Context: an optimization exercise on an open-source flow, tuned for small area. The choices shown serve that exercise and are no tape-out recipe. Where RTL was checked, it was by simulation tests only, not by an equivalence proof against the original. Not every run is shown, and edits may drop behaviour that the tests do not exercise. The RTL of run 3 was laid out without a check of its function. Power is estimated from default activity; no workload was simulated.

--- flow/design.v ---
module Core (clk, addr_to_sram, read_data_sram, write_data, write_enable, sram_req, rom_req, addr_rom, read_data_rom, sram_op_done, clr, reg_write_enable, reg_read_index_1, reg_read_index_2, reg_write_index, reg_write_data, reg_read_data_1, reg_read_data_2);
	input clk, clr, sram_op_done;  
	output reg[18:0] addr_to_sram;
	output reg[17:0] addr_rom;  
	input[7:0] read_data_sram, read_data_rom;  
	output reg write_enable, sram_req, rom_req;  
	output reg[7:0] write_data;  
	output reg reg_write_enable;
	output reg[3:0] reg_read_index_1, reg_read_index_2, reg_write_index;
	output reg[18:0] reg_write_data;
	input[18:0] reg_read_data_1, reg_read_data_2;
	parameter ADD = 5'b00000;
	parameter SUB = 5'b00001;
	parameter CMP = 5'b00010;
	parameter AND = 5'b00011;
	parameter OR = 5'b00100;
	parameter XOR = 5'b00101;
	parameter MOV = 5'b00110;
	parameter BLT = 5'b00111;
	parameter BLTE = 5'b01000;
	parameter LOAD = 5'b01001;
	parameter STORE = 5'b01010;
	parameter JR = 5'b01011;
	parameter BE = 5'b01100;
	parameter BNE = 5'b01101;
	parameter SHIFTLI = 5'b01110;
	parameter SHIFTRI = 5'b01111;
	parameter INC = 5'b11111;
	parameter ADDI = 5'b10000;
	parameter SUBI = 5'b10001;
	parameter CMPI = 5'b10010;
	parameter ANDI = 5'b10011;
	parameter ORI = 5'b10100;
	parameter XORI = 5'b10101;
	parameter MOVI = 5'b10110;
	parameter LOADI = 5'b10111;
	parameter STOREI = 5'b11000;
	parameter JA = 5'b11001;
	parameter BEI = 5'b11010;
	parameter BNEI = 5'b11011;
	parameter BLTI = 5'b11100;
	parameter BLTEI = 5'b11101;
	parameter JS = 5'b11110;	
	parameter FETCH1 = 0;
	parameter DECODE1 = 1;
	parameter FETCH2 = 2;
	parameter DECODE2 = 3;
	parameter FETCH3 = 15;
	parameter DECODE3 = 16;
	parameter FETCH4 = 17;
	parameter DECODE4 = 18;
	parameter OPERATION = 4;
	parameter BRANCH = 5;
	parameter LOADSTATE = 6;
	parameter STORESTATE = 7;
	parameter I_OPERATION = 8;
	parameter I_BRANCH = 9;
	parameter I_LOAD = 10;
	parameter I_STORE = 11;
	parameter I_STORE2 = 19;
	parameter LOADSTATE2 = 12;
	parameter I_LOAD2 = 13;
	parameter STORESTATE2 = 14;
	reg[4:0] state; 
	reg[17:0] PC; 
	reg neg_flag; 
	reg zero_flag; 
	reg[4:0] OPCODE; 
	reg[19:0] immd; 
	reg load_sram; 
	always @ (*) begin
		addr_rom = 19'd0;
		sram_req = 1'b0;
		write_enable = 0;
		reg_write_data = 0;
		write_data = 0;
		reg_write_enable = 0;
		rom_req = 0;
		addr_to_sram = 0;
			if(state == FETCH1) begin
				rom_req = 1'b1;
				addr_rom = PC;
			end
			else if(state == DECODE1) begin
			end
			else if(state == FETCH2) begin
				rom_req = 1;
				addr_rom = PC;
			end
			else if(state == DECODE2) begin
			end
			if(state == FETCH3) begin
				rom_req = 1;
				addr_rom = PC;
			end
			else if(state == DECODE3) begin
			end
			else if(state == FETCH4) begin
				rom_req = 1;
				addr_rom = PC;
			end
			else if(state == DECODE4) begin
			end
			else if(state == OPERATION) begin
				reg_write_enable = 1'b1;
				case(OPCODE)
					ADD: begin
							reg_write_data = reg_read_data_1 + reg_read_data_2;
					end
					SUB: begin
							reg_write_data = reg_read_data_1 - reg_read_data_2;
					end
					CMP: begin
							reg_write_data = reg_read_data_1 - reg_read_data_2;
					end
					AND: begin
							reg_write_data = reg_read_data_1 & reg_read_data_2;
					end
					OR: begin
							reg_write_data = reg_read_data_1 | reg_read_data_2;
					end
					XOR: begin
							reg_write_data = reg_read_data_1 ^ reg_read_data_2;
					end
					MOV: begin
							reg_write_data = reg_read_data_2;
					end
					SHIFTLI: begin
							reg_write_data = reg_read_data_1 << reg_read_index_2;
					end
					SHIFTRI: begin
							reg_write_data = reg_read_data_1 >> reg_read_index_2;
					end
					INC: begin
							reg_write_data = reg_read_data_1 + 1'b1;
					end
				endcase
				if(OPCODE == CMP) begin
					reg_write_enable = 1'b0;
				end
			end
			else if(state == I_BRANCH) begin
				if(OPCODE == JS) begin
						reg_write_data = PC;  
						reg_write_enable = 1;
				end
			end
			else if(state == LOADSTATE) begin
				if(reg_read_data_2 <= 20'hF)
					sram_req = 1'b1;
				else
					rom_req = 1;
				addr_to_sram = {reg_read_data_2};  
				addr_rom = {reg_read_data_2};
			end
			else if(state == LOADSTATE2) begin
				reg_write_data = load_sram ? read_data_sram : read_data_rom;  
				reg_write_enable = 1;
			end
			else if(state == I_LOAD) begin
				if(immd <= 20'hF)
					sram_req = 1'b1;
				else
					rom_req = 1;
				addr_to_sram = {immd};
				addr_rom = {immd};
			end
			else if(state == I_LOAD2) begin
				reg_write_data = load_sram ? read_data_sram : read_data_rom;  
				reg_write_enable = 1;
			end
			else if(state == STORESTATE) begin
				sram_req = 1'b1;
				write_enable = 1;
				addr_to_sram = {reg_read_data_2};
				write_data = reg_read_data_1[7:0];
			end 
			else if(state == I_STORE) begin
				sram_req = 1'b1;
				addr_to_sram = {immd};
				write_data = reg_read_data_1[7:0];
				write_enable = 1;
			end
			else if(state == I_OPERATION) begin
				reg_write_enable = 1'b1;
				case(OPCODE)
					ADDI: begin
							reg_write_data = reg_read_data_1 + immd;
					end
					SUBI:begin
							reg_write_data = reg_read_data_1 - immd;
					end
					CMPI: begin
							reg_write_data = reg_read_data_1 - immd;
					end
					ANDI: begin
							reg_write_data = reg_read_data_1 & immd;
					end
					ORI: begin
							reg_write_data = reg_read_data_1 | immd;
					end
					XORI: begin
							reg_write_data = reg_read_data_1 ^ immd;
					end
					MOVI: begin
							reg_write_data = immd;
					end
				endcase
				if(OPCODE == CMPI) begin
					reg_write_enable = 1'b0;
				end
			end
	end
	always @ (posedge clk or negedge clr) begin
			if(~clr) begin
				state <= FETCH1;
				PC <= 0;
			end
			else if(state == FETCH1) begin
				state <= DECODE1;
				PC <= PC + 1'b1;
			end
			else if(state == DECODE1) begin
				OPCODE <= read_data_rom[7:3];
				state <= FETCH2;
			end
			else if(state == FETCH2) begin
				state <= DECODE2;
				PC <= PC + 1'b1;
			end
			else if(state == DECODE2) begin
					reg_read_index_1 <= read_data_rom[7:4];	
					reg_read_index_2 <= read_data_rom[3:0];
					reg_write_index <= read_data_rom[7:4];
					immd[19:16] <= read_data_rom[3:0];
					if(OPCODE == INC || OPCODE <= MOV || OPCODE == SHIFTLI || OPCODE == SHIFTRI) begin
						state <= OPERATION;
					end
					else if(OPCODE[4] == 1'b1) begin
						state <= FETCH3;
					end
					else if(OPCODE == LOAD) begin
						state <= LOADSTATE;
					end
					else if(OPCODE == STORE) begin
						state <= STORESTATE;
					end
					else begin
						state <= BRANCH;
					end
			end
			else if(state == FETCH3) begin
				state <= DECODE3;
				PC <= PC + 1'b1;
			end
			else if(state == DECODE3) begin
				state <= FETCH4;
				immd[15:8] <= read_data_rom;
			end
			else if(state == FETCH4) begin
				state <= DECODE4;
				PC <= PC + 1'b1;
			end
			else if(state == DECODE4) begin
				immd[7:0] <= read_data_rom;
				if(OPCODE <= MOVI) 
					state <= I_OPERATION;
				else if(OPCODE == LOADI)
					state <= I_LOAD;
				else if(OPCODE == STOREI)
					state <= I_STORE;
				else begin
					if(OPCODE == JS) 
						reg_write_index <= 4'd3;
					state <= I_BRANCH;
				end
			end
			else if(state == OPERATION || state == I_OPERATION) begin
				if(reg_write_data == 0) begin
					zero_flag <= 1; 
				end
				else begin
					zero_flag <= 0;
				end
				if(reg_write_data[18] == 1'b1) begin
					neg_flag <= 1;
				end
				else begin
					neg_flag <= 0;
				end
				state <= FETCH1;
			end
			else if(state == BRANCH) begin
				case(OPCODE)
					BLT: begin
						if(neg_flag) 
							PC <= reg_read_data_1;
					end
					BLTE: begin
						if(neg_flag || zero_flag) 
							PC <= reg_read_data_1;
					end
					JR: begin
						PC <= reg_read_data_1;
					end
					BE: begin
						if(zero_flag)
							PC <= reg_read_data_1;
					end
					BNE: begin
						if(!zero_flag) 
							PC <= reg_read_data_1;
					end
				endcase
				state <= FETCH1;
			end 
			else if(state == I_BRANCH) begin
				case(OPCODE)
					BLTI: begin
						if(neg_flag) 
							PC <= immd;
					end
					BLTEI: begin
						if(neg_flag || zero_flag) 
							PC <= immd;
					end
					JA: begin
						PC <= immd;
					end
					JS: begin
						PC <= immd;
					end
					BEI: begin
						if(zero_flag)
							PC <= immd;
					end
					BNEI: begin
						if(!zero_flag) 
							PC <= immd;
					end
				endcase
				state <= FETCH1;
			end
			else if(state == STORESTATE) begin
				state <= STORESTATE2;
			end
			else if(state == STORESTATE2) begin
				if(sram_op_done)
					state <= FETCH1;
				else
					state <= STORESTATE;
			end
			else if(state == I_STORE) begin
				state <= I_STORE2;
			end
			else if(state == I_STORE2) begin
				if(sram_op_done)
					state <= FETCH1;
				else
					state <= I_STORE;
			end
			else if(state == LOADSTATE) begin
				if(reg_read_data_2 <= 20'hF)
					load_sram <= 1'b1;
				else 
					load_sram <= 1'b0;
				state <= LOADSTATE2;
			end
			else if(state == LOADSTATE2) begin
				if((sram_op_done && load_sram) || ~load_sram)
					state <= FETCH1;
				else 
					state <= LOADSTATE;
			end
			else if(state == I_LOAD) begin
				if(immd <= 20'hF)
					load_sram <= 1'b1;
				else
					load_sram <= 1'b0;
				state <= I_LOAD2;
			end
			else if(state == I_LOAD2) begin
				if((sram_op_done && load_sram) || ~load_sram)
					state <= FETCH1;
				else
					state <= I_LOAD;
			end
	end
endmodule
module Register_File (clk,
					  we,
					  read_index_1,
					  read_index_2,
					  write_index,
					  write_data,
					  read_data_1,
					  read_data_2);
	input clk, we;
	input[3:0] read_index_1, read_index_2, write_index;
	input[18:0] write_data;
	output reg[18:0] read_data_1, read_data_2;
	reg [15:0] sp;
	reg [15:0] fp;
	reg [18:0] ra;
	reg [18:0] a0;
	reg [18:0] a1;
	reg [15:0] m0;
	reg [15:0] m1;
	reg [15:0] rv;
	reg [15:0] v0;
	reg [15:0] v1;
	reg [15:0] p0;
	reg [15:0] p1;
	reg [15:0] p2;
	reg [15:0] p3;
	reg [15:0] p4;
	always@(*) 
	begin
		case(read_index_1)
			0: read_data_1 = 0;
			1: read_data_1 = sp;
			2: read_data_1 = fp;
			3: read_data_1 = ra;
			4: read_data_1 = a0;
			5: read_data_1 = a1;
			6: read_data_1 = m0;
			7: read_data_1 = m1;
			8: read_data_1 = rv;
			9: read_data_1 = v0;
			10: read_data_1 = v1;
			11: read_data_1 = p0;
			12: read_data_1 = p1;
			13: read_data_1 = p2;
			14: read_data_1 = p3;
			15: read_data_1 = p4;
		endcase
	end
	always@(*) 
	begin
		case(read_index_2)
			0: read_data_2 = 0;
			1: read_data_2 = sp;
			2: read_data_2 = fp;
			3: read_data_2 = ra;
			4: read_data_2 = a0;
			5: read_data_2 = a1;
			6: read_data_2 = m0;
			7: read_data_2 = m1;
			8: read_data_2 = rv;
			9: read_data_2 = v0;
			10: read_data_2 = v1;
			11: read_data_2 = p0;
			12: read_data_2 = p1;
			13: read_data_2 = p2;
			14: read_data_2 = p3;
			15: read_data_2 = p4;
		endcase
	end
	always@(posedge clk)begin
		if(we) begin
			case(write_index)
				1: sp <= write_data;
				2: fp <= write_data;
				3: ra <= write_data;
				4: a0 <= write_data;
				5: a1 <= write_data;
				6: m0 <= write_data;
				7: m1 <= write_data;
				8: rv <= write_data;
				9: v0 <= write_data;
				10: v1 <= write_data;
				11: p0 <= write_data;
				12: p1 <= write_data;
				13: p2 <= write_data;
				14: p3 <= write_data;
				15: p4 <= write_data;
		endcase
	end
	end
endmodule
module IOController(clk, clr, mem_data, button, data_ready, we, write_data, req, addr, LED, audio_req, start, stopPos, audio_done, audio_addr);
	input clk, clr;
	input[7:0] mem_data;
	input[7:0] button;
	input data_ready;
	output reg we;
	output reg [7:0] write_data;
	output reg req;
	output reg[18:0] addr;
	output reg LED;	
	input audio_req;
	output reg start;
	output reg[18:0] stopPos;
	input audio_done;
	input[18:0] audio_addr;
	parameter BUTTON0 = 1;
	parameter BUTTON1 = 2;
	parameter BUTTON2 = 3;
	parameter BUTTON3 = 4;
	parameter BUTTON4 = 5;
	parameter BUTTON5 = 6;
	parameter BUTTON6 = 7;
	parameter BUTTON7 = 14;
	parameter WAITCORE = 8;
	parameter WAITPOSITION = 9;
	parameter GETPOSITION = 10;
	parameter STARTAUDIO = 11;
	parameter STARTAUDIO2 = 12;
	parameter WAITAUDIO = 13;
	reg[9:0] counter;
	reg[4:0] state;
	reg but8;
	always@(*) begin
		we  = 0;
		write_data = 0;
		addr = 0;
		req = 0;
		LED = 0;
		start = 0;
		case(state)
				BUTTON0:begin
					write_data = 8'd1;  
					we = 1;		
					req = 1;
				end
				BUTTON1:begin
					write_data = 8'd2;  
					we = 1;	
					req = 1;
				end
				BUTTON2:begin
					write_data = 8'd3;  
					we = 1;	
					req = 1;
				end
				BUTTON3:begin
					write_data = 8'd4;  
					we = 1;	
					req = 1;
				end
				BUTTON4:begin
					write_data = 8'd5;  
					we = 1;	
					req = 1;
				end
				BUTTON5:begin
					write_data = 8'd6;  
					we = 1;	
					req = 1;
				end
				BUTTON6:begin
					write_data = 8'd7;  
					we = 1;
					req = 1;
				end
				BUTTON7:begin
					if(but8 == 1) begin
						write_data = 8'd0;
					end
					else
						write_data = 8'd1;
					addr = 2;
					we = 1;
					req = 1;
				end
				WAITPOSITION: begin
				end
				GETPOSITION:begin
					req = 1;
					addr = 1;
				end
				STARTAUDIO: begin
					start = 1;
				end
				WAITAUDIO: begin
					req = audio_req;
					addr = audio_addr;
				end
				WAITCORE: begin
					LED = 1;
					if(counter == 0) begin
						req = 1;
					end
				end
		endcase
	end
	always@(posedge clk or negedge clr) begin
		if(~clr) begin
			state <= 0;
			counter <= 0;
			but8 <= 0;
			stopPos <= 0;
		end
		else begin
			case(state)
				0: begin
					if(button[0]) begin
						state <= BUTTON0;
					end
					else if(button[1]) begin
						state <= BUTTON1;
					end
					else if(button[2]) begin
						state <= BUTTON2;
					end
					else if(button[3]) begin
						state <= BUTTON3;
					end
						else if(button[4]) begin
						state <= BUTTON4;
					end
					else if(button[5]) begin  
						state <= BUTTON5;
					end
					else if(button[6]) begin  
						state <= BUTTON6;
					end
					else if(button[7]) begin
						state <= BUTTON7;
					end
				end
				BUTTON0:begin
					state <= WAITCORE;	
				end
				BUTTON1:begin
					state <= WAITCORE;	
				end
				BUTTON2:begin
					state <= WAITCORE;	
				end
				BUTTON3:begin
					state <= WAITCORE;	
				end
				BUTTON4:begin
					state <= WAITCORE;	
				end
				BUTTON5:begin
					state <= WAITCORE;	
				end
				BUTTON6:begin
					state <= GETPOSITION;
					counter <= 0;
				end
				BUTTON7: begin
					state <= 0;
					but8 <= ~but8;
				end
				WAITPOSITION: begin
					counter <= counter + 1'b1;
					if(counter == 100) begin
						state <= GETPOSITION;
					end
				end
				GETPOSITION:begin
					state <= STARTAUDIO;
				end
				STARTAUDIO: begin
					state <= WAITAUDIO;
					stopPos <= mem_data * 16000;  
				end
				WAITAUDIO: begin
					if(audio_done)
						state <= 0;
				end
				WAITCORE:begin
					counter <= counter + 1'b1;
					if(mem_data == 0) begin
						state <= 0;
					end
				end
			endcase
		end
	end
endmodule
module MemoryController (clk, sram_we, sram_addr, sram_data_in, sram_data_out, rom_data, rom_oe, rom_ce, rom_addr,
core_we, core_sram_addr, core_rom_addr, core_sram_req, core_rom_req, core_write_data, core_op_done, core_sram_data, 
core_rom_data, IO_we, IO_addr, IO_req, IO_write_data, IO_data, EN, clr, IO_ready);
	input clk, clr;
	output reg sram_we;
	output reg[18:0] sram_addr;
	input[7:0] sram_data_in;
	output reg[7:0] sram_data_out;
	output EN;
	input[7:0] rom_data;
	output reg rom_oe;
	output reg rom_ce;
	output reg[17:0] rom_addr;
	input core_we;
	input[18:0] core_sram_addr;
	input[17:0] core_rom_addr;
	input core_sram_req;
	input core_rom_req;
	input[7:0] core_write_data;
	output reg core_op_done;
	output reg[7:0] core_sram_data;
	output reg[7:0] core_rom_data;
	input IO_we;
	input[18:0] IO_addr;
	input IO_req;
	input[7:0] IO_write_data;
	output reg[7:0] IO_data;
	output reg IO_ready;
	reg[1:0] sram_state;
	parameter IO = 0;
	parameter CORE = 1;
	parameter IDLE = 2;
	assign EN = ~sram_we ? 1'b1 : 1'b0;
	always@(*) begin
		IO_data = 0;
		core_sram_data = 0;
		core_op_done = 0;
		IO_ready = 0;
		core_rom_data = rom_data;
		if(sram_we) begin  
			if(sram_state == IO) begin
				IO_data = sram_data_in;
				IO_ready = 1;
			end
			else if(sram_state == CORE) begin
				core_sram_data = sram_data_in;
				core_op_done = 1;
			end
		end
		else begin
			if(sram_state == IO) begin
				IO_ready = 1;
			end
			else if(sram_state == CORE) begin
				core_op_done = 1;
			end
		end
	end
	always@(posedge clk or negedge clr) begin
		if(~clr) begin
			sram_state <= IDLE;
			rom_addr <= 0;
			rom_ce <= 1;
			rom_oe <= 1;
			sram_we <= 1;
			sram_addr <= 0;
			sram_data_out <= 0;
		end
		else begin
			if(core_rom_req) begin
				rom_ce <= 0;
				rom_oe <= 0;
				rom_addr <= core_rom_addr;
			end
			else begin
				rom_ce <= 1;
				rom_oe <= 1;
			end
			if(sram_state == IDLE) begin
				if(IO_req) begin
					sram_addr <= IO_addr;
					sram_we <= ~IO_we;
					sram_state <= IO;
					if(IO_we) begin
						sram_data_out <= IO_write_data;
					end
				end
				else if(core_sram_req) begin
					sram_addr <= core_sram_addr;
					sram_we <= ~core_we;
					sram_state <= CORE;
					if(core_we) begin
						sram_data_out <= core_write_data;
					end
				end
			end
			else begin
				if(IO_req) begin
					sram_addr <= IO_addr;
					sram_we <= ~IO_we;
					sram_state <= IO;
					if(IO_we) begin
						sram_data_out <= IO_write_data;
					end
				end
				else if(core_sram_req) begin
					sram_addr <= core_sram_addr;
					sram_we <= ~core_we;
					sram_state <= CORE;
					if(core_we) begin
						sram_data_out <= core_write_data;
					end
				end
				else begin
					sram_state <= IDLE;
				end
			end
		end
	end
endmodule
module audioController(clk, clr, mem_data, addr, data, NC, gain, stop, req, data_ready, start, stopPos, done);
	input clk, clr;
	input[7:0] mem_data;
	output reg[18:0] addr;
	output reg data;
	output NC, gain, stop;
	output reg req;
	input data_ready;
	input start;
	input[18:0] stopPos;
	output reg done;
	assign NC = 0;  
	assign gain  = 0;  
	assign stop = 0;  
	reg[18:0] currentPosition;
	reg[2:0] bitCounter;
	reg[6:0] counter;
	reg[7:0] data_saved;
	always@(*) begin
		req = 0;
		if(bitCounter == 0 && addr <= currentPosition)
			req = 1;
	end
	always@(posedge clk or negedge clr) begin
		if(~clr) begin
			counter <= 0;
			addr <= 0;
			bitCounter <= 0;
			currentPosition <= 0;
			data <= 0;
			data_saved = 0;
		end
		else if(start) begin
			addr <= 0;
			currentPosition <= stopPos;
			done <= 0;
		end
		else begin
			if(addr <= currentPosition) begin
				counter <= counter + 1'b1;
				if(data_ready) begin
					data_saved = mem_data;
				end
				if(counter == 78) begin
					data = data_saved[bitCounter];
					bitCounter <= bitCounter + 1'b1;
					if(bitCounter == 7) begin
						addr <= addr + 1'b1;
					end	
					counter <= 0;
				end
			end
			else
				done <= 1;
		end
	end
endmodule
module top (input clk,
			input clr,
			input[7:0] sram_data_in,
			input[7:0] rom_data,
			output sram_we,
			output[18:0] sram_addr,
			output[7:0] sram_data_out,
			output rom_oe,
			output rom_ce,
			output[17:0] rom_addr,
			output EN,
			output LED,
			output sram_oe,
			output sram_ce,
			output sram_NC,
			output rom_pgm,
			output audio_stop,
			output audio_gain,
			output audio_NC,
			output audio_data,
			input[7:0] buttons
			);
	assign sram_oe = 0;  
	assign sram_ce = 0;  
	assign sram_NC = 1;  
	assign rom_pgm = 1;  
	wire core_we, core_sram_req, core_rom_req, core_op_done;
	wire[18:0] core_sram_addr;
	wire[17:0] core_rom_addr;
	wire[7:0] core_write_data, core_sram_data, core_rom_data;
	wire IO_we, IO_req, IO_ready;
	wire[7:0] IO_data, IO_write_data;
	wire[18:0] IO_addr;
	wire[18:0] audio_addr;
	wire audio_req;
	wire start;
	wire[18:0] stopPos;
	wire audio_done;
	IOController _IOController(.clk(clk), 
							   .clr(clr), 
							   .mem_data(IO_data), 
							   .button(buttons), 
							   .data_ready(IO_ready), 
							   .we(IO_we), 
							   .write_data(IO_write_data), 
							   .req(IO_req), 
							   .addr(IO_addr), 
							   .LED(LED),
							   .audio_req(audio_req),
							   .start(start),
							   .stopPos(stopPos),
								.audio_done(audio_done),
								.audio_addr(audio_addr));
	audioController _audioController(.clk(clk),
			.clr(clr),
			.mem_data(IO_data),
			.addr(audio_addr),
			.data(audio_data), 
			.NC(audio_NC), 
			.gain(audio_gain), 
			.stop(audio_stop), 
			.req(audio_req), 
			.data_ready(IO_ready),
			.start(start), 
			.stopPos(stopPos), 
			.done(audio_done)); 
 MemoryController _MemoryController(.clk(clk), 
									.sram_we(sram_we), 
									.sram_addr(sram_addr), 
									.sram_data_in(sram_data_in), 
									.sram_data_out(sram_data_out), 
									.rom_data(rom_data), 
									.rom_oe(rom_oe), 
									.rom_ce(rom_ce), 
									.rom_addr(rom_addr),
									.core_we(core_we), 
									.core_sram_addr(core_sram_addr), 
									.core_rom_addr(core_rom_addr), 
									.core_sram_req(core_sram_req), 
									.core_rom_req(core_rom_req), 
									.core_write_data(core_write_data), 
									.core_op_done(core_op_done), 
									.core_sram_data(core_sram_data), 
									.core_rom_data(core_rom_data), 
									.IO_we(IO_we), 
									.IO_addr(IO_addr), 
									.IO_req(IO_req), 
									.IO_write_data(IO_write_data), 
									.IO_data(IO_data), 
									.IO_ready(IO_ready),
									.EN(EN), 
									.clr(clr));
	wire reg_write_enable;
	wire[3:0] reg_read_index_1, reg_read_index_2, reg_write_index;
	wire[18:0] reg_write_data, reg_read_data_1, reg_read_data_2;
	Core _Core(.clk(clk), 
			   .addr_to_sram(core_sram_addr),
			   .read_data_sram(core_sram_data),
 			   .write_data(core_write_data), 
               .write_enable(core_we), 
               .sram_req(core_sram_req), 
			   .rom_req(core_rom_req), 
			   .addr_rom(core_rom_addr), 
			   .read_data_rom(core_rom_data), 
			   .sram_op_done(core_op_done), 
			   .clr(clr), 
			   .reg_write_enable(reg_write_enable), 
			   .reg_read_index_1(reg_read_index_1), 
			   .reg_read_index_2(reg_read_index_2), 
			   .reg_write_index(reg_write_index), 
			   .reg_write_data(reg_write_data), 
			   .reg_read_data_1(reg_read_data_1), 
			   .reg_read_data_2(reg_read_data_2));
	Register_File _RegisterFile(.clk(clk),
		  					    .we(reg_write_enable),
		  					    .read_index_1(reg_read_index_1),
		  					    .read_index_2(reg_read_index_2),
		  					    .write_index(reg_write_index),
		  					    .write_data(reg_write_data),
		  					    .read_data_1(reg_read_data_1),
		  					    .read_data_2(reg_read_data_2));
endmodule
--- flow/run.sh ---
#!/bin/bash
# synth_recipe.tcl (not shown) runs the flow's synth.tcl, then flattens the netlist and writes it again
# the make line also repeats each setting of config.mk as NAME=value (left out here)
make -C /OpenROAD-flow-scripts/flow DESIGN_CONFIG=/design/flow/config.mk WORK_HOME=/design/flow/orfs CLKGATE_MAP_FILE= SYNTH_SCRIPT=/design/flow/synth_recipe.tcl finish
--- flow/config.mk ---
export PLATFORM = sky130hd
export DESIGN_NAME = top
export DESIGN_NICKNAME = top
export VERILOG_FILES = /design/flow/design.v
export SDC_FILE = /design/flow/constraint.sdc
export NUM_CORES = 4
export LEC_CHECK = 0
export CAP_MARGIN = 20
export CORE_MARGIN = 2
export CORE_UTILIZATION = 40
export PLACE_DENSITY = 0.6
export SLEW_MARGIN = 20
--- flow/constraint.sdc ---
create_clock -name core_clock -period 10.0 [get_ports {clk}]
set_input_delay 2.0000 -clock core_clock [delete_from_list [all_inputs] [get_ports {clk}]]
set_output_delay 2.0000 -clock core_clock [all_outputs]
set_load 0.01 [all_outputs]
### Local utilization, run 1

Bar = 100 um. 28 x 28 tiles, from dark purple (low) to yellow (high), 0 to 100% covered.
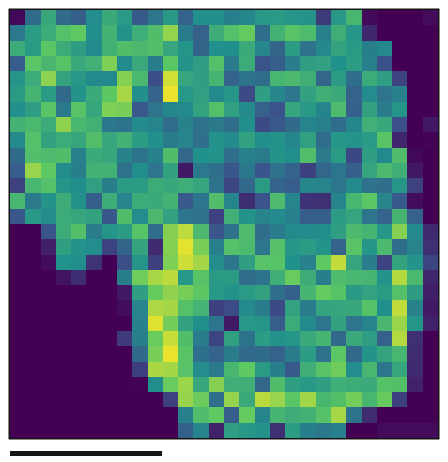
The densest ninth of the die: upper left. The emptiest ninth of the die: lower left. The mean over all tiles is 42%. 18% of the tiles are nearly empty. 7.9% of the tiles are over 75% full. The fullest tile reaches 97%.
core area: 77100 um2
Starting Density: 40.2%
fin util: 45.0%

### Hierarchy map of the flops, run 1

Other sequential cells in the stronger grey, the rest of the logic in the fainter grey.
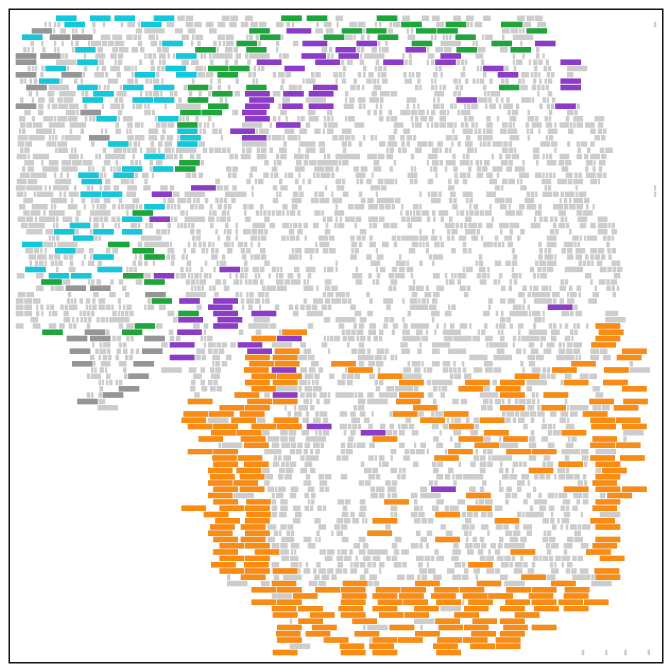
_audioController: marked cyan, sequential cells 51, where upper left. _MemoryController: marked green, sequential cells 49. _Core: marked purple, sequential cells 59. _RegisterFile: marked orange, sequential cells 249.

### Gate families picked out, run 1

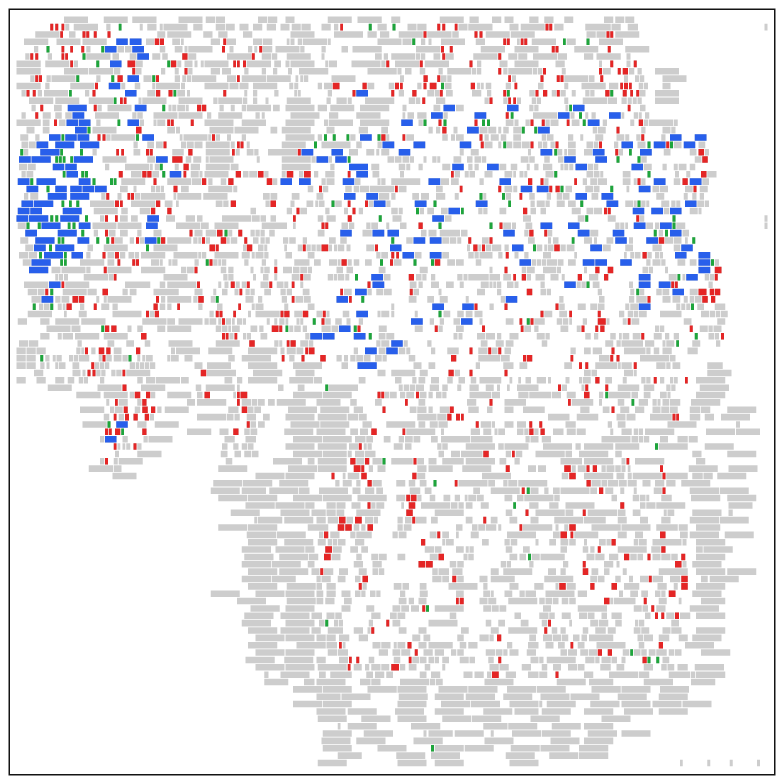
adder and majority cells: marked blue, cells 184, most used ha_1, where a horizontal strip, top. NAND gates: marked red, cells 526, most used nand2_1, where all over the die. inverters: marked green, cells 156, most used inv_1.
Layout Cells excl Fill: 4348
most common cell after layout, fill and taps aside: nand2_1
fraction of area in multi-input gates: 49.5%

run 1: stage by stage:
step           setup slack, ns  cells
2_1_floorplan             4.14   3257
3_3_place_gp              2.33   4248
3_5_place_dp              2.15   4249
4_1_cts                   2.13   4344
5_1_grt                   1.57   4348
6_report                  1.82   4348
run 1: final timing paths:
check                      slack, ns                            end                     startpoint
setup reg to reg                1.82                _Core.zero_flag      _Core.reg_read_index_2[1]
hold / removal                  0.47  _MemoryController.rom_addr[7]  _MemoryController.rom_addr[7]
hold reg to reg                 0.47  _MemoryController.rom_addr[7]  _MemoryController.rom_addr[7]
max in group asynchronous       7.54       _audioController.addr[9]                            clr
setup / recovery                1.82                _Core.zero_flag      _Core.reg_read_index_2[1]
min in group asynchronous       1.27                 _Core.state[0]                            clr
run 1: cells in the final DEF (no fill, tap or decap), types with 68 or more instances in the layout:
cell type and count:
edfxtp_1 286, nand2_1 334, buf_4 104, ha_1 162
nand3_1 91, inv_1 148, dfrtp_1 146, mux2i_1 108
o21ai_0 206, clkdlybuf4s50_1 75, a21oi_1 209, xnor2_1 68
nor2_1 192
run 1: synth_stat cells (39+ instances only):
master | number | share of area (%)
clkbuf_1 | 142 | 1.7
nand3_1 | 91 | 1.5
nor3_1 | 69 | 1.1
edfxtp_1 | 286 | 28
mux2_2 | 46 | 1.7
inv_1 | 148 | 1.8
xnor2_1 | 68 | 1.9
ha_1 | 162 | 6.5
nor2_1 | 208 | 2.5
dfrtp_1 | 146 | 12
a22oi_1 | 64 | 1.5
buf_2 | 44 | 0.71
mux2i_1 | 108 | 3.5
a221oi_1 | 39 | 1.1
o21ai_0 | 208 | 3.4
a31oi_1 | 40 | 0.81
nand2_1 | 334 | 4.0
nor2b_1 | 46 | 0.93
a21oi_1 | 210 | 3.4
run 1: worst max-delay path: stages (launching register included):
cell       delay [ns]
edfxtp_1         0.76
buf_12           0.38
and2_1           0.36
a22o_1           0.31
a22oi_1          0.28
nand4_1          0.53
inv_1            0.29
ha_1             0.20
o2111ai_1        0.19
nor4_1           0.88
a21oi_1          0.28
xnor2_1          0.21
nor2_1           0.06
ha_1             0.35
a21oi_1          0.20
inv_1            0.08
a21o_1           0.19
a21oi_1          0.25
nor3_1           0.07
a2111oi_0        0.37
o311ai_0         0.21
a211oi_1         0.27
o41ai_1          0.12
a31oi_1          0.22
o22ai_1          0.15
or4b_1           0.51
nor4_1           0.23
run 1: report_power, final:
part	switching (mW)	internal [mW]	total, mW
Clock	0.827	1.05	1.87
Sequential	0.223	2.18	2.41
Combinational	1.94	1.09	3.02
run 1: state kept, by name (all words and copies together), names as in the netlist, 18 cells and up:
register and flops:
_MemoryController.sram_addr 19, _audioController.addr 19, _RegisterFile.a1 19, _RegisterFile.ra 19, _MemoryController.rom_addr 18, _RegisterFile.a0 19
_Core.PC 18
run 1: cell families after synthesis:
kind of cell	synth area share (%)
AO/OA/AOI/OAI	20.7
XOR/XNOR	2.51
adder cells (fa/ha/maj)	7.96
buffers and inverters	5.38
flip-flops	39.7
multiplexers	7.54
other	0.0242
AND/OR/NAND/NOR	16.2
run 1: area by class of cell:
cell class                 instances  area share, %
sequential                       435           35.5
clock inverter                    40           1.10
inverter                         156           1.69
clock buffer                      55           3.78
antenna                            2         0.0144
multi-input combinational       2436           49.5
tap                             1040           3.75
timing repair buffer             184           4.61
run 1: metal layers:
layer	vias to the layer above	part of all wire [%]	wire length [um]
li1	12300	-	-
met1	13600	41	50500
met2	1845	42	52100
met3	368	12	14400
met4	10	5.3	6580
met5	-	0.057	70
==> metrics.md, run 1 <==
| Metric | Value |
|---|---|
| Status | no timing/DRC/antenna violations |
| Post-DRT Antenna Nets | 0 |
| Syn. warnings | 5 |
| Top FF cell, synth | edfxtp_1 |
| Part of the Yosys area used for sequential elements | 39.7% |
| Slew headroom | 20.5% |
| GR peak layer | met2 |
| Critical path fanouts, max | 58 |
| Core Rows | 102 |
| Vias per inst | 6.47 |
| DIE HEIGHT | 282 um |
| CTS H-Tree Depth | 2 |
| Fin crit share | 81.8% |
| Final Wtd Congestion | 1.00 |
| GRT overflow | 0 |
| Mapped cell area | 31000 um2 |
| Die X-Extent | 282 um |
| Crit end category | flop |
| CTS tree | built |
| Tot Pwr | 7.30 mW |
| Post-synth EDFFs | 286 |
| Nets | 3474 |
| Fin Setup TNS | 0 ns |
| Largest net degree at the start of global routing | 71 |
| Hold buffers post-CTS | 0 |
| Clock Tree Buf Depth | 3 |
| Clock Tree Root | clkbuf_16 |
| Placed cell areas | 33000 um2 |
| Met2 Usage GRT | 44.6% |
| Antenna violations before repair | 7 |
| Clock sink count | 435 |
| Fmax | 122 MHz |
| Final Hold Fails | 0 |
| WS Path Type | flop to flop |
| Finish-stage setup viols | 0 |
| Share of cells above drive strength 1 | 10.6% |
| Min cycle time layout | 8.18 ns |
| Wire length per cell | 28.4 um |
| Fin Clk Skew | 0.0607 ns |
| Hold Path Depth | 2 |
| First-pass GRT wire length | 180 mm |
| Worst Reg-to-Reg Cells | 26 |
| Peak supply drop | 0.126 mV |
| CP required | 10.45 ns |
| Reg clk slew, reported paths | 0.06 ns |
| Max-slew violations | 0 |
| WHS | 0.473 ns |
| Starting DRT DRC Count | 4390 |
| IO buf count | 76 |
| Via count | 28100 |
| Drt first pass iters | 6 |
| Number of unique standard cell types used by synthesis | 103 |
| Startpoint Class | flop |
| Total setup buffers inserted after CTS | 0 |
| Synthesized instance count | 3252 |
| # DRC | 0 |
| Mean Syn Cell Area | 9.53 um2 |
| Max-Cap Viols | 0 |
| Register area | 12300 um2 |
| Async SR Flop Fraction | 34.3% |
| Fill count | 7440 |
| M1 GR Usage | 42.0% |
| Worst Tran Pin Value | 1.19 ns |
| CTS Buf Count | 51 |
| Critical Path AT | 8.63 ns |
| Routed wire length | 124 mm |
| Number of global-route vias before repair | 26100 |
| CTS resizes | 0 |
| Pwr Density | 210 nW/um2 |
| Register bit count reported by yosys | 435 |
| Multi-input logic area | 17200 um2 |
| Leakage | 13.4 nW |
| Worst Hold Class | flop to flop |
| Overall global routing resource usage | 30.6% |
| RSZ-0062 raised after global routing | no |
| Layout area overhead | 11.9% |
| Design area | 34700 um2 |
| M3 GR Usage | 8.39% |
| Die ar. | 79800 um2 |
| Hpwl dp | 89.8 mm |
| Ports | 84 |
| Clock latency (worst-skew pair) | 0.64 ns |
==> run 2: a larger rewrite; changed files in full <==
==> flow/design.v <==
module Core (clk, clr, rom_data, sram_data, op_done,
	rom_req, rom_addr, sram_req, we, sram_addr, write_data);
	input clk, clr;
	input [7:0] rom_data;
	input [7:0] sram_data;    
	input op_done;            
	output rom_req;
	output [17:0] rom_addr;
	output sram_req, we;
	output [18:0] sram_addr;
	output [7:0] write_data;
	parameter LOAD = 5'd9;
	parameter STORE = 5'd10;
	parameter JS = 5'd30;
	parameter INC = 5'd31;
	parameter FETCH1 = 4'd0;
	parameter DECODE1 = 4'd1;
	parameter FETCH2 = 4'd2;
	parameter DECODE2 = 4'd3;
	parameter FETCH3 = 4'd4;
	parameter DECODE3 = 4'd5;
	parameter FETCH4 = 4'd6;
	parameter DECODE4 = 4'd7;
	parameter OPERATION = 4'd8;
	parameter BRANCH = 4'd9;
	parameter LOADSTATE = 4'd10;
	parameter LOADSTATE2 = 4'd11;
	parameter STORESTATE = 4'd12;
	parameter STORESTATE2 = 4'd13;
	reg [3:0] state;
	reg [17:0] PC;
	reg [4:0] OPCODE;
	reg [19:0] immd;
	reg [3:0] index;      
	reg neg_flag, zero_flag;
	reg load_sram;
	reg same;             
	wire fetch = ~state[3] & ~state[0];
	wire low_addr = immd[19:4] == 16'd0;
	wire is_inc = OPCODE == INC;
	wire is_shift = OPCODE[4:1] == 4'b0111;
	wire is_js = OPCODE == JS;
	wire is_reg_branch = OPCODE == 5'd7 || OPCODE == 5'd8 || OPCODE == 5'd11 ||
	                     OPCODE == 5'd12 || OPCODE == 5'd13;
	wire hi_from_rom = (OPCODE[4] & ~is_inc) | is_shift;
	wire [18:0] rdata;
	wire [3:0] read_index = (state == DECODE2) ?
		(is_reg_branch ? rom_data[7:4] : (is_inc ? 4'd0 : rom_data[3:0])) : index;
	wire sub = ~OPCODE[3] & (OPCODE[2:0] == 3'd1 || OPCODE[2:0] == 3'd2);
	wire [18:0] b = immd[18:0];
	wire [18:0] sum = rdata + (b ^ {19{sub}}) + {18'd0, sub | is_inc};
	reg [18:0] result;
	always @(*) begin
		if (OPCODE[3]) begin
			if (OPCODE[4])
				result = sum;                        
			else if (OPCODE[0])
				result = rdata >> immd[19:16];       
			else
				result = rdata << immd[19:16];       
		end
		else begin
			case (OPCODE[2:0])
				3'd3: result = rdata & b;
				3'd4: result = rdata | b;
				3'd5: result = rdata ^ b;
				3'd6: result = b;
				default: result = sum;               
			endcase
		end
	end
	wire [7:0] load_byte = load_sram ? sram_data : rom_data;
	wire reg_we = (state == OPERATION && OPCODE[3:0] != 4'd2) ||
	              (state == BRANCH && is_js) || state == LOADSTATE2;
	wire [18:0] reg_wdata = (state == OPERATION) ? result :
	                        (state == BRANCH) ? {1'b0, PC} : {11'd0, load_byte};
	Register_File _RegisterFile(.clk(clk), .we(reg_we), .read_index(read_index),
		.write_index(index), .write_data(reg_wdata), .read_data(rdata));
	reg taken;
	always @(*) begin
		case (OPCODE)
			5'd7, 5'd28: taken = neg_flag;                   
			5'd8, 5'd29: taken = neg_flag | zero_flag;       
			5'd12, 5'd26: taken = zero_flag;                 
			5'd13, 5'd27: taken = ~zero_flag;                
			default: taken = 1'b1;                           
		endcase
	end
	assign rom_req = fetch | (state == LOADSTATE & ~low_addr);
	assign rom_addr = fetch ? PC : immd[17:0];
	assign sram_req = (state == LOADSTATE & low_addr) | state == STORESTATE;
	assign we = state == STORESTATE;
	assign sram_addr = immd[18:0];
	assign write_data = rdata[7:0];
	always @(posedge clk or negedge clr) begin
		if (~clr) begin
			state <= FETCH1;
			PC <= 18'd0;
		end
		else begin
			if (fetch) begin
				PC <= PC + 1'b1;
				state <= state + 1'b1;
			end
			else case (state)
				DECODE1: state <= FETCH2;
				DECODE2: begin
					if (OPCODE == INC || OPCODE <= 5'd6 || is_shift)
						state <= OPERATION;
					else if (OPCODE[4])
						state <= FETCH3;
					else if (OPCODE == LOAD)
						state <= LOADSTATE;
					else if (OPCODE == STORE)
						state <= STORESTATE;
					else
						state <= BRANCH;
				end
				DECODE3: state <= FETCH4;
				DECODE4: begin
					if (OPCODE[3:0] <= 4'd6)
						state <= OPERATION;
					else if (OPCODE[3:0] == 4'd7)
						state <= LOADSTATE;
					else if (OPCODE[3:0] == 4'd8)
						state <= STORESTATE;
					else
						state <= BRANCH;
				end
				BRANCH: begin
					if (taken)
						PC <= immd[17:0];
					state <= FETCH1;
				end
				LOADSTATE: state <= LOADSTATE2;
				LOADSTATE2: state <= (load_sram & ~op_done) ? LOADSTATE : FETCH1;
				STORESTATE: state <= STORESTATE2;
				STORESTATE2: state <= op_done ? FETCH1 : STORESTATE;
				default: state <= FETCH1;            
			endcase
		end
	end
	always @(posedge clk) begin
		case (state)
			DECODE1: OPCODE <= rom_data[7:3];
			DECODE2: begin
				index <= is_js ? 4'd3 : rom_data[7:4];
				same <= ~OPCODE[4] & (rom_data[7:4] == rom_data[3:0]);
				immd[19] <= hi_from_rom & rom_data[3];
				immd[18:16] <= hi_from_rom ? rom_data[2:0] : rdata[18:16];
				immd[15:0] <= rdata[15:0];
			end
			DECODE3: immd[15:8] <= rom_data;
			DECODE4: immd[7:0] <= rom_data;
			OPERATION: begin
				zero_flag <= result == 19'd0;
				neg_flag <= result[18];
			end
			LOADSTATE: load_sram <= low_addr;
			LOADSTATE2: if (same) immd[3:0] <= 4'd0;
			default: ;
		endcase
	end
endmodule
module Register_File (clk, we, read_index, write_index, write_data, read_data);
	input clk, we;
	input [3:0] read_index, write_index;
	input [18:0] write_data;
	output reg [18:0] read_data;
	reg [18:0] r [1:15];
	genvar k;
	generate
		for (k = 1; k < 16; k = k + 1) begin : regs
			if (k >= 3 && k <= 5) begin : wide
				always @(posedge clk)
					if (we && write_index == k)
						r[k] <= write_data;
			end
			else begin : narrow
				always @(posedge clk)
					if (we && write_index == k)
						r[k][15:0] <= write_data[15:0];
			end
		end
	endgenerate
	always @(*) begin
		read_data = 19'd0;
		case (read_index)
			4'd1: read_data[15:0] = r[1][15:0];
			4'd2: read_data[15:0] = r[2][15:0];
			4'd3: read_data = r[3];
			4'd4: read_data = r[4];
			4'd5: read_data = r[5];
			4'd6: read_data[15:0] = r[6][15:0];
			4'd7: read_data[15:0] = r[7][15:0];
			4'd8: read_data[15:0] = r[8][15:0];
			4'd9: read_data[15:0] = r[9][15:0];
			4'd10: read_data[15:0] = r[10][15:0];
			4'd11: read_data[15:0] = r[11][15:0];
			4'd12: read_data[15:0] = r[12][15:0];
			4'd13: read_data[15:0] = r[13][15:0];
			4'd14: read_data[15:0] = r[14][15:0];
			4'd15: read_data[15:0] = r[15][15:0];
			default: read_data = 19'd0;
		endcase
	end
endmodule
module IOController (clk, clr, button, mem_data, req, we, addr, write_data, LED,
	audio_req, audio_addr, audio_done, start, stop_len);
	input clk, clr;
	input [7:0] button;
	input [7:0] mem_data;
	output req, we;
	output [18:0] addr;
	output [7:0] write_data;
	output LED;
	input audio_req;
	input [18:0] audio_addr;
	input audio_done;
	output start;
	output reg [7:0] stop_len;
	parameter IDLE = 4'd0;
	parameter BUTTON6 = 4'd7;
	parameter BUTTON7 = 4'd8;
	parameter WAITCORE = 4'd9;
	parameter GETPOSITION = 4'd10;
	parameter STARTAUDIO = 4'd11;
	parameter WAITAUDIO = 4'd12;
	reg [3:0] state;
	reg [9:0] counter;
	reg but8;
	wire s_button = (state != IDLE) & (~state[3] | state == BUTTON7);
	wire s_waitcore = state == WAITCORE;
	wire s_getpos = state == GETPOSITION;
	wire s_waitaudio = state == WAITAUDIO;
	assign we = s_button;
	assign write_data = {5'd0, state[2:1], state[3] ? ~but8 : state[0]};
	assign req = s_button | s_getpos | (s_waitaudio & audio_req) | (s_waitcore & counter == 10'd0);
	assign addr = s_waitaudio ? audio_addr : {17'd0, state == BUTTON7, s_getpos};
	assign LED = s_waitcore;
	assign start = state == STARTAUDIO;
	always @(posedge clk or negedge clr) begin
		if (~clr) begin
			state <= IDLE;
			counter <= 10'd0;
			but8 <= 1'b0;
			stop_len <= 8'd0;
		end
		else begin
			case (state)
				IDLE: begin
					if (button[0]) state <= 4'd1;
					else if (button[1]) state <= 4'd2;
					else if (button[2]) state <= 4'd3;
					else if (button[3]) state <= 4'd4;
					else if (button[4]) state <= 4'd5;
					else if (button[5]) state <= 4'd6;
					else if (button[6]) state <= 4'd7;
					else if (button[7]) state <= BUTTON7;
				end
				BUTTON6: begin
					state <= GETPOSITION;
					counter <= 10'd0;
				end
				BUTTON7: begin
					state <= IDLE;
					but8 <= ~but8;
				end
				WAITCORE: begin
					counter <= counter + 1'b1;
					state <= IDLE;
				end
				GETPOSITION: state <= STARTAUDIO;
				STARTAUDIO: begin
					state <= WAITAUDIO;
					stop_len <= mem_data;
				end
				WAITAUDIO: begin
					if (audio_done)
						state <= IDLE;
				end
				default: state <= WAITCORE;  
			endcase
		end
	end
endmodule
module MemoryController (clk, clr, sram_we, sram_addr, sram_data_in, sram_data_out,
	rom_oe, rom_ce, rom_addr, EN,
	core_rom_req, core_rom_addr, core_sram_req, core_we, core_sram_addr, core_write_data,
	core_op_done, core_sram_data,
	IO_req, IO_we, IO_addr, IO_write_data, IO_data, IO_ready);
	input clk, clr;
	output reg sram_we;
	output reg [18:0] sram_addr;
	input [7:0] sram_data_in;
	output reg [7:0] sram_data_out;
	output rom_oe, rom_ce;
	output reg [17:0] rom_addr;
	output EN;
	input core_rom_req;
	input [17:0] core_rom_addr;
	input core_sram_req, core_we;
	input [18:0] core_sram_addr;
	input [7:0] core_write_data;
	output core_op_done;
	output [7:0] core_sram_data;
	input IO_req, IO_we;
	input [18:0] IO_addr;
	input [7:0] IO_write_data;
	output [7:0] IO_data;
	output IO_ready;
	reg own_io, own_core, rom_off;
	assign EN = ~sram_we;
	assign rom_oe = rom_off;
	assign rom_ce = rom_off;
	assign IO_ready = own_io;
	assign core_op_done = own_core;
	assign IO_data = (own_io & sram_we) ? sram_data_in : 8'd0;
	assign core_sram_data = (own_core & sram_we) ? sram_data_in : 8'd0;
	always @(posedge clk or negedge clr) begin
		if (~clr) begin
			own_io <= 1'b0;
			own_core <= 1'b0;
			rom_off <= 1'b1;
			rom_addr <= 18'd0;
			sram_we <= 1'b1;
			sram_addr <= 19'd0;
			sram_data_out <= 8'd0;
		end
		else begin
			rom_off <= ~core_rom_req;
			if (core_rom_req)
				rom_addr <= core_rom_addr;
			own_io <= IO_req;
			own_core <= ~IO_req & core_sram_req;
			if (IO_req) begin
				sram_addr <= IO_addr;
				sram_we <= ~IO_we;
				if (IO_we)
					sram_data_out <= IO_write_data;
			end
			else if (core_sram_req) begin
				sram_addr <= core_sram_addr;
				sram_we <= ~core_we;
				if (core_we)
					sram_data_out <= core_write_data;
			end
		end
	end
endmodule
module audioController (clk, clr, mem_data, data_ready, start, stop_len, addr, req, done, data);
	input clk, clr;
	input [7:0] mem_data;
	input data_ready;
	input start;
	input [7:0] stop_len;
	output reg [18:0] addr;
	output req;
	output reg done;
	output reg data;
	reg [7:0] len;           
	reg [2:0] bitCounter;
	reg [6:0] counter;
	reg [7:0] data_saved;
	wire [11:0] endpos = {len[4:0], 7'd0} - {len, 1'b0} - {4'd0, len};
	wire active = addr <= {endpos, 7'd0};
	wire [7:0] sample = data_ready ? mem_data : data_saved;
	assign req = (bitCounter == 3'd0) & active;
	always @(posedge clk or negedge clr) begin
		if (~clr) begin
			counter <= 7'd0;
			addr <= 19'd0;
			bitCounter <= 3'd0;
			len <= 8'd0;
			data <= 1'b0;
			data_saved <= 8'd0;
		end
		else if (start) begin
			addr <= 19'd0;
			len <= stop_len;
		end
		else if (active) begin
			counter <= counter + 1'b1;
			data_saved <= sample;
			if (counter == 7'd78) begin
				data <= sample[bitCounter];
				bitCounter <= bitCounter + 1'b1;
				if (bitCounter == 3'd7)
					addr <= addr + 1'b1;
				counter <= 7'd0;
			end
		end
	end
	always @(posedge clk)
		done <= ~start & ~active;
endmodule
module top (input clk,
			input clr,
			input[7:0] sram_data_in,
			input[7:0] rom_data,
			output sram_we,
			output[18:0] sram_addr,
			output[7:0] sram_data_out,
			output rom_oe,
			output rom_ce,
			output[17:0] rom_addr,
			output EN,
			output LED,
			output sram_oe,
			output sram_ce,
			output sram_NC,
			output rom_pgm,
			output audio_stop,
			output audio_gain,
			output audio_NC,
			output audio_data,
			input[7:0] buttons
			);
	assign sram_oe = 1'b0;
	assign sram_ce = 1'b0;
	assign sram_NC = 1'b1;
	assign rom_pgm = 1'b1;
	assign audio_stop = 1'b0;
	assign audio_gain = 1'b0;
	assign audio_NC = 1'b0;
	wire core_rom_req, core_sram_req, core_we, core_op_done;
	wire [17:0] core_rom_addr;
	wire [18:0] core_sram_addr;
	wire [7:0] core_write_data, core_sram_data;
	wire IO_req, IO_we, IO_ready;
	wire [18:0] IO_addr;
	wire [7:0] IO_write_data, IO_data;
	wire start, audio_req, audio_done;
	wire [7:0] stop_len;
	wire [18:0] audio_addr;
	Core _Core(.clk(clk), .clr(clr),
		.rom_data(rom_data), .sram_data(core_sram_data), .op_done(core_op_done),
		.rom_req(core_rom_req), .rom_addr(core_rom_addr),
		.sram_req(core_sram_req), .we(core_we), .sram_addr(core_sram_addr),
		.write_data(core_write_data));
	MemoryController _MemoryController(.clk(clk), .clr(clr),
		.sram_we(sram_we), .sram_addr(sram_addr), .sram_data_in(sram_data_in),
		.sram_data_out(sram_data_out), .rom_oe(rom_oe), .rom_ce(rom_ce), .rom_addr(rom_addr),
		.EN(EN),
		.core_rom_req(core_rom_req), .core_rom_addr(core_rom_addr),
		.core_sram_req(core_sram_req), .core_we(core_we), .core_sram_addr(core_sram_addr),
		.core_write_data(core_write_data), .core_op_done(core_op_done), .core_sram_data(core_sram_data),
		.IO_req(IO_req), .IO_we(IO_we), .IO_addr(IO_addr), .IO_write_data(IO_write_data),
		.IO_data(IO_data), .IO_ready(IO_ready));
	IOController _IOController(.clk(clk), .clr(clr), .button(buttons),
		.mem_data(IO_data), .req(IO_req), .we(IO_we), .addr(IO_addr),
		.write_data(IO_write_data), .LED(LED),
		.audio_req(audio_req), .audio_addr(audio_addr), .audio_done(audio_done),
		.start(start), .stop_len(stop_len));
	audioController _audioController(.clk(clk), .clr(clr),
		.mem_data(IO_data), .data_ready(IO_ready), .start(start), .stop_len(stop_len),
		.addr(audio_addr), .req(audio_req), .done(audio_done), .data(audio_data));
endmodule
==> flow/config.mk <==
export PLATFORM = sky130hd
export DESIGN_NAME = top
export DESIGN_NICKNAME = top
export VERILOG_FILES = /design/flow/design.v
export SDC_FILE = /design/flow/constraint.sdc
export NUM_CORES = 4
export LEC_CHECK = 0
export ABC_AREA = 1
export CAP_MARGIN = 20
export CORE_MARGIN = 2
export CORE_UTILIZATION = 60
export PLACE_DENSITY = 0.75
export SLEW_MARGIN = 20
### Hierarchy map of the flops, run 2

Other cells in grey.
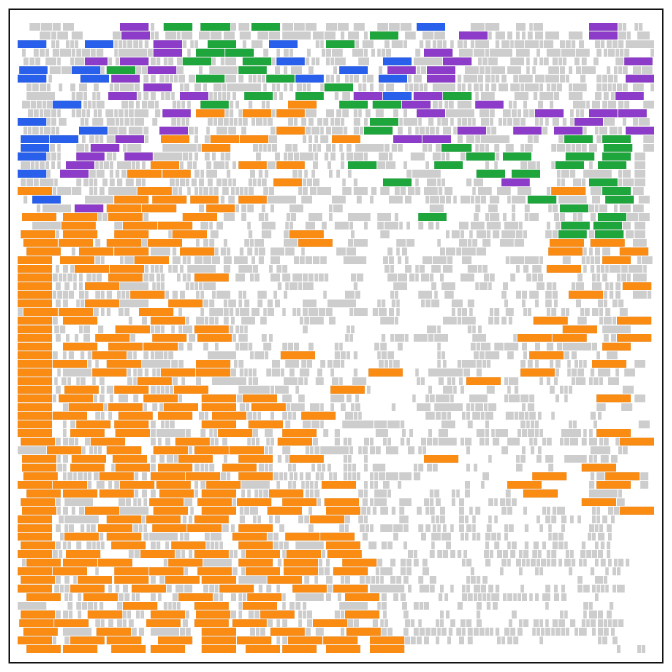
_audioController: marked purple, sequential cells 47, where a horizontal strip, top. _IOController: marked blue, sequential cells 23. _MemoryController: marked green, sequential cells 49. _Core: marked orange, sequential cells 304.
Die ar.: 42100 um2
fin util: 67.8%
Layout Cells excl Fill: 3457

### Local utilization, run 2

Bar = 50 um. 21 x 21 tiles, from dark purple (low) to yellow (high), 0 to 100% covered.
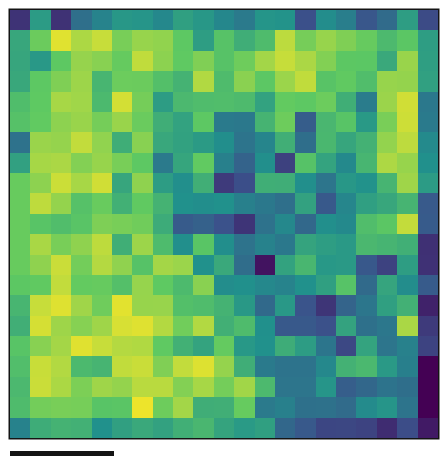
The fullest tile reaches 98%. 36% of the tiles are over 75% full. The mean over all tiles is 63%. 0.70% of the tiles are nearly empty.
Starting Density: 61.0%
core area: 39800 um2

==> run 2 against run 1 <==
- routed wire length down 33%
- sequential power up 2%
- largest cell class is now flip-flops and latches
- clock power down about 10%
- synthesized area down 22%
- via count down 23%
- hold slack worse by 0.0071 ns
- die area down 47%
- global-route usage up 9.3 points
- critical path depth up 6
- register-to-register slack better by 0.11 ns
- power up 41%
- largest power group unchanged
==> metrics.md, run 2 <==
| Metric | Value |
|---|---|
| Status | no timing/DRC/antenna violations |
| Antenna diodes | 0 (-2) |
| Post-DRT Antenna Nets | 0 (unchanged) |
| Reg2reg setup slack | 1.93 ns (+0.11 ns) |
| Fill count | 3196 (-57%) |
| Post-synth EDFFs | 282 (-1.4%) |
| Ports | 84 (unchanged) |
| Worst Reg-to-Reg Cells | 35 (+35%) |
| Die X-Extent | 205 um (-27%) |
| Final Hold Fails | 0 (unchanged) |
| Largest net degree at the start of global routing | 76 (+7.0%) |
| Tot Pwr | 10.3 mW (+41%) |
| Fin Setup TNS | 0 ns (unchanged) |
| Fin Clk Skew | 0.0215 ns (-0.0392 ns) |
| Core Rows | 73 (-28%) |
| Reg-to-Reg Start | _Core.OPCODE[3] |
| Share of cells above drive strength 1 | 6.62% (-4.0 points) |
| Hold buffers post-CTS | 0 (unchanged) |
| Final Wtd Congestion | 1.04 (+3.1%) |
| CP max-delay cell | nor2_4 |
| Most common cell after layout, fill and taps aside | nand2_1 |
| Reg clk slew, reported paths | 0.06 ns (about the same) |
| Min cycle time layout | 8.31 ns (+0.131 ns) |
| GRT overflow | 0 (unchanged) |
| Mapped cell area | 24300 um2 (-22%) |
| Layout area overhead | 11.1% |
| Number of global-route vias before repair | 20300 (-22%) |
| Peak supply drop | 0.225 mV (+79%) |
| Vias per inst | 6.28 (-2.9%) |
| First-pass GRT wire length | 125 mm (-31%) |
| Critical Path AT | 8.57 ns (-0.06 ns) |
| Clock Tree Buf Depth | 3 (unchanged) |
| Syn. warnings | 6 (+1) |
| Critical path fanouts, max | 27 (-53%) |
| Max-Cap Viols | 0 (unchanged) |
| Clock sink count | 423 (-2.8%) |
| DIE HEIGHT | 205 um (-27%) |
| Top FF cell, synth | edfxtp_1 |
| Top cell type's share of synthesized area | 34.9% (+7.2 points) |
| WS Path Type | primary input to flop |
| Pre-CTS setup slack | 1.23 ns (-0.922 ns) |
| Multi-input logic area | 10600 um2 (-38%) |
| Largest cells by area after synthesis | edfxtp_1 (35%), dfrtp_1 (14%), nand2_1 (9.6%) |
| Crit-path max cell delay | 0.76 ns (-0.12 ns) |
| Design area | 27000 um2 (-22%) |
| Leakage | 11.8 nW (-12%) |
| Worst Setup EP | _Core._RegisterFile.r[4][17] |
| Top-count cell post-synth | nand2_1 |
| Nets | 3020 (-13%) |
| Finish-stage setup viols | 0 (unchanged) |
| Antenna violations before repair | 2 (-5) |
| CTS Buf Count | 44 (-14%) |
| Register area | 12000 um2 (-2.7%) |
| Mean Syn Cell Area | 8.53 um2 (-10%) |
| Fmax | 120 MHz (-1.6%) |
| IO buf count | 76 (unchanged) |
| Leading area contributor after synthesis | edfxtp_1 |
| Hpwl dp | 59.1 mm (-34%) |
| Register bit count reported by yosys | 423 (-2.8%) |
| Clock Tree Root | clkbuf_16 |
| Fin crit share | 83.1% (+1.3 points) |
| Clock latency (worst-skew pair) | 0.60 ns (-0.04 ns) |
| Starting DRT DRC Count | 3379 (-23%) |
| Placed cell areas | 25500 um2 (-23%) |
| Routed wire length | 83.0 mm (-33%) |
| Synth cell count leaders | nand2_1 (624), nand3_1 (374), edfxtp_1 (282) |
| Overall global routing resource usage | 39.9% (+9.3 points) |
| CTS tree | built |
| CP required | 10.26 ns (-0.19 ns) |
| Crit path from | rom_data[0] |
| Pwr Density | 381 nW/um2 (+81%) |
| Worst Hold Class | flop to flop |
| WHS | 0.466 ns (-0.00708 ns) |
| Worst Tran Pin Value | 1.18 ns (-0.0127 ns) |
| RSZ-0062 raised after global routing | no |
| Wire length per cell | 24.0 um (-16%) |
| Async SR Flop Fraction | 33.1% (-1.2 points) |
| Max FFs per register | 249 |
| Startpoint Class | primary input |
| Total setup buffers inserted after CTS | 0 (unchanged) |
| Setup WS post-layout | 1.69 ns (-0.131 ns) |
| Via count | 21700 (-23%) |
| Biggest register | _Core._RegisterFile.r |
| Part of the Yosys area used for sequential elements | 49.4% (+9.6 points) |
| Crit-path most repeated cell | nand2_1 |
| # DRC | 0 (unchanged) |
| Slew headroom | 21.1% (+0.62 points) |
| Crit end category | flop |
| Number of unique standard cell types used by synthesis | 69 (-33%) |
| Drt first pass iters | 6 (unchanged) |
| Placed cells | 3374 (-21%) |
| Largest regs | _Core._RegisterFile.r x249, _Core.immd x20 |
| Reg2Reg Capture Point | _Core._RegisterFile.r[4][17] |
| CTS resizes | 0 (unchanged) |
| Commonest cells after routing, fill and taps aside | nand2_1 (624), nand3_1 (374), edfxtp_1 (282) |
| CTS H-Tree Depth | 2 (unchanged) |
| Max-slew violations | 0 (unchanged) |
| Synthesized instance count | 2847 (-12%) |
### Clock network drawn from the DEF, run 2

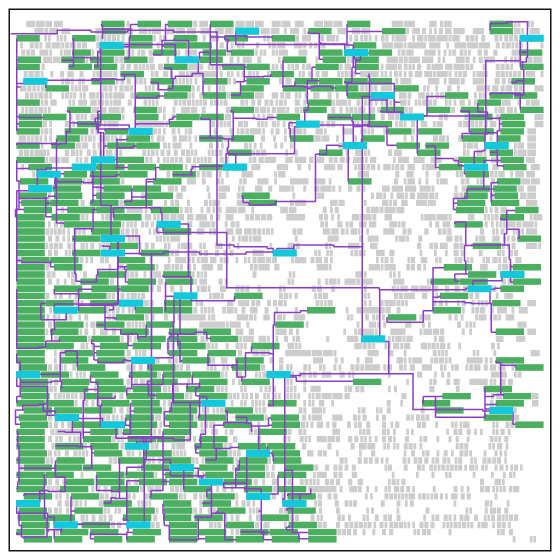
flip-flops: marked green, count 423. cells driving clock nets: marked cyan, count 44. clock wires: marked purple, length 5210 um.
Position of the flops: all over the die. There are 45 routed clock nets.

[run 2: worst min-delay path by stage]
stage	from	to	slack [ns]	depth (start not counted)
after floorplan	_IOController.but8	_IOController.but8	0.44	1
after global placement	_IOController.but8	_IOController.but8	0.46	1
after detailed placement	_IOController.but8	_IOController.but8	0.46	1
after CTS	_IOController.but8	_IOController.but8	0.47	1
after global routing	_IOController.but8	_IOController.but8	0.49	1
final	_IOController.but8	_IOController.but8	0.47	1
[run 2: report_power, final]
group | internal, mW | leakage [nW] | switching (mW) | total, mW
Combinational | 1.80 | 6.58 | 4.35 | 6.15
Sequential | 2.22 | 4.50 | 0.252 | 2.47
Clock | 0.950 | 0.691 | 0.726 | 1.68
Total | 4.97 | 11.8 | 5.33 | 10.3
[run 2: critical path, delay by kind of cell]
| family | cells | cell delay (ns) |
|---|---|---|
| AOI/OAI and AO/OA | 10 | 2.44 |
| buffers and inverters | 3 | 0.92 |
| xor gates and xnor gates | 1 | 0.28 |
| and+or+nand+nor | 17 | 2.60 |
| adders and majority gates | 1 | 0.31 |
[run 2: cell type report]
cell class                      count  share of cell area [%]
Sequential cell                   423                    44.4
Multi-Input combinational cell   2004                    39.2
Timing Repair Buffer              128                    4.42
Clock buffer                       55                    4.23
Inverter                          295                    4.12
Tap cell                          525                    2.43
Clock inverter                     27                    1.14
[run 2: logic make-up after synthesis]
group	after synthesis	synth area share, %
flip-flops	423	49.4
other	2	0.0309
AO/OA/AOI/OAI	481	11.4
XOR/XNOR	50	1.83
AND/OR/NAND/NOR	1360	24.5
buffers and inverters	425	7.36
adder cells (fa/ha/maj)	98	5.14
multiplexers	8	0.330
[run 2: metal layers]
metal / share of wire (%) / wire length, um / vias up / GRT usage (%)
li1: - / - / 9790 / -
met1: 39 / 32500 / 10400 / 55.8
met2: 44 / 36400 / 1364 / 59.0
met3: 13 / 10600 / 211 / 10.3
met4: 4.3 / 3580 / 0 / 17.2
met5: 0 / 0 / - / 0
==> run 3: a larger rewrite; changed files in full <==
removed: flow/run.sh
==> flow/design.v <==
module Core (clk, clr, rom_data, sram_data, op_done,
	rom_addr, rom_off, sram_req, we, sram_addr, write_data);
	input clk, clr;
	input [7:0] rom_data;
	input [7:0] sram_data;    
	input op_done;            
	output reg [17:0] rom_addr;
	output reg rom_off;       
	output sram_req, we;
	output [18:0] sram_addr;
	output [7:0] write_data;
	parameter LOAD = 5'd9;
	parameter STORE = 5'd10;
	parameter JS = 5'd30;
	parameter INC = 5'd31;
	parameter FETCH1 = 4'd0;
	parameter DECODE1 = 4'd1;
	parameter FETCH2 = 4'd2;
	parameter DECODE2 = 4'd3;
	parameter FETCH3 = 4'd4;
	parameter DECODE3 = 4'd5;
	parameter FETCH4 = 4'd6;
	parameter DECODE4 = 4'd7;
	parameter OPERATION = 4'd8;
	parameter BRANCH = 4'd9;
	parameter LOADSTATE = 4'd10;
	parameter LOADSTATE2 = 4'd11;
	parameter STORESTATE = 4'd12;
	parameter STORESTATE2 = 4'd13;
	reg [3:0] state;
	reg [4:0] OPCODE;
	reg [19:0] immd;
	reg [3:0] index;      
	reg neg_flag, zero_flag;
	reg load_sram;
	reg same;             
	reg seq;              
	reg pc_in_immd;       
	wire fetch = ~state[3] & ~state[0];
	wire low_addr = immd[19:4] == 16'd0;
	wire rom_load = state == LOADSTATE & ~low_addr;
	wire [17:0] pc;
	wire [18:0] pc_c;
	assign pc_c[0] = seq;
	genvar i;
	generate
		for (i = 0; i < 18; i = i + 1) begin : pcinc
			assign pc[i] = rom_addr[i] ^ pc_c[i];
			assign pc_c[i+1] = rom_addr[i] & pc_c[i];
		end
	endgenerate
	wire is_inc = OPCODE == INC;
	wire is_shift = OPCODE[4:1] == 4'b0111;
	wire is_js = OPCODE == JS;
	wire is_mov = ~OPCODE[3] & OPCODE[2:0] == 3'd6;    
	wire is_reg_branch = OPCODE == 5'd7 || OPCODE == 5'd8 || OPCODE == 5'd11 ||
	                     OPCODE == 5'd12 || OPCODE == 5'd13;
	wire hi_from_rom = (OPCODE[4] & ~is_inc) | is_shift;
	wire [18:0] rdata;
	wire [3:0] read_index = (state == DECODE2) ?
		(is_reg_branch ? rom_data[7:4] : (is_inc ? 4'd0 : rom_data[3:0])) :
		(is_mov ? 4'd0 : index);
	wire sub = ~OPCODE[3] & (OPCODE[2:0] == 3'd1 || OPCODE[2:0] == 3'd2);
	wire [18:0] b = immd[18:0] ^ {19{sub}};
	wire [18:0] p = rdata ^ b;
	wire [18:0] g = rdata & b;
	wire [19:0] c;
	assign c[0] = sub | is_inc;
	generate
		for (i = 0; i < 19; i = i + 1) begin : carry
			assign c[i+1] = g[i] | (p[i] & c[i]);
		end
	endgenerate
	wire op_and = ~OPCODE[3] & OPCODE[2:0] == 3'd3;
	wire op_or = ~OPCODE[3] & OPCODE[2:0] == 3'd4;
	wire op_xor = ~OPCODE[3] & OPCODE[2:0] == 3'd5;
	wire [18:0] logic_r = ((p & {19{~op_and}}) | (g & {19{op_and | op_or}})) ^
	                      (c[18:0] & {19{~(op_and | op_or | op_xor)}});
	wire shr = OPCODE[0];
	wire [18:0] rrev, srev;
	wire [18:0] shl_in = shr ? rrev : rdata;
	wire [18:0] shl_out = shl_in << immd[19:16];
	generate
		for (i = 0; i < 19; i = i + 1) begin : rev
			assign rrev[i] = rdata[18-i];
			assign srev[i] = shl_out[18-i];
		end
	endgenerate
	wire [18:0] result = (OPCODE[3] & ~OPCODE[4]) ? (shr ? srev : shl_out) : logic_r;
	wire [7:0] load_byte = load_sram ? sram_data : rom_data;
	wire reg_we = (state == OPERATION && OPCODE[3:0] != 4'd2) ||
	              (state == BRANCH && is_js) || state == LOADSTATE2;
	wire [18:0] reg_wdata = (state == OPERATION) ? result :
	                        (state == BRANCH) ? {1'b0, pc} : {11'd0, load_byte};
	Register_File _RegisterFile(.clk(clk), .we(reg_we), .read_index(read_index),
		.write_index(index), .write_data(reg_wdata), .read_data(rdata));
	reg taken;
	always @(*) begin
		case (OPCODE)
			5'd7, 5'd28: taken = neg_flag;                   
			5'd8, 5'd29: taken = neg_flag | zero_flag;       
			5'd12, 5'd26: taken = zero_flag;                 
			5'd13, 5'd27: taken = ~zero_flag;                
			default: taken = 1'b1;                           
		endcase
	end
	assign sram_req = (state == LOADSTATE & low_addr) | state == STORESTATE;
	assign we = state == STORESTATE;
	assign sram_addr = immd[18:0];
	assign write_data = rdata[7:0];
	always @(posedge clk or negedge clr) begin
		if (~clr) begin
			state <= FETCH1;
			rom_addr <= 18'd0;
			rom_off <= 1'b1;
			seq <= 1'b0;
			pc_in_immd <= 1'b0;
		end
		else begin
			seq <= 1'b1;
			rom_off <= ~(fetch | rom_load);
			if (fetch)
				rom_addr <= pc_in_immd ? immd[17:0] : pc;
			else if (rom_load)
				rom_addr <= immd[17:0];
			if (fetch)
				pc_in_immd <= 1'b0;
			else if (state == BRANCH)
				pc_in_immd <= taken;
			else if (state == LOADSTATE)
				pc_in_immd <= ~low_addr;
			if (fetch)
				state <= state + 1'b1;
			else case (state)
				DECODE1: state <= FETCH2;
				DECODE2: begin
					if (OPCODE == INC || OPCODE <= 5'd6 || is_shift)
						state <= OPERATION;
					else if (OPCODE[4])
						state <= FETCH3;
					else if (OPCODE == LOAD)
						state <= LOADSTATE;
					else if (OPCODE == STORE)
						state <= STORESTATE;
					else
						state <= BRANCH;
				end
				DECODE3: state <= FETCH4;
				DECODE4: begin
					if (OPCODE[3:0] <= 4'd6)
						state <= OPERATION;
					else if (OPCODE[3:0] == 4'd7)
						state <= LOADSTATE;
					else if (OPCODE[3:0] == 4'd8)
						state <= STORESTATE;
					else
						state <= BRANCH;
				end
				LOADSTATE: state <= LOADSTATE2;
				LOADSTATE2: state <= (load_sram & ~op_done) ? LOADSTATE : FETCH1;
				STORESTATE: state <= STORESTATE2;
				STORESTATE2: state <= op_done ? FETCH1 : STORESTATE;
				default: state <= FETCH1;            
			endcase
		end
	end
	always @(posedge clk) begin
		case (state)
			DECODE1: OPCODE <= rom_data[7:3];
			DECODE2: begin
				index <= is_js ? 4'd3 : rom_data[7:4];
				same <= ~OPCODE[4] & (rom_data[7:4] == rom_data[3:0]);
				immd[19] <= hi_from_rom & rom_data[3];
				immd[18:16] <= hi_from_rom ? rom_data[2:0] : rdata[18:16];
				immd[15:0] <= rdata[15:0];
			end
			DECODE3: immd[15:8] <= rom_data;
			DECODE4: immd[7:0] <= rom_data;
			OPERATION: begin
				zero_flag <= result == 19'd0;
				neg_flag <= result[18];
			end
			LOADSTATE: begin
				load_sram <= low_addr;
				if (~low_addr)
					immd[17:0] <= pc;               
			end
			LOADSTATE2: if (same & load_sram) immd[3:0] <= 4'd0;
			default: ;
		endcase
	end
endmodule
module Register_File (clk, we, read_index, write_index, write_data, read_data);
	input clk, we;
	input [3:0] read_index, write_index;
	input [18:0] write_data;
	output reg [18:0] read_data;
	reg [18:0] r [1:15];
	genvar k;
	generate
		for (k = 1; k < 16; k = k + 1) begin : regs
			if (k >= 3 && k <= 5) begin : wide
				always @(posedge clk)
					if (we && write_index == k)
						r[k] <= write_data;
			end
			else begin : narrow
				always @(posedge clk)
					if (we && write_index == k)
						r[k][15:0] <= write_data[15:0];
			end
		end
	endgenerate
	always @(*) begin
		read_data = 19'd0;
		case (read_index)
			4'd1: read_data[15:0] = r[1][15:0];
			4'd2: read_data[15:0] = r[2][15:0];
			4'd3: read_data = r[3];
			4'd4: read_data = r[4];
			4'd5: read_data = r[5];
			4'd6: read_data[15:0] = r[6][15:0];
			4'd7: read_data[15:0] = r[7][15:0];
			4'd8: read_data[15:0] = r[8][15:0];
			4'd9: read_data[15:0] = r[9][15:0];
			4'd10: read_data[15:0] = r[10][15:0];
			4'd11: read_data[15:0] = r[11][15:0];
			4'd12: read_data[15:0] = r[12][15:0];
			4'd13: read_data[15:0] = r[13][15:0];
			4'd14: read_data[15:0] = r[14][15:0];
			4'd15: read_data[15:0] = r[15][15:0];
			default: read_data = 19'd0;
		endcase
	end
endmodule
module IOController (clk, clr, button, mem_data, req, we, addr, write_data, LED,
	audio_req, audio_addr, audio_done, start, stop_len);
	input clk, clr;
	input [7:0] button;
	input [7:0] mem_data;
	output req, we;
	output [18:0] addr;
	output [7:0] write_data;
	output LED;
	input audio_req;
	input [18:0] audio_addr;
	input audio_done;
	output start;
	output reg [7:0] stop_len;
	parameter IDLE = 4'd0;
	parameter BUTTON6 = 4'd7;
	parameter BUTTON7 = 4'd8;
	parameter WAITCORE = 4'd9;
	parameter GETPOSITION = 4'd10;
	parameter STARTAUDIO = 4'd11;
	parameter WAITAUDIO = 4'd12;
	reg [3:0] state;
	reg [9:0] counter;       
	reg but8;
	wire [9:0] counter_inc;
	wire [10:0] cc;
	assign cc[0] = state == WAITCORE;
	genvar i;
	generate
		for (i = 0; i < 10; i = i + 1) begin : cinc
			assign counter_inc[i] = counter[i] ^ cc[i];
			assign cc[i+1] = counter[i] & cc[i];
		end
	endgenerate
	wire s_button = (state != IDLE) & (~state[3] | state == BUTTON7);
	wire s_waitcore = state == WAITCORE;
	wire s_getpos = state == GETPOSITION;
	wire s_waitaudio = state == WAITAUDIO;
	assign we = s_button;
	assign write_data = {5'd0, state[2:1], state[3] ? ~but8 : state[0]};
	assign req = s_button | s_getpos | (s_waitaudio & audio_req) | (s_waitcore & counter == 10'd0);
	assign addr = s_waitaudio ? audio_addr : {17'd0, state == BUTTON7, s_getpos};
	assign LED = s_waitcore;
	assign start = state == STARTAUDIO;
	always @(posedge clk or negedge clr) begin
		if (~clr) begin
			state <= IDLE;
			counter <= 10'd0;
			but8 <= 1'b0;
			stop_len <= 8'd0;
		end
		else begin
			counter <= counter_inc & {10{state != BUTTON6}};
			but8 <= but8 ^ (state == BUTTON7);
			case (state)
				IDLE: begin
					if (button[0]) state <= 4'd1;
					else if (button[1]) state <= 4'd2;
					else if (button[2]) state <= 4'd3;
					else if (button[3]) state <= 4'd4;
					else if (button[4]) state <= 4'd5;
					else if (button[5]) state <= 4'd6;
					else if (button[6]) state <= 4'd7;
					else if (button[7]) state <= BUTTON7;
				end
				BUTTON6: state <= GETPOSITION;
				BUTTON7: state <= IDLE;
				WAITCORE: state <= IDLE;
				GETPOSITION: state <= STARTAUDIO;
				STARTAUDIO: begin
					state <= WAITAUDIO;
					stop_len <= mem_data;
				end
				WAITAUDIO: begin
					if (audio_done)
						state <= IDLE;
				end
				default: state <= WAITCORE;  
			endcase
		end
	end
endmodule
module MemoryController (clk, clr, sram_we, sram_addr, sram_data_in, sram_data_out, EN,
	core_sram_req, core_we, core_sram_addr, core_write_data, core_op_done, core_sram_data,
	IO_req, IO_we, IO_addr, IO_write_data, IO_data, IO_ready);
	input clk, clr;
	output reg sram_we;
	output reg [18:0] sram_addr;
	input [7:0] sram_data_in;
	output reg [7:0] sram_data_out;
	output EN;
	input core_sram_req, core_we;
	input [18:0] core_sram_addr;
	input [7:0] core_write_data;
	output core_op_done;
	output [7:0] core_sram_data;
	input IO_req, IO_we;
	input [18:0] IO_addr;
	input [7:0] IO_write_data;
	output [7:0] IO_data;
	output IO_ready;
	reg own_io, own_core;
	assign EN = ~sram_we;
	assign IO_ready = own_io;
	assign core_op_done = own_core;
	assign IO_data = (own_io & sram_we) ? sram_data_in : 8'd0;
	assign core_sram_data = (own_core & sram_we) ? sram_data_in : 8'd0;
	always @(posedge clk or negedge clr) begin
		if (~clr) begin
			own_io <= 1'b0;
			own_core <= 1'b0;
			sram_we <= 1'b1;
			sram_addr <= 19'd0;
			sram_data_out <= 8'd0;
		end
		else begin
			own_io <= IO_req;
			own_core <= ~IO_req & core_sram_req;
			if (IO_req) begin
				sram_addr <= IO_addr;
				sram_we <= ~IO_we;
				if (IO_we)
					sram_data_out <= IO_write_data;
			end
			else if (core_sram_req) begin
				sram_addr <= core_sram_addr;
				sram_we <= ~core_we;
				if (core_we)
					sram_data_out <= core_write_data;
			end
		end
	end
endmodule
module audioController (clk, clr, mem_data, data_ready, start, stop_len, addr, req, done, data);
	input clk, clr;
	input [7:0] mem_data;
	input data_ready;
	input start;
	input [7:0] stop_len;
	output reg [18:0] addr;
	output req;
	output reg done;
	output reg data;
	reg [7:0] len;           
	reg [2:0] bitCounter;
	reg [6:0] counter;
	reg [7:0] data_saved;
	wire [9:0] len3;
	wire [11:0] endpos;
	wire [10:0] c3;
	wire [12:0] bw;
	assign c3[0] = 1'b0;
	assign bw[0] = 1'b0;
	genvar i;
	generate
		for (i = 0; i < 10; i = i + 1) begin : times3
			wire x = (i < 8) ? len[i] : 1'b0;
			wire y = (i >= 1 && i < 9) ? len[i-1] : 1'b0;
			assign len3[i] = x ^ y ^ c3[i];
			assign c3[i+1] = (x & y) | (c3[i] & (x ^ y));
		end
		for (i = 0; i < 12; i = i + 1) begin : minus
			wire x = (i >= 7) ? len[i-7] : 1'b0;
			wire y = (i < 10) ? len3[i] : 1'b0;
			assign endpos[i] = x ^ y ^ bw[i];
			assign bw[i+1] = (~x & y) | (bw[i] & ~(x ^ y));
		end
	endgenerate
	wire [12:0] gt;
	assign gt[0] = |addr[6:0];
	generate
		for (i = 0; i < 12; i = i + 1) begin : cmp
			assign gt[i+1] = (addr[i+7] & ~endpos[i]) | (~(addr[i+7] ^ endpos[i]) & gt[i]);
		end
	endgenerate
	wire active = ~gt[12];
	wire [7:0] sample = data_ready ? mem_data : data_saved;
	wire run = ~start & active;
	wire bit_end = run & counter == 7'd78;
	wire [19:0] ac;
	wire [7:0] cc;
	assign ac[0] = bit_end & bitCounter == 3'd7;
	assign cc[0] = run;
	wire [18:0] addr_inc;
	wire [6:0] counter_inc;
	generate
		for (i = 0; i < 19; i = i + 1) begin : ainc
			assign addr_inc[i] = addr[i] ^ ac[i];
			assign ac[i+1] = addr[i] & ac[i];
		end
		for (i = 0; i < 7; i = i + 1) begin : cinc
			assign counter_inc[i] = counter[i] ^ cc[i];
			assign cc[i+1] = counter[i] & cc[i];
		end
	endgenerate
	assign req = (bitCounter == 3'd0) & active;
	always @(posedge clk or negedge clr) begin
		if (~clr) begin
			counter <= 7'd0;
			addr <= 19'd0;
			bitCounter <= 3'd0;
			len <= 8'd0;
			data <= 1'b0;
			data_saved <= 8'd0;
		end
		else begin
			addr <= addr_inc & {19{~start}};
			counter <= counter_inc & {7{~bit_end}};
			bitCounter <= bitCounter + bit_end;
			if (start)
				len <= stop_len;
			if (run)
				data_saved <= sample;
			if (bit_end)
				data <= sample[bitCounter];
		end
	end
	always @(posedge clk)
		done <= ~start & ~active;
endmodule
module top (input clk,
			input clr,
			input[7:0] sram_data_in,
			input[7:0] rom_data,
			output sram_we,
			output[18:0] sram_addr,
			output[7:0] sram_data_out,
			output rom_oe,
			output rom_ce,
			output[17:0] rom_addr,
			output EN,
			output LED,
			output sram_oe,
			output sram_ce,
			output sram_NC,
			output rom_pgm,
			output audio_stop,
			output audio_gain,
			output audio_NC,
			output audio_data,
			input[7:0] buttons
			);
	assign sram_oe = 1'b0;
	assign sram_ce = 1'b0;
	assign sram_NC = 1'b1;
	assign rom_pgm = 1'b1;
	assign audio_stop = 1'b0;
	assign audio_gain = 1'b0;
	assign audio_NC = 1'b0;
	assign rom_oe = rom_off;
	assign rom_ce = rom_off;
	wire core_sram_req, core_we, core_op_done, rom_off;
	wire [18:0] core_sram_addr;
	wire [7:0] core_write_data, core_sram_data;
	wire IO_req, IO_we, IO_ready;
	wire [18:0] IO_addr;
	wire [7:0] IO_write_data, IO_data;
	wire start, audio_req, audio_done;
	wire [7:0] stop_len;
	wire [18:0] audio_addr;
	Core _Core(.clk(clk), .clr(clr),
		.rom_data(rom_data), .sram_data(core_sram_data), .op_done(core_op_done),
		.rom_addr(rom_addr), .rom_off(rom_off),
		.sram_req(core_sram_req), .we(core_we), .sram_addr(core_sram_addr),
		.write_data(core_write_data));
	MemoryController _MemoryController(.clk(clk), .clr(clr),
		.sram_we(sram_we), .sram_addr(sram_addr), .sram_data_in(sram_data_in),
		.sram_data_out(sram_data_out), .EN(EN),
		.core_sram_req(core_sram_req), .core_we(core_we), .core_sram_addr(core_sram_addr),
		.core_write_data(core_write_data), .core_op_done(core_op_done), .core_sram_data(core_sram_data),
		.IO_req(IO_req), .IO_we(IO_we), .IO_addr(IO_addr), .IO_write_data(IO_write_data),
		.IO_data(IO_data), .IO_ready(IO_ready));
	IOController _IOController(.clk(clk), .clr(clr), .button(buttons),
		.mem_data(IO_data), .req(IO_req), .we(IO_we), .addr(IO_addr),
		.write_data(IO_write_data), .LED(LED),
		.audio_req(audio_req), .audio_addr(audio_addr), .audio_done(audio_done),
		.start(start), .stop_len(stop_len));
	audioController _audioController(.clk(clk), .clr(clr),
		.mem_data(IO_data), .data_ready(IO_ready), .start(start), .stop_len(stop_len),
		.addr(audio_addr), .req(audio_req), .done(audio_done), .data(audio_data));
endmodule
==> flow/flow/run.sh <==
#!/bin/bash
# Own layout flow: the standard flow, except that synthesis maps the logic
# with an area-oriented ABC script (flow/area.abc) and leaves adders to ABC
# instead of extracting half/full adder cells. Registers, their names and cell
# types are those of the standard synthesis (ABC maps only combinational logic).
set -euo pipefail
W=$PWD
{
	echo "proc abc {args} { set i [lsearch \$args -script]; lset args [expr {\$i + 1}] $W/flow/area.abc; yosys abc {*}\$args }"
	cat synth_recipe.tcl
} > my_synth.tcl
sed -e "s#SYNTH_SCRIPT=[^ ]*#SYNTH_SCRIPT=$W/my_synth.tcl ADDER_MAP_FILE=#" standard.sh > my_standard.sh
grep -q "my_synth.tcl ADDER_MAP_FILE=" my_standard.sh
bash my_standard.sh finish > flow.log 2>&1
test -s out/final.def
==> flow/flow/area.abc <==
strash
dc2
dch -f
amap
mfs2
strash
dch -f
amap
topo
==> flow/standard.sh <==
#!/bin/bash
# synth_recipe.tcl (not shown) runs the flow's synth.tcl, then flattens the netlist and writes it again
# the make line also repeats each setting of config.mk as NAME=value (left out here)
make -C /OpenROAD-flow-scripts/flow DESIGN_CONFIG=/design/flow/config.mk WORK_HOME=/design/flow/orfs CLKGATE_MAP_FILE= SYNTH_SCRIPT=/design/flow/synth_recipe.tcl "${@:-finish}"
==> flow/config.mk <==
export PLATFORM = sky130hd
export DESIGN_NAME = top
export DESIGN_NICKNAME = top
export VERILOG_FILES = /design/flow/design.v
export SDC_FILE = /design/flow/constraint.sdc
export NUM_CORES = 4
export LEC_CHECK = 0
export CAP_MARGIN = 20
export CORE_MARGIN = 2
export CORE_UTILIZATION = 40
export PLACE_DENSITY = 0.6
export SLEW_MARGIN = 20
### Clock network drawn from the DEF, run 3

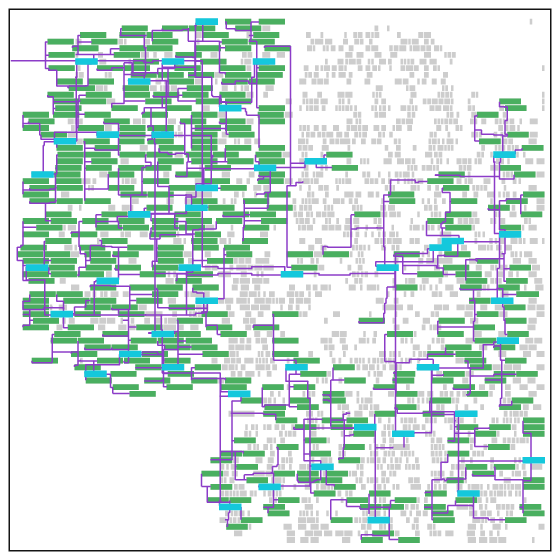
flip-flops: marked green, count 407. cells driving clock nets: marked cyan, count 44. clock wires: marked purple, length 5100 um.
There are 45 routed clock nets.
Fin Clk Skew: 0.0767 ns
Clk pwr share: 20.6%
clock latency (worst-skew pair): 0.61 ns
Power Clock: 1.60 mW

### Gate families picked out, run 3

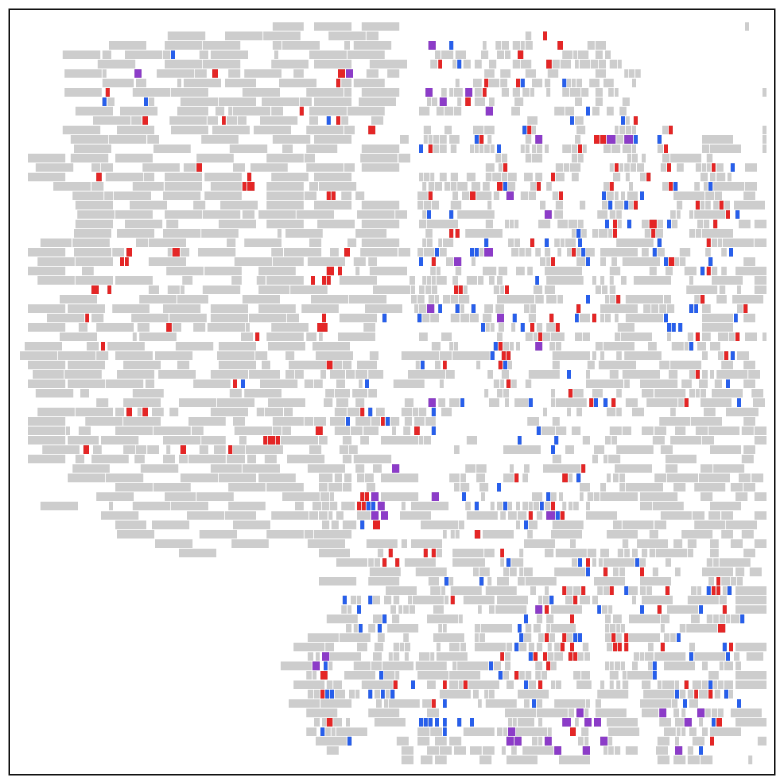
inverters: marked blue, cells 164, most used clkinv_1. NAND gates: marked red, cells 190, most used nand2_1, where all over the die. AND and OR gates: marked purple, cells 43, most used or2_0.
most common cell after layout, fill and taps aside: edfxtp_1
fraction of area in multi-input gates: 30.1%
Layout Cells excl Fill: 2590

==> run 3 against run 2 <==
- still clean
- non-clock buffer count rose by 30
- utilization fell by 19 points
- hold slack improved by 0.0062 ns
- sequential share of layout area rose by 7.0 points
- global-route usage fell by 15 points
- sequential cell count fell by 16
- routed wire length fell by 24%
- count of clock-buffer cells in the layout rose by 5
- cell count fell by 25%
- critical path type is now flop to flop
- critical endpoint is now _Core.zero_flag
==> metrics.md, run 3 <==
| Metric | Value |
|---|---|
| Status | no timing/DRC/antenna violations |
| Family with the most delay on the worst path | compound AO/OA/AOI/OAI gates |
| Startpoint Class | flop |
| RSZ-0062 raised after global routing | no |
| Max-Cap Viols | 0 (unchanged) |
| Wire length per cell | 24.4 um (+1.6%) |
| # DRC | 0 (unchanged) |
| CTS H-Tree Depth | 2 (unchanged) |
| Crit end category | flop |
| Number of unique standard cell types used by synthesis | 53 (-23%) |
| CP required | 10.41 ns (+0.15 ns) |
| Final Wtd Congestion | 0.971 (-6.3%) |
| Worst Tran Pin Value | 1.01 ns (-0.162 ns) |
| Crit-path max cell delay | 0.59 ns (-0.17 ns) |
| Critical path fanouts, max | 26 (-3.7%) |
| Mapped cell area | 18800 um2 (-22%) |
| Largest cells by area after synthesis | edfxtp_1 (45%), dfrtp_1 (16%), nor2_1 (4.7%) |
| IO buf count | 76 (unchanged) |
| Synth cell count leaders | edfxtp_1 (282), nor2_1 (236), clkinv_1 (164) |
| WHS | 0.472 ns (+0.00624 ns) |
| Pwr Density | 345 nW/um2 (-9.5%) |
| Clock Tree Root | clkbuf_16 |
| WS Path Type | flop to flop |
| Leakage | 7.86 nW (-33%) |
| Via count | 15900 (-27%) |
| Hpwl dp | 43.5 mm (-26%) |
| Reg clk slew, reported paths | 0.06 ns (about the same) |
| CP max-delay cell | o21ai_0 |
| Drt first pass iters | 6 (unchanged) |
| Antenna diodes | 0 (unchanged) |
| Nets | 1977 (-35%) |
| Switching part of the total power | 44.1% (-7.6 points) |
| Critical Path AT | 9.38 ns (+0.81 ns) |
| Syn. warnings | 6 (unchanged) |
| Vias per inst | 6.14 (-2.4%) |
| Fin Setup TNS | 0 ns (unchanged) |
| Part of the Yosys area used for sequential elements | 61.5% (+12 points) |
| Fill count | 4185 (+31%) |
| Commonest cells after routing, fill and taps aside | edfxtp_1 (282), nor2_1 (223), clkinv_1 (169) |
| Max FFs per register | 249 (unchanged) |
| Placed cell areas | 21100 um2 (-17%) |
| Top FF cell, synth | edfxtp_1 |
| GRT overflow | 0 (unchanged) |
| Biggest register | _Core._RegisterFile.r |
| Multi-input logic area | 6770 um2 (-36%) |
| Number of global-route vias before repair | 14800 (-27%) |
| Antenna violations before repair | 1 (-1) |
| Clock sink count | 407 (-3.8%) |
| Starting DRT DRC Count | 2111 (-38%) |
| Overall global routing resource usage | 25.2% (-15 points) |
| CTS tree | built |
| Slew headroom | 31.9% (+11 points) |
| Internal power contribution | 4.35 mW (-12%) |
| Core area | 46600 um2 (+17%) |
| Leading area contributor after synthesis | edfxtp_1 |
| Synthesized instance count | 1749 (-39%) |
| Final Hold Fails | 0 (unchanged) |
| Async SR Flop Fraction | 30.5% (-2.6 points) |
| Post-synth EDFFs | 282 (unchanged) |
| Largest regs | _Core._RegisterFile.r x249, _Core.immd x20 |
| Peak supply drop | 0.187 mV (-17%) |
| Finish-stage setup viols | 0 (unchanged) |
| Register area | 11600 um2 (-3.3%) |
| Combinational share of power | 48.8% (-11 points) |
| Clock Tree Buf Depth | 3 (unchanged) |
| Post-DRT Antenna Nets | 0 (unchanged) |
| Mean Syn Cell Area | 10.8 um2 (+26%) |
| Sw power | 3.43 mW (-36%) |
| Min cycle time layout | 8.96 ns (+0.653 ns) |
| Max-slew violations | 0 (unchanged) |
| Share of cells above drive strength 1 | 9.08% (+2.5 points) |
| Seq pwr share | 30.6% (+6.6 points) |
| Top-count cell post-synth | edfxtp_1 |
| Largest net degree at the start of global routing | 64 (-16%) |
| Worst Hold Class | flop to flop |
| Crit-path most repeated cell | nor2_1 |
| Top cell type's share of synthesized area | 44.9% (+10 points) |
| Register bit count reported by yosys | 407 (-3.8%) |
| First-pass GRT wire length | 93.4 mm (-25%) |
| Fin crit share | 89.6% (+6.5 points) |
| CTS Buf Count | 44 (unchanged) |
| Starting Density | 40.5% (-21 points) |
| Critical path buffers and inverters | 8 (+5) |
| Design area | 22500 um2 (-17%) |
| Fmax | 112 MHz (-7.3%) |
| Die X-Extent | 221 um (+7.7%) |
| Layout area overhead | 19.6% |
| DIE HEIGHT | 221 um (+7.7%) |
### The whole layout, all layers, run 3

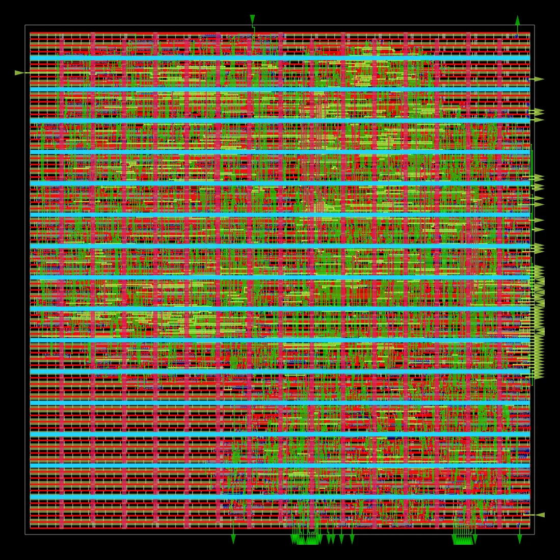
Die ar.: 48800 um2
fin util: 48.4%
Ports: 84
routed wire length: 63.2 mm
Core Rows: 79

run 3: final cells by class:
cell class              instances  share of cell area (%)
clock buffers                  60                    5.38
clock inverters                18                   0.889
inverters                     164                    2.73
multi-input cells            1176                    30.1
flip-flops and latches        407                    51.5
well taps                     607                    3.37
repair buffers                158                    6.10
run 3: stage by stage:
stage / instances / total power, mW / util, % / setup WS (ns)
after global placement: 2512 / 6.07 / 45.3 / 0.614
after global routing: 2590 / 8.20 / 48.4 / 0.0930
final: 2590 / 7.78 / 48.4 / 1.04
after detailed placement: 2512 / 6.09 / 45.3 / 0.405
after floorplan: 1755 / 4.61 / - / 0.413
after CTS: 2590 / 7.70 / 48.4 / 1.01
run 3: per-layer routing:
metal | up-vias | GRT usage, % | share of wire, %
li1 | 7202 | - | -
met1 | 7751 | 34.2 | 41
met3 | 138 | 4.25 | 8.5
met5 | - | 0 | 0
met4 | 0 | 8.66 | 3.3
met2 | 801 | 41.0 | 47
run 3: timing repair:
| item | in CTS | in global routing |
|---|---|---|
| endpoints found under the setup margin | 0 | 1 |
| resized for setup | 0 | 1 |
| buffers inserted | 0 | 0 |
| endpoints found under the hold margin | 0 | 0 |
| hold buffers | 0 | 0 |
run 3: worst register-to-register path: cells and delay by family (launching register included):
kind	cells	cell delay (ns)
buffers and inverters	8	1.46
and+or+nand+nor	20	2.89
DFF	1	0.40
AOI/OAI and AO/OA	20	4.01
run 3: worst paths after layout:
kind,from,to,slack [ns],cells past startpoint
worst min-delay path,_audioController.counter[6],_audioController.counter[6],0.47,1
worst max-delay path,_Core.OPCODE[0],_Core.zero_flag,1.04,48
worst max register to register,_Core.OPCODE[0],_Core.zero_flag,1.04,48
max in group asynchronous,clr,_Core.rom_addr[9],7.12,2
worst min register to register,_audioController.counter[6],_audioController.counter[6],0.47,1
min in group asynchronous,clr,_IOController.state[2],1.48,1
run 3: logic make-up (layout without fill, tap and decap cells):
family | count (synthesis) | after routing | synth area share, %
AOI/OAI and AO/OA | 598 | 598 | 21.6
buffers and inverters | 172 | 400 | 3.59
DFF | 407 | 407 | 61.5
other | 2 | 8 | 0.0399
and+or+nand+nor | 570 | 570 | 13.2
run 3: power groups by stage:
stage	Clock, mW	Sequential [mW]	Combinational [mW]
2_1_floorplan	0	2.36	2.24
3_3_place_gp	0	2.40	3.66
3_5_place_dp	0	2.41	3.69
4_1_cts	1.63	2.38	3.70
5_1_grt	1.69	2.40	4.11
6_report	1.60	2.38	3.80
==> run 4: changes to the inputs <==
--- a/flow/design.v
+++ b/flow/design.v
@@ -7,3 +7,3 @@
 	output reg [17:0] rom_addr;
-	output reg rom_off;       
+	output rom_off;           
 	output sram_req, we;
@@ -34,3 +34,2 @@
 	reg neg_flag, zero_flag;
-	reg load_sram;
 	reg same;             
@@ -89,3 +88,3 @@
 	wire [18:0] result = (OPCODE[3] & ~OPCODE[4]) ? (shr ? srev : shl_out) : logic_r;
-	wire [7:0] load_byte = load_sram ? sram_data : rom_data;
+	wire [7:0] load_byte = pc_in_immd ? rom_data : sram_data;
 	wire reg_we = (state == OPERATION && OPCODE[3:0] != 4'd2) ||
@@ -106,2 +105,3 @@
 	end
+	assign rom_off = ~((~state[3] & state[0]) | (state == LOADSTATE2 & pc_in_immd));
 	assign sram_req = (state == LOADSTATE & low_addr) | state == STORESTATE;
@@ -114,3 +114,2 @@
 			rom_addr <= 18'd0;
-			rom_off <= 1'b1;
 			seq <= 1'b0;
@@ -120,3 +119,2 @@
 			seq <= 1'b1;
-			rom_off <= ~(fetch | rom_load);
 			if (fetch)
@@ -159,3 +157,3 @@
 				LOADSTATE: state <= LOADSTATE2;
-				LOADSTATE2: state <= (load_sram & ~op_done) ? LOADSTATE : FETCH1;
+				LOADSTATE2: state <= (~pc_in_immd & ~op_done) ? LOADSTATE : FETCH1;
 				STORESTATE: state <= STORESTATE2;
@@ -183,3 +181,2 @@
 			LOADSTATE: begin
-				load_sram <= low_addr;
 				if (~low_addr)
@@ -187,3 +184,3 @@
 			end
-			LOADSTATE2: if (same & load_sram) immd[3:0] <= 4'd0;
+			LOADSTATE2: if (same & ~pc_in_immd) immd[3:0] <= 4'd0;
 			default: ;
@@ -246,3 +243,3 @@
 	input [18:0] audio_addr;
-	input audio_done;
+	input audio_done;        
 	output start;
@@ -256,2 +253,3 @@
 	parameter WAITAUDIO = 4'd12;
+	parameter ENDAUDIO = 4'd13;
 	reg [3:0] state;
@@ -308,5 +306,6 @@
 				end
+				ENDAUDIO: state <= IDLE;
 				WAITAUDIO: begin
 					if (audio_done)
-						state <= IDLE;
+						state <= ENDAUDIO;
 				end
@@ -376,3 +375,3 @@
 	output req;
-	output reg done;
+	output done;
 	output reg data;
@@ -452,4 +451,3 @@
 	end
-	always @(posedge clk)
-		done <= ~start & ~active;
+	assign done = ~active;
 endmodule
==> flow/flow/run.sh (replaced) <==
#!/bin/bash
# Own layout flow: the standard flow (standard.sh, ORFS), with these changes:
#  - synthesis maps the logic with an area-oriented ABC script (flow/area.abc)
#    and leaves adders to ABC instead of extracting half/full adder cells;
#    registers, their names and cell types are the standard synthesis's
#    (ABC maps only combinational logic);
#  - port buffers are buf_1 cells;
#  - clock tree synthesis uses small clock buffers and no dummy loads.
# Each tool's output goes to flow.log here and to ORFS's own logs under orfs/logs.
set -euo pipefail
W=$PWD
{
	echo "proc abc {args} { set i [lsearch \$args -script]; lset args [expr {\$i + 1}] $W/flow/area.abc; yosys abc {*}\$args }"
	cat synth_recipe.tcl
} > my_synth.tcl
CTS="-sink_clustering_enable -repair_clock_nets -dont_use_dummy_load -buf_list sky130_fd_sc_hd__clkbuf_4"
sed -e "s#SYNTH_SCRIPT=[^ ]*#SYNTH_SCRIPT=$W/my_synth.tcl ADDER_MAP_FILE= 'CTS_ARGS=$CTS' 'BUFFER_PORTS_ARGS=-buffer_cell sky130_fd_sc_hd__buf_1'#" standard.sh > my_standard.sh
grep -q "my_synth.tcl ADDER_MAP_FILE=" my_standard.sh
bash my_standard.sh finish > flow.log 2>&1
test -s out/final.def
==> flow/flow/area.abc (replaced) <==
strash
dc2
dch -f
amap
mfs2
strash
dc2
dch -f
amap
mfs2
strash
dch -f
amap
topo
--- a/flow/config.mk
+++ b/flow/config.mk
@@ -9,4 +9,4 @@
 export CORE_MARGIN = 2
-export CORE_UTILIZATION = 40
-export PLACE_DENSITY = 0.6
+export CORE_UTILIZATION = 60
+export PLACE_DENSITY = 0.75
 export SLEW_MARGIN = 20
### Gate families picked out, run 4

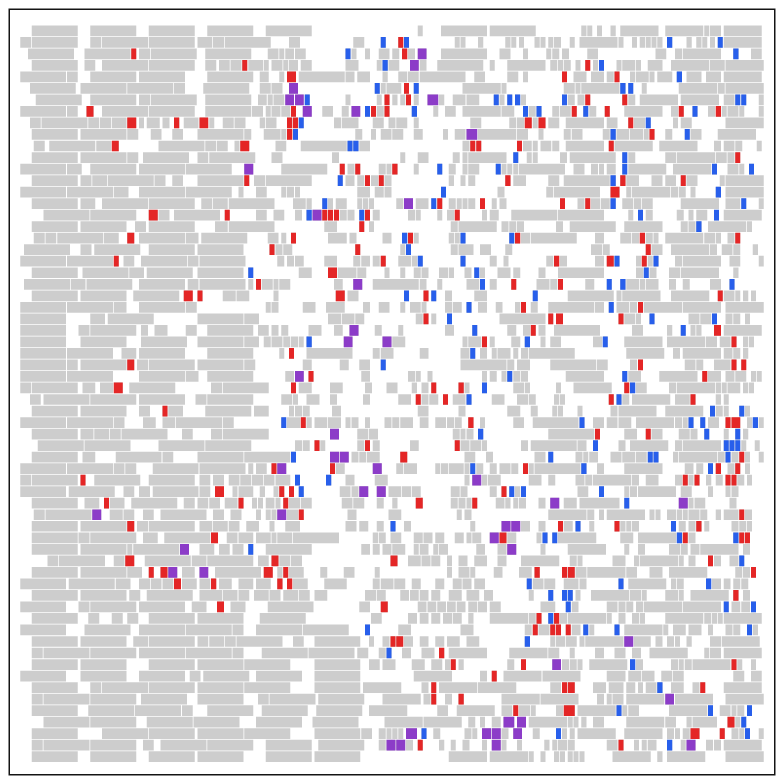
NAND gates: marked red, cells 196, most used nand2_1, where all over the die. AND and OR gates: marked purple, cells 49, most used or2_0. inverters: marked blue, cells 153, most used clkinv_1.

### Hierarchy map of the flops, run 4

Other cells in grey.
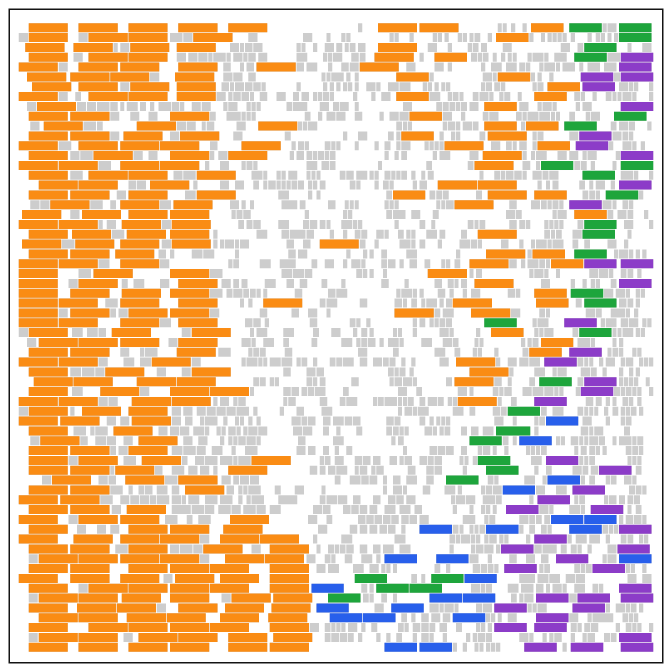
_IOController: marked blue, sequential cells 23. _audioController: marked purple, sequential cells 46, where a vertical strip on the right. _MemoryController: marked green, sequential cells 30. _Core: marked orange, sequential cells 305, where all over the die.
fin util: 68.1%
Layout Cells excl Fill: 2377

==> run 4 against run 3 <==
- global-route usage is 14 points higher
- power is 9.7% lower
- count of clock-buffer cells in the layout is 39 higher
- non-clock buffer count is 7 lower
- routed wire length is 0.68% lower
- synthesized area is 0.96% lower
- clock power is 36% lower
- via count is 2.7% higher
- final area is 7.6% lower
- worst setup slack better by 0.27 ns
- hold slack better by 0.0054 ns
==> metrics.md, run 4 <==
| Metric | Value |
|---|---|
| Fmax | 115 MHz (+3.1%) |
| Register bit count reported by yosys | 404 (-0.74%) |
| Starting Density | 61.0% (+21 points) |
| Peak supply drop | 0.199 mV (+6.3%) |
| Synthesized instance count | 1731 (-1.0%) |
| Final Hold Fails | 0 (unchanged) |
| Overall global routing resource usage | 38.7% (+14 points) |
| Synth cell count leaders | edfxtp_1 (281), nor2_1 (254), nand2_1 (156) |
| Hpwl dp | 45.0 mm (+3.5%) |
| Combinational share of power | 51.6% (+2.8 points) |
| Core area | 30600 um2 (-34%) |
| Mapped cell area | 18700 um2 (-0.96%) |
| Register area | 11500 um2 (-0.66%) |
| CP max-delay cell | a222oi_1 |
| Crit end category | flop |
| Internal power contribution | 3.77 mW (-13%) |
| Clock Tree Buf Depth | 3 (unchanged) |
| CTS tree | built |
| Top-count cell post-synth | edfxtp_1 |
| Antenna violations before repair | 3 (+2) |
| Final Wtd Congestion | 1.04 (+6.9%) |
| Pwr Density | 337 nW/um2 (-2.3%) |
| CTS resizes | 0 (unchanged) |
| RSZ-0062 raised after global routing | no |
| Share of cells above drive strength 1 | 9.90% (+0.83 points) |
| Crit-path max cell delay | 0.47 ns (-0.12 ns) |
| Largest regs | _Core._RegisterFile.r x249, _Core.immd x20 |
| Top cell type's share of synthesized area | 45.2% (+0.27 points) |
| Syn. warnings | 6 (unchanged) |
| CP required | 10.58 ns (+0.17 ns) |
| Reg clk slew, reported paths | 0.06 ns (about the same) |
| First-pass GRT wire length | 94.2 mm (+0.87%) |
| Leakage | 7.41 nW (-5.7%) |
| Switching part of the total power | 46.2% (+2.1 points) |
| Starting DRT DRC Count | 2348 (+11%) |
| Mean Syn Cell Area | 10.8 um2 (about the same) |
| Top FF cell, synth | edfxtp_1 |
| Max-Cap Viols | 0 (unchanged) |
| Critical Path AT | 9.27 ns (-0.11 ns) |
| Part of the Yosys area used for sequential elements | 61.7% (+0.19 points) |
| Fill count | 2350 (-44%) |
| CTS Buf Count | 99 (+130%) |
| Largest net degree at the start of global routing | 65 (+1.6%) |
| Total setup buffers inserted after CTS | 0 (unchanged) |
| Clk pwr share | 14.6% (-6.0 points) |
| Largest cells by area after synthesis | edfxtp_1 (45%), dfrtp_1 (16%), nor2_1 (5.1%) |
| CTS H-Tree Depth | 3 (+1) |
| Number of global-route vias before repair | 15900 (+7.4%) |
| Seq pwr share | 33.8% (+3.2 points) |
| Fin Setup TNS | 0 ns (unchanged) |
| Nets | 2007 (+1.5%) |
| Post-DRT Antenna Nets | 0 (unchanged) |
| Multi-input logic area | 6630 um2 (-2.1%) |
| Startpoint Class | flop |
| Commonest cells after routing, fill and taps aside | edfxtp_1 (281), nor2_1 (246), nand2_1 (156) |
| Drt first pass iters | 11 (+5) |
| Min cycle time layout | 8.69 ns (-0.273 ns) |
| Worst Tran Pin Value | 1.13 ns (+0.117 ns) |
| Worst Hold Class | flop to flop |
| Layout area overhead | 11.6% |
| Clock Tree Root | clkbuf_4 |
| Core Rows | 64 (-19%) |
| Wire length per cell | 26.4 um (+8.2%) |
| Via count | 16300 (+2.7%) |
| Most common cell after layout, fill and taps aside | edfxtp_1 |
| GRT overflow | 0 (unchanged) |
| Number of unique standard cell types used by synthesis | 44 (-17%) |
| Max-slew violations | 0 (unchanged) |
| Vias per inst | 6.87 (+12%) |
| Biggest register | _Core._RegisterFile.r |
| IO buf count | 76 (unchanged) |
| Leading area contributor after synthesis | edfxtp_1 |
| Clock latency (worst-skew pair) | 0.83 ns (+0.22 ns) |
| Hold buffers post-CTS | 0 (unchanged) |
| # DRC | 0 (unchanged) |
| Sw power | 3.25 mW (-5.4%) |
| Critical path fanouts, max | 41 (+58%) |
| Ports | 84 (unchanged) |
| WS Path Type | flop to flop |
| Clock sink count | 404 (-0.74%) |
| Fin Clk Skew | 0.0971 ns (+0.0205 ns) |
| Post-synth EDFFs | 281 (-0.35%) |
| Finish-stage setup viols | 0 (unchanged) |
| Max FFs per register | 249 (unchanged) |
| Async SR Flop Fraction | 30.4% (about the same) |
| Slew headroom | 24.7% (-7.3 points) |
| Routed wire length | 62.8 mm (-0.68%) |
| Status | no timing/DRC/antenna violations |
| Fin crit share | 86.9% (-2.7 points) |
### The whole layout, all layers, run 4

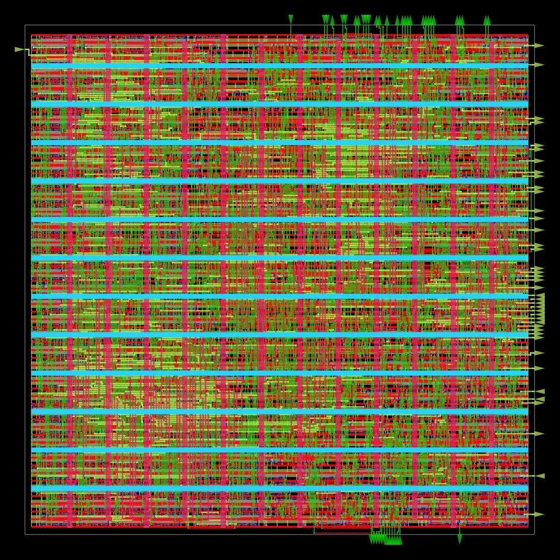
Die X-Extent: 180 um
design area: 20800 um2
Die ar.: 32500 um2

-- run 4: cell count changes after synthesis, sizes merged, moves of 5 or more --
cell | previous run | this run
nor4 | 19 | 8
nor2 | 236 | 254
a32oi | 7 | 13
a22oi | 43 | 57
nor3 | 68 | 39
o32ai | 4 | 12
a221oi | 15 | 20
nor2b | 12 | 6
nand2 | 150 | 156
a221o | 15 | 3
clkinv | 164 | 153
-- run 4: cell families (layout without fill, tap and decap cells) --
logic type | after synthesis | in the layout | share of synthesized area [%]
AO/OA/AOI/OAI | 611 | 611 | 22.2
buffers and inverters | 161 | 403 | 3.40
flip-flops | 404 | 404 | 61.7
other | 2 | 10 | 0.0402
AND/OR/NAND/NOR | 553 | 553 | 12.7
-- run 4: critical path: cells and delay by family, from the launching register on --
kind | cells | cell delay [ns]
AO/OA/AOI/OAI | 20 | 4.57
AND/OR/NAND/NOR | 18 | 2.49
flip-flops | 1 | 0.39
buffers and inverters | 5 | 1.01
-- run 4: stage by stage --
step                      instances  worst slack (ns)  hold slack (ns)  total power, mW  cell area, um2
after global placement         2274              1.11            0.464             5.83           20000
final                          2377              1.31            0.478             7.02           20800
after global routing           2377            0.0950            0.504             7.42           20800
after floorplan                1737              1.37            0.446             4.58           18700
after detailed placement       2275             0.817            0.472             5.87           20000
after CTS                      2374              1.08            0.481             6.89           20800
-- run 4: power groups by stage --
stage                     combinational (mW)  sequential [mW]  clock [mW]
after floorplan                         2.22             2.36           0
after global placement                  3.44             2.39           0
after detailed placement                3.47             2.40           0
after CTS                               3.49             2.37        1.03
after global routing                    3.91             2.40        1.11
final                                   3.62             2.38        1.02
-- run 4: final timing paths --
kind | start | to | slack (ns) | depth (start not counted)
hold / removal | _IOController.counter[9] | _IOController.counter[9] | 0.48 | 1
setup / recovery | _Core.OPCODE[0] | _Core.zero_flag | 1.31 | 43
max in group asynchronous | clr | _Core.state[0] | 7.27 | 2
setup reg to reg | _Core.OPCODE[0] | _Core.zero_flag | 1.31 | 43
hold reg to reg | _IOController.counter[9] | _IOController.counter[9] | 0.48 | 1
min in group asynchronous | clr | _audioController.data_saved[5] | 1.37 | 1
-- run 4: layout make-up --
| type | instances | area share [%] |
|---|---|---|
| Sequential cell | 404 | 55.3 |
| Inverter | 153 | 2.76 |
| Tap cell | 396 | 2.38 |
| Multi-Input combinational cell | 1172 | 31.9 |
| Antenna cell | 2 | 0.0240 |
| Timing Repair Buffer | 151 | 4.09 |
| Clock buffer | 99 | 3.57 |
-- run 4: routing by layer --
layer  global-route usage (%)  wire length, um  vias to the layer above
met5                        0                0                        -
met4                     25.3             4670                        0
met3                     8.43             6310                      296
met2                     61.7            29300                     1115
met1                     48.0            22500                     7707
li1                         -                -                     7203
==> run 5: changes to the inputs <==
--- a/flow/design.v
+++ b/flow/design.v
@@ -1,2 +1,2 @@
-module Core (clk, clr, rom_data, sram_data, op_done,
+module Core (clk, clr, rom_data, sram_data_in, io_owns_sram,
 	rom_addr, rom_off, sram_req, we, sram_addr, write_data);
@@ -4,4 +4,4 @@
 	input [7:0] rom_data;
-	input [7:0] sram_data;    
-	input op_done;            
+	input [7:0] sram_data_in;
+	input io_owns_sram;
 	output reg [17:0] rom_addr;
@@ -88,3 +88,3 @@
 	wire [18:0] result = (OPCODE[3] & ~OPCODE[4]) ? (shr ? srev : shl_out) : logic_r;
-	wire [7:0] load_byte = pc_in_immd ? rom_data : sram_data;
+	wire [7:0] load_byte = pc_in_immd ? rom_data : (io_owns_sram ? 8'd0 : sram_data_in);
 	wire reg_we = (state == OPERATION && OPCODE[3:0] != 4'd2) ||
@@ -157,5 +157,5 @@
 				LOADSTATE: state <= LOADSTATE2;
-				LOADSTATE2: state <= (~pc_in_immd & ~op_done) ? LOADSTATE : FETCH1;
+				LOADSTATE2: state <= (~pc_in_immd & io_owns_sram) ? LOADSTATE : FETCH1;
 				STORESTATE: state <= STORESTATE2;
-				STORESTATE2: state <= op_done ? FETCH1 : STORESTATE;
+				STORESTATE2: state <= io_owns_sram ? STORESTATE : FETCH1;
 				default: state <= FETCH1;            
@@ -317,3 +317,3 @@
 module MemoryController (clk, clr, sram_we, sram_addr, sram_data_in, sram_data_out, EN,
-	core_sram_req, core_we, core_sram_addr, core_write_data, core_op_done, core_sram_data,
+	core_sram_req, core_we, core_sram_addr, core_write_data,
 	IO_req, IO_we, IO_addr, IO_write_data, IO_data, IO_ready);
@@ -328,4 +328,2 @@
 	input [7:0] core_write_data;
-	output core_op_done;
-	output [7:0] core_sram_data;
 	input IO_req, IO_we;
@@ -335,8 +333,6 @@
 	output IO_ready;
-	reg own_io, own_core;
+	reg own_io;           
 	assign EN = ~sram_we;
 	assign IO_ready = own_io;
-	assign core_op_done = own_core;
 	assign IO_data = (own_io & sram_we) ? sram_data_in : 8'd0;
-	assign core_sram_data = (own_core & sram_we) ? sram_data_in : 8'd0;
 	always @(posedge clk or negedge clr) begin
@@ -344,3 +340,2 @@
 			own_io <= 1'b0;
-			own_core <= 1'b0;
 			sram_we <= 1'b1;
@@ -351,3 +346,2 @@
 			own_io <= IO_req;
-			own_core <= ~IO_req & core_sram_req;
 			if (IO_req) begin
@@ -484,5 +478,5 @@
 	assign rom_ce = rom_off;
-	wire core_sram_req, core_we, core_op_done, rom_off;
+	wire core_sram_req, core_we, rom_off;
 	wire [18:0] core_sram_addr;
-	wire [7:0] core_write_data, core_sram_data;
+	wire [7:0] core_write_data;
 	wire IO_req, IO_we, IO_ready;
@@ -494,3 +488,3 @@
 	Core _Core(.clk(clk), .clr(clr),
-		.rom_data(rom_data), .sram_data(core_sram_data), .op_done(core_op_done),
+		.rom_data(rom_data), .sram_data_in(sram_data_in), .io_owns_sram(IO_ready),
 		.rom_addr(rom_addr), .rom_off(rom_off),
@@ -502,3 +496,3 @@
 		.core_sram_req(core_sram_req), .core_we(core_we), .core_sram_addr(core_sram_addr),
-		.core_write_data(core_write_data), .core_op_done(core_op_done), .core_sram_data(core_sram_data),
+		.core_write_data(core_write_data),
 		.IO_req(IO_req), .IO_we(IO_we), .IO_addr(IO_addr), .IO_write_data(IO_write_data),
--- a/flow/flow/run.sh
+++ b/flow/flow/run.sh
@@ -15,3 +15,3 @@
 } > my_synth.tcl
-CTS="-sink_clustering_enable -repair_clock_nets -dont_use_dummy_load -buf_list sky130_fd_sc_hd__clkbuf_4"
+CTS="-sink_clustering_enable -repair_clock_nets -dont_use_dummy_load -buf_list sky130_fd_sc_hd__clkbuf_16 -sink_clustering_size 36 -sink_clustering_max_diameter 80"
 sed -e "s#SYNTH_SCRIPT=[^ ]*#SYNTH_SCRIPT=$W/my_synth.tcl ADDER_MAP_FILE= 'CTS_ARGS=$CTS' 'BUFFER_PORTS_ARGS=-buffer_cell sky130_fd_sc_hd__buf_1'#" standard.sh > my_standard.sh
### Local utilization, run 5

Bar = 50 um. 18 x 18 tiles, from dark purple (low) to yellow (high), 0 to 100% covered.
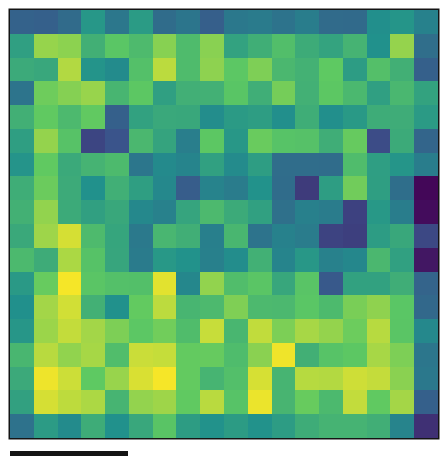
The mean over all tiles is 62%. 26% of the tiles are over 75% full. 0.30% of the tiles are nearly empty. The emptiest ninth of the die: middle right.

### The whole layout, all layers, run 5

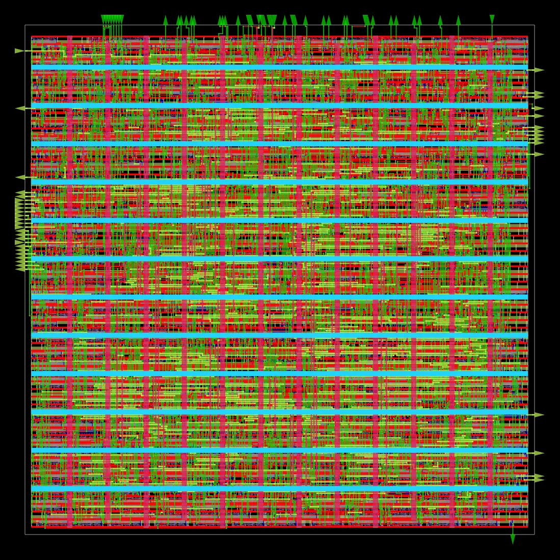
routed wire length: 59.8 mm
fin util: 67.7%

==> run 5 against run 4 <==
- hold slack better by 0.016 ns
- synthesized area increased by 0.62%
- routed wire length decreased by 4.7%
- critical endpoint unchanged
- still clean
- sequential cell count decreased by 1
- power increased by 4.9%
- maximum frequency down 6.0%
- register-to-register slack lost 0.53 ns
- critical path type is now primary input to flop
- combinational power rose by 9.9%
- die area increased by 0.61%
- critical path depth is 4 lower
==> metrics.md, run 5 <==
| Metric | Value |
|---|---|
| Clock sink count | 403 (-0.25%) |
| Top cell type's share of synthesized area | 44.9% (-0.28 points) |
| Reg clk slew, reported paths | 0.11 ns (+0.05 ns) |
| CTS Buf Count | 21 (-79%) |
| Reg2reg setup slack | 0.78 ns (-0.53 ns) |
| Synth cell count leaders | edfxtp_1 (281), nor2_1 (250), nand2_1 (171) |
| Worst Tran Pin Value | 1.12 ns (-0.0104 ns) |
| Most common cell after layout, fill and taps aside | edfxtp_1 |
| Fmax | 108 MHz (-6.0%) |
| Register bit count reported by yosys | 403 (-0.25%) |
| Antenna violations before repair | 1 (-2) |
| Syn. warnings | 6 (unchanged) |
| Die ar. | 32700 um2 (+0.61%) |
| Wire length per cell | 25.9 um (-2.0%) |
| Worst Hold Class | flop to flop |
| Core Rows | 64 (unchanged) |
| Fin Setup TNS | 0 ns (unchanged) |
| Vias per inst | 6.94 (+1.1%) |
| Largest net degree at the start of global routing | 79 (+22%) |
| Synthesized instance count | 1753 (+1.3%) |
| Final Hold Fails | 0 (unchanged) |
| Max-slew violations | 0 (unchanged) |
| Min cycle time layout | 9.25 ns (+0.559 ns) |
| Setup WS post-layout | 0.750 ns (-0.559 ns) |
| Hpwl dp | 42.0 mm (-6.6%) |
| Part of the Yosys area used for sequential elements | 61.2% (-0.52 points) |
| Fin Clk Skew | 0.0833 ns (-0.0139 ns) |
| CTS H-Tree Depth | 1 (-2) |
| Overall global routing resource usage | 36.2% (-2.5 points) |
| Max-Cap Viols | 0 (unchanged) |
| Critical Path AT | 9.59 ns (+0.32 ns) |
| Fin crit share | 92.5% (+5.6 points) |
| WHS | 0.493 ns (+0.0158 ns) |
| IO buf count | 76 (unchanged) |
| Max FFs per register | 249 (unchanged) |
| Drt first pass iters | 8 (-3) |
| Largest regs | _Core._RegisterFile.r x249, _Core.immd x20 |
| Status | no timing/DRC/antenna violations |
| Ports | 84 (unchanged) |
| Crit-path max cell delay | 0.55 ns (+0.08 ns) |
| Slew headroom | 25.0% (+0.35 points) |
| Async SR Flop Fraction | 30.3% (-0.17 points) |
| Starting Density | 61.2% (+0.22 points) |
| GRT overflow | 0 (unchanged) |
| Number of unique standard cell types used by synthesis | 51 (+16%) |
| Clock latency (worst-skew pair) | 0.58 ns (-0.25 ns) |
| Leakage | 7.17 nW (-3.2%) |
| Pwr Density | 355 nW/um2 (+5.2%) |
| Biggest register | _Core._RegisterFile.r |
| Leading area contributor after synthesis | edfxtp_1 |
| CTS tree | built |
| CP required | 10.34 ns (-0.24 ns) |
| Hold buffers post-CTS | 0 (unchanged) |
| Share of cells above drive strength 1 | 6.42% (-3.5 points) |
| Hold_sp | _IOController.but8 |
| Critical path fanouts, max | 16 (-61%) |
| Mean Syn Cell Area | 10.7 um2 (-0.64%) |
| RSZ-0062 raised after global routing | yes |
| Critical path buffers and inverters | 5 (unchanged) |
| Number of global-route vias before repair | 14800 (-6.8%) |
| Family with the most delay on the worst path | compound AO/OA/AOI/OAI gates |
| Reg-to-Reg Start | _Core.OPCODE[1] |
| Post-synth EDFFs | 281 (unchanged) |
| Starting DRT DRC Count | 2464 (+4.9%) |
| Die X-Extent | 181 um (+0.30%) |
| Worst Reg-to-Reg Cells | 44 (+2.3%) |
| CP max-delay cell | a32oi_1 |
| Top FF cell, synth | edfxtp_1 |
| Core area | 30700 um2 (+0.26%) |
| Finish-stage setup viols | 0 (unchanged) |
| Mapped cell area | 18800 um2 (+0.62%) |
### Clock network drawn from the DEF, run 5

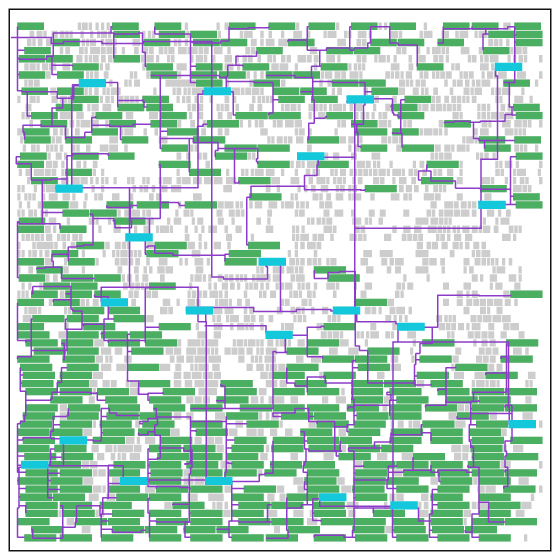
cells driving clock nets: marked cyan, count 21. clock wires: marked purple, length 4140 um. flip-flops: marked green, count 403.
Position of the flops: all over the die.

## run 5: layout make-up
class	instances	area, um2
Antenna cell	1	2.50
Multi-Input combinational cell	1195	6850
Sequential cell	403	11500
Tap cell	396	495
Inverter	153	574
Fill cell	2347	9910
Clock buffer	21	526
Timing Repair Buffer	144	827
## run 5: where the power goes
part           internal (mW)  leakage, nW  total [mW]  switching, mW
Clock                  0.375        0.259       0.882          0.507
Combinational           1.30         2.80        3.98           2.69
Sequential              2.25         4.12        2.50          0.249
## run 5: layer usage
layer / vias up / GRT usage [%] / routed length (um)
li1: 7095 / - / -
met1: 7691 / 54.6 / 24000
met2: 1127 / 53.3 / 26000
met3: 145 / 7.24 / 7720
met4: 0 / 11.6 / 2180
met5: - / 0 / 0
## run 5: through the flow
| stage | area [um2] | cells |
|---|---|---|
| 2_1_floorplan | 18800 | 1759 |
| 3_3_place_gp | 20100 | 2289 |
| 3_5_place_dp | 20200 | 2290 |
| 4_1_cts | 20700 | 2311 |
| 5_1_grt | 20800 | 2312 |
| 6_report | 20800 | 2313 |
## run 5: worst reg2reg max path: cells and delay by family, from the launching register on
family	cells	cell delay [ns]
AND/OR/NAND/NOR	18	2.88
AO/OA/AOI/OAI	19	4.12
buffers and inverters	7	1.50
flip-flops	1	0.52
## run 5: how the worst max path moves through the flow
stage / from / endpoint / slack (ns) / cells past startpoint
global placement: rom_data[1] / _Core._RegisterFile.r[12][14] / 0.85 / 33
detailed placement: rom_data[1] / _Core._RegisterFile.r[6][15] / 0.25 / 34
finish: rom_data[1] / _Core.zero_flag / 0.75 / 39
floorplan: _Core.OPCODE[0] / _Core.zero_flag / 1.49 / 40
CTS: _Core.state[0] / _Core._RegisterFile.r[1][15] / 0.75 / 34
global route: _audioController.len[2] / _audioController.addr[18] / -0.05 / 54
## run 5: kinds of logic (layout without fill, tap and decap cells)
| family | count (synthesis) | after routing | share of synthesized area (%) |
|---|---|---|---|
| flops | 403 | 403 | 61.2 |
| compound gates | 595 | 595 | 21.7 |
| other cells | 2 | 9 | 0.0400 |
| buf+inv | 161 | 318 | 3.38 |
| simple gates | 592 | 592 | 13.6 |
## run 5: repair_timing
item | 4_1_cts | 5_1_grt
setup buffers | 0 | 0
resized for setup | 0 | 3
setup endpoints to repair | 0 | 6

[separate check: timing with driven ports]
No port has a modelled driver above. Below, the same layouts with a new extraction and two added sets of constraints.
Step 1: set_driving_cell puts a clkbuf_16 on clk and a buf_2 on each other input, an assumption about the parent block.
Step 2 also shifts input and output timing later by t, the mid clock arrival at the registers, as if the neighbouring blocks saw the same clock.
Three values: ideal ports, drivers, drivers and shift; two values: the first two.
| run | shift t [ns] | slack for setup (ns) | hold WS [ns] | latest minus earliest clock arrival (ns) |
|---|---|---|---|---|
| run 1 | 0.675 | 1.820 / 1.820 / 1.820 | 0.473 / 0.473 / 0.473 | 0.061 / 0.060 |
| run 2 | 0.649 | 1.689 / 1.719 / 1.070 | 0.466 / 0.466 / 0.466 | 0.022 / 0.022 |
| run 3 | 0.628 | 1.036 / 1.036 / 0.466 | 0.472 / 0.472 / 0.472 | 0.077 / 0.076 |
| run 4 | 0.838 | 1.309 / 1.309 / 0.674 | 0.478 / 0.478 / 0.478 | 0.098 / 0.098 |
| run 5 | 0.590 | 0.750 / 0.761 / 0.172 | 0.493 / 0.493 / 0.493 | 0.085 / 0.085 |
After both steps setup and hold are still met in every run listed. For run 4, which loses most, drivers alone change the setup slack by 0.000 ns; drivers and shift together by -0.635 ns.
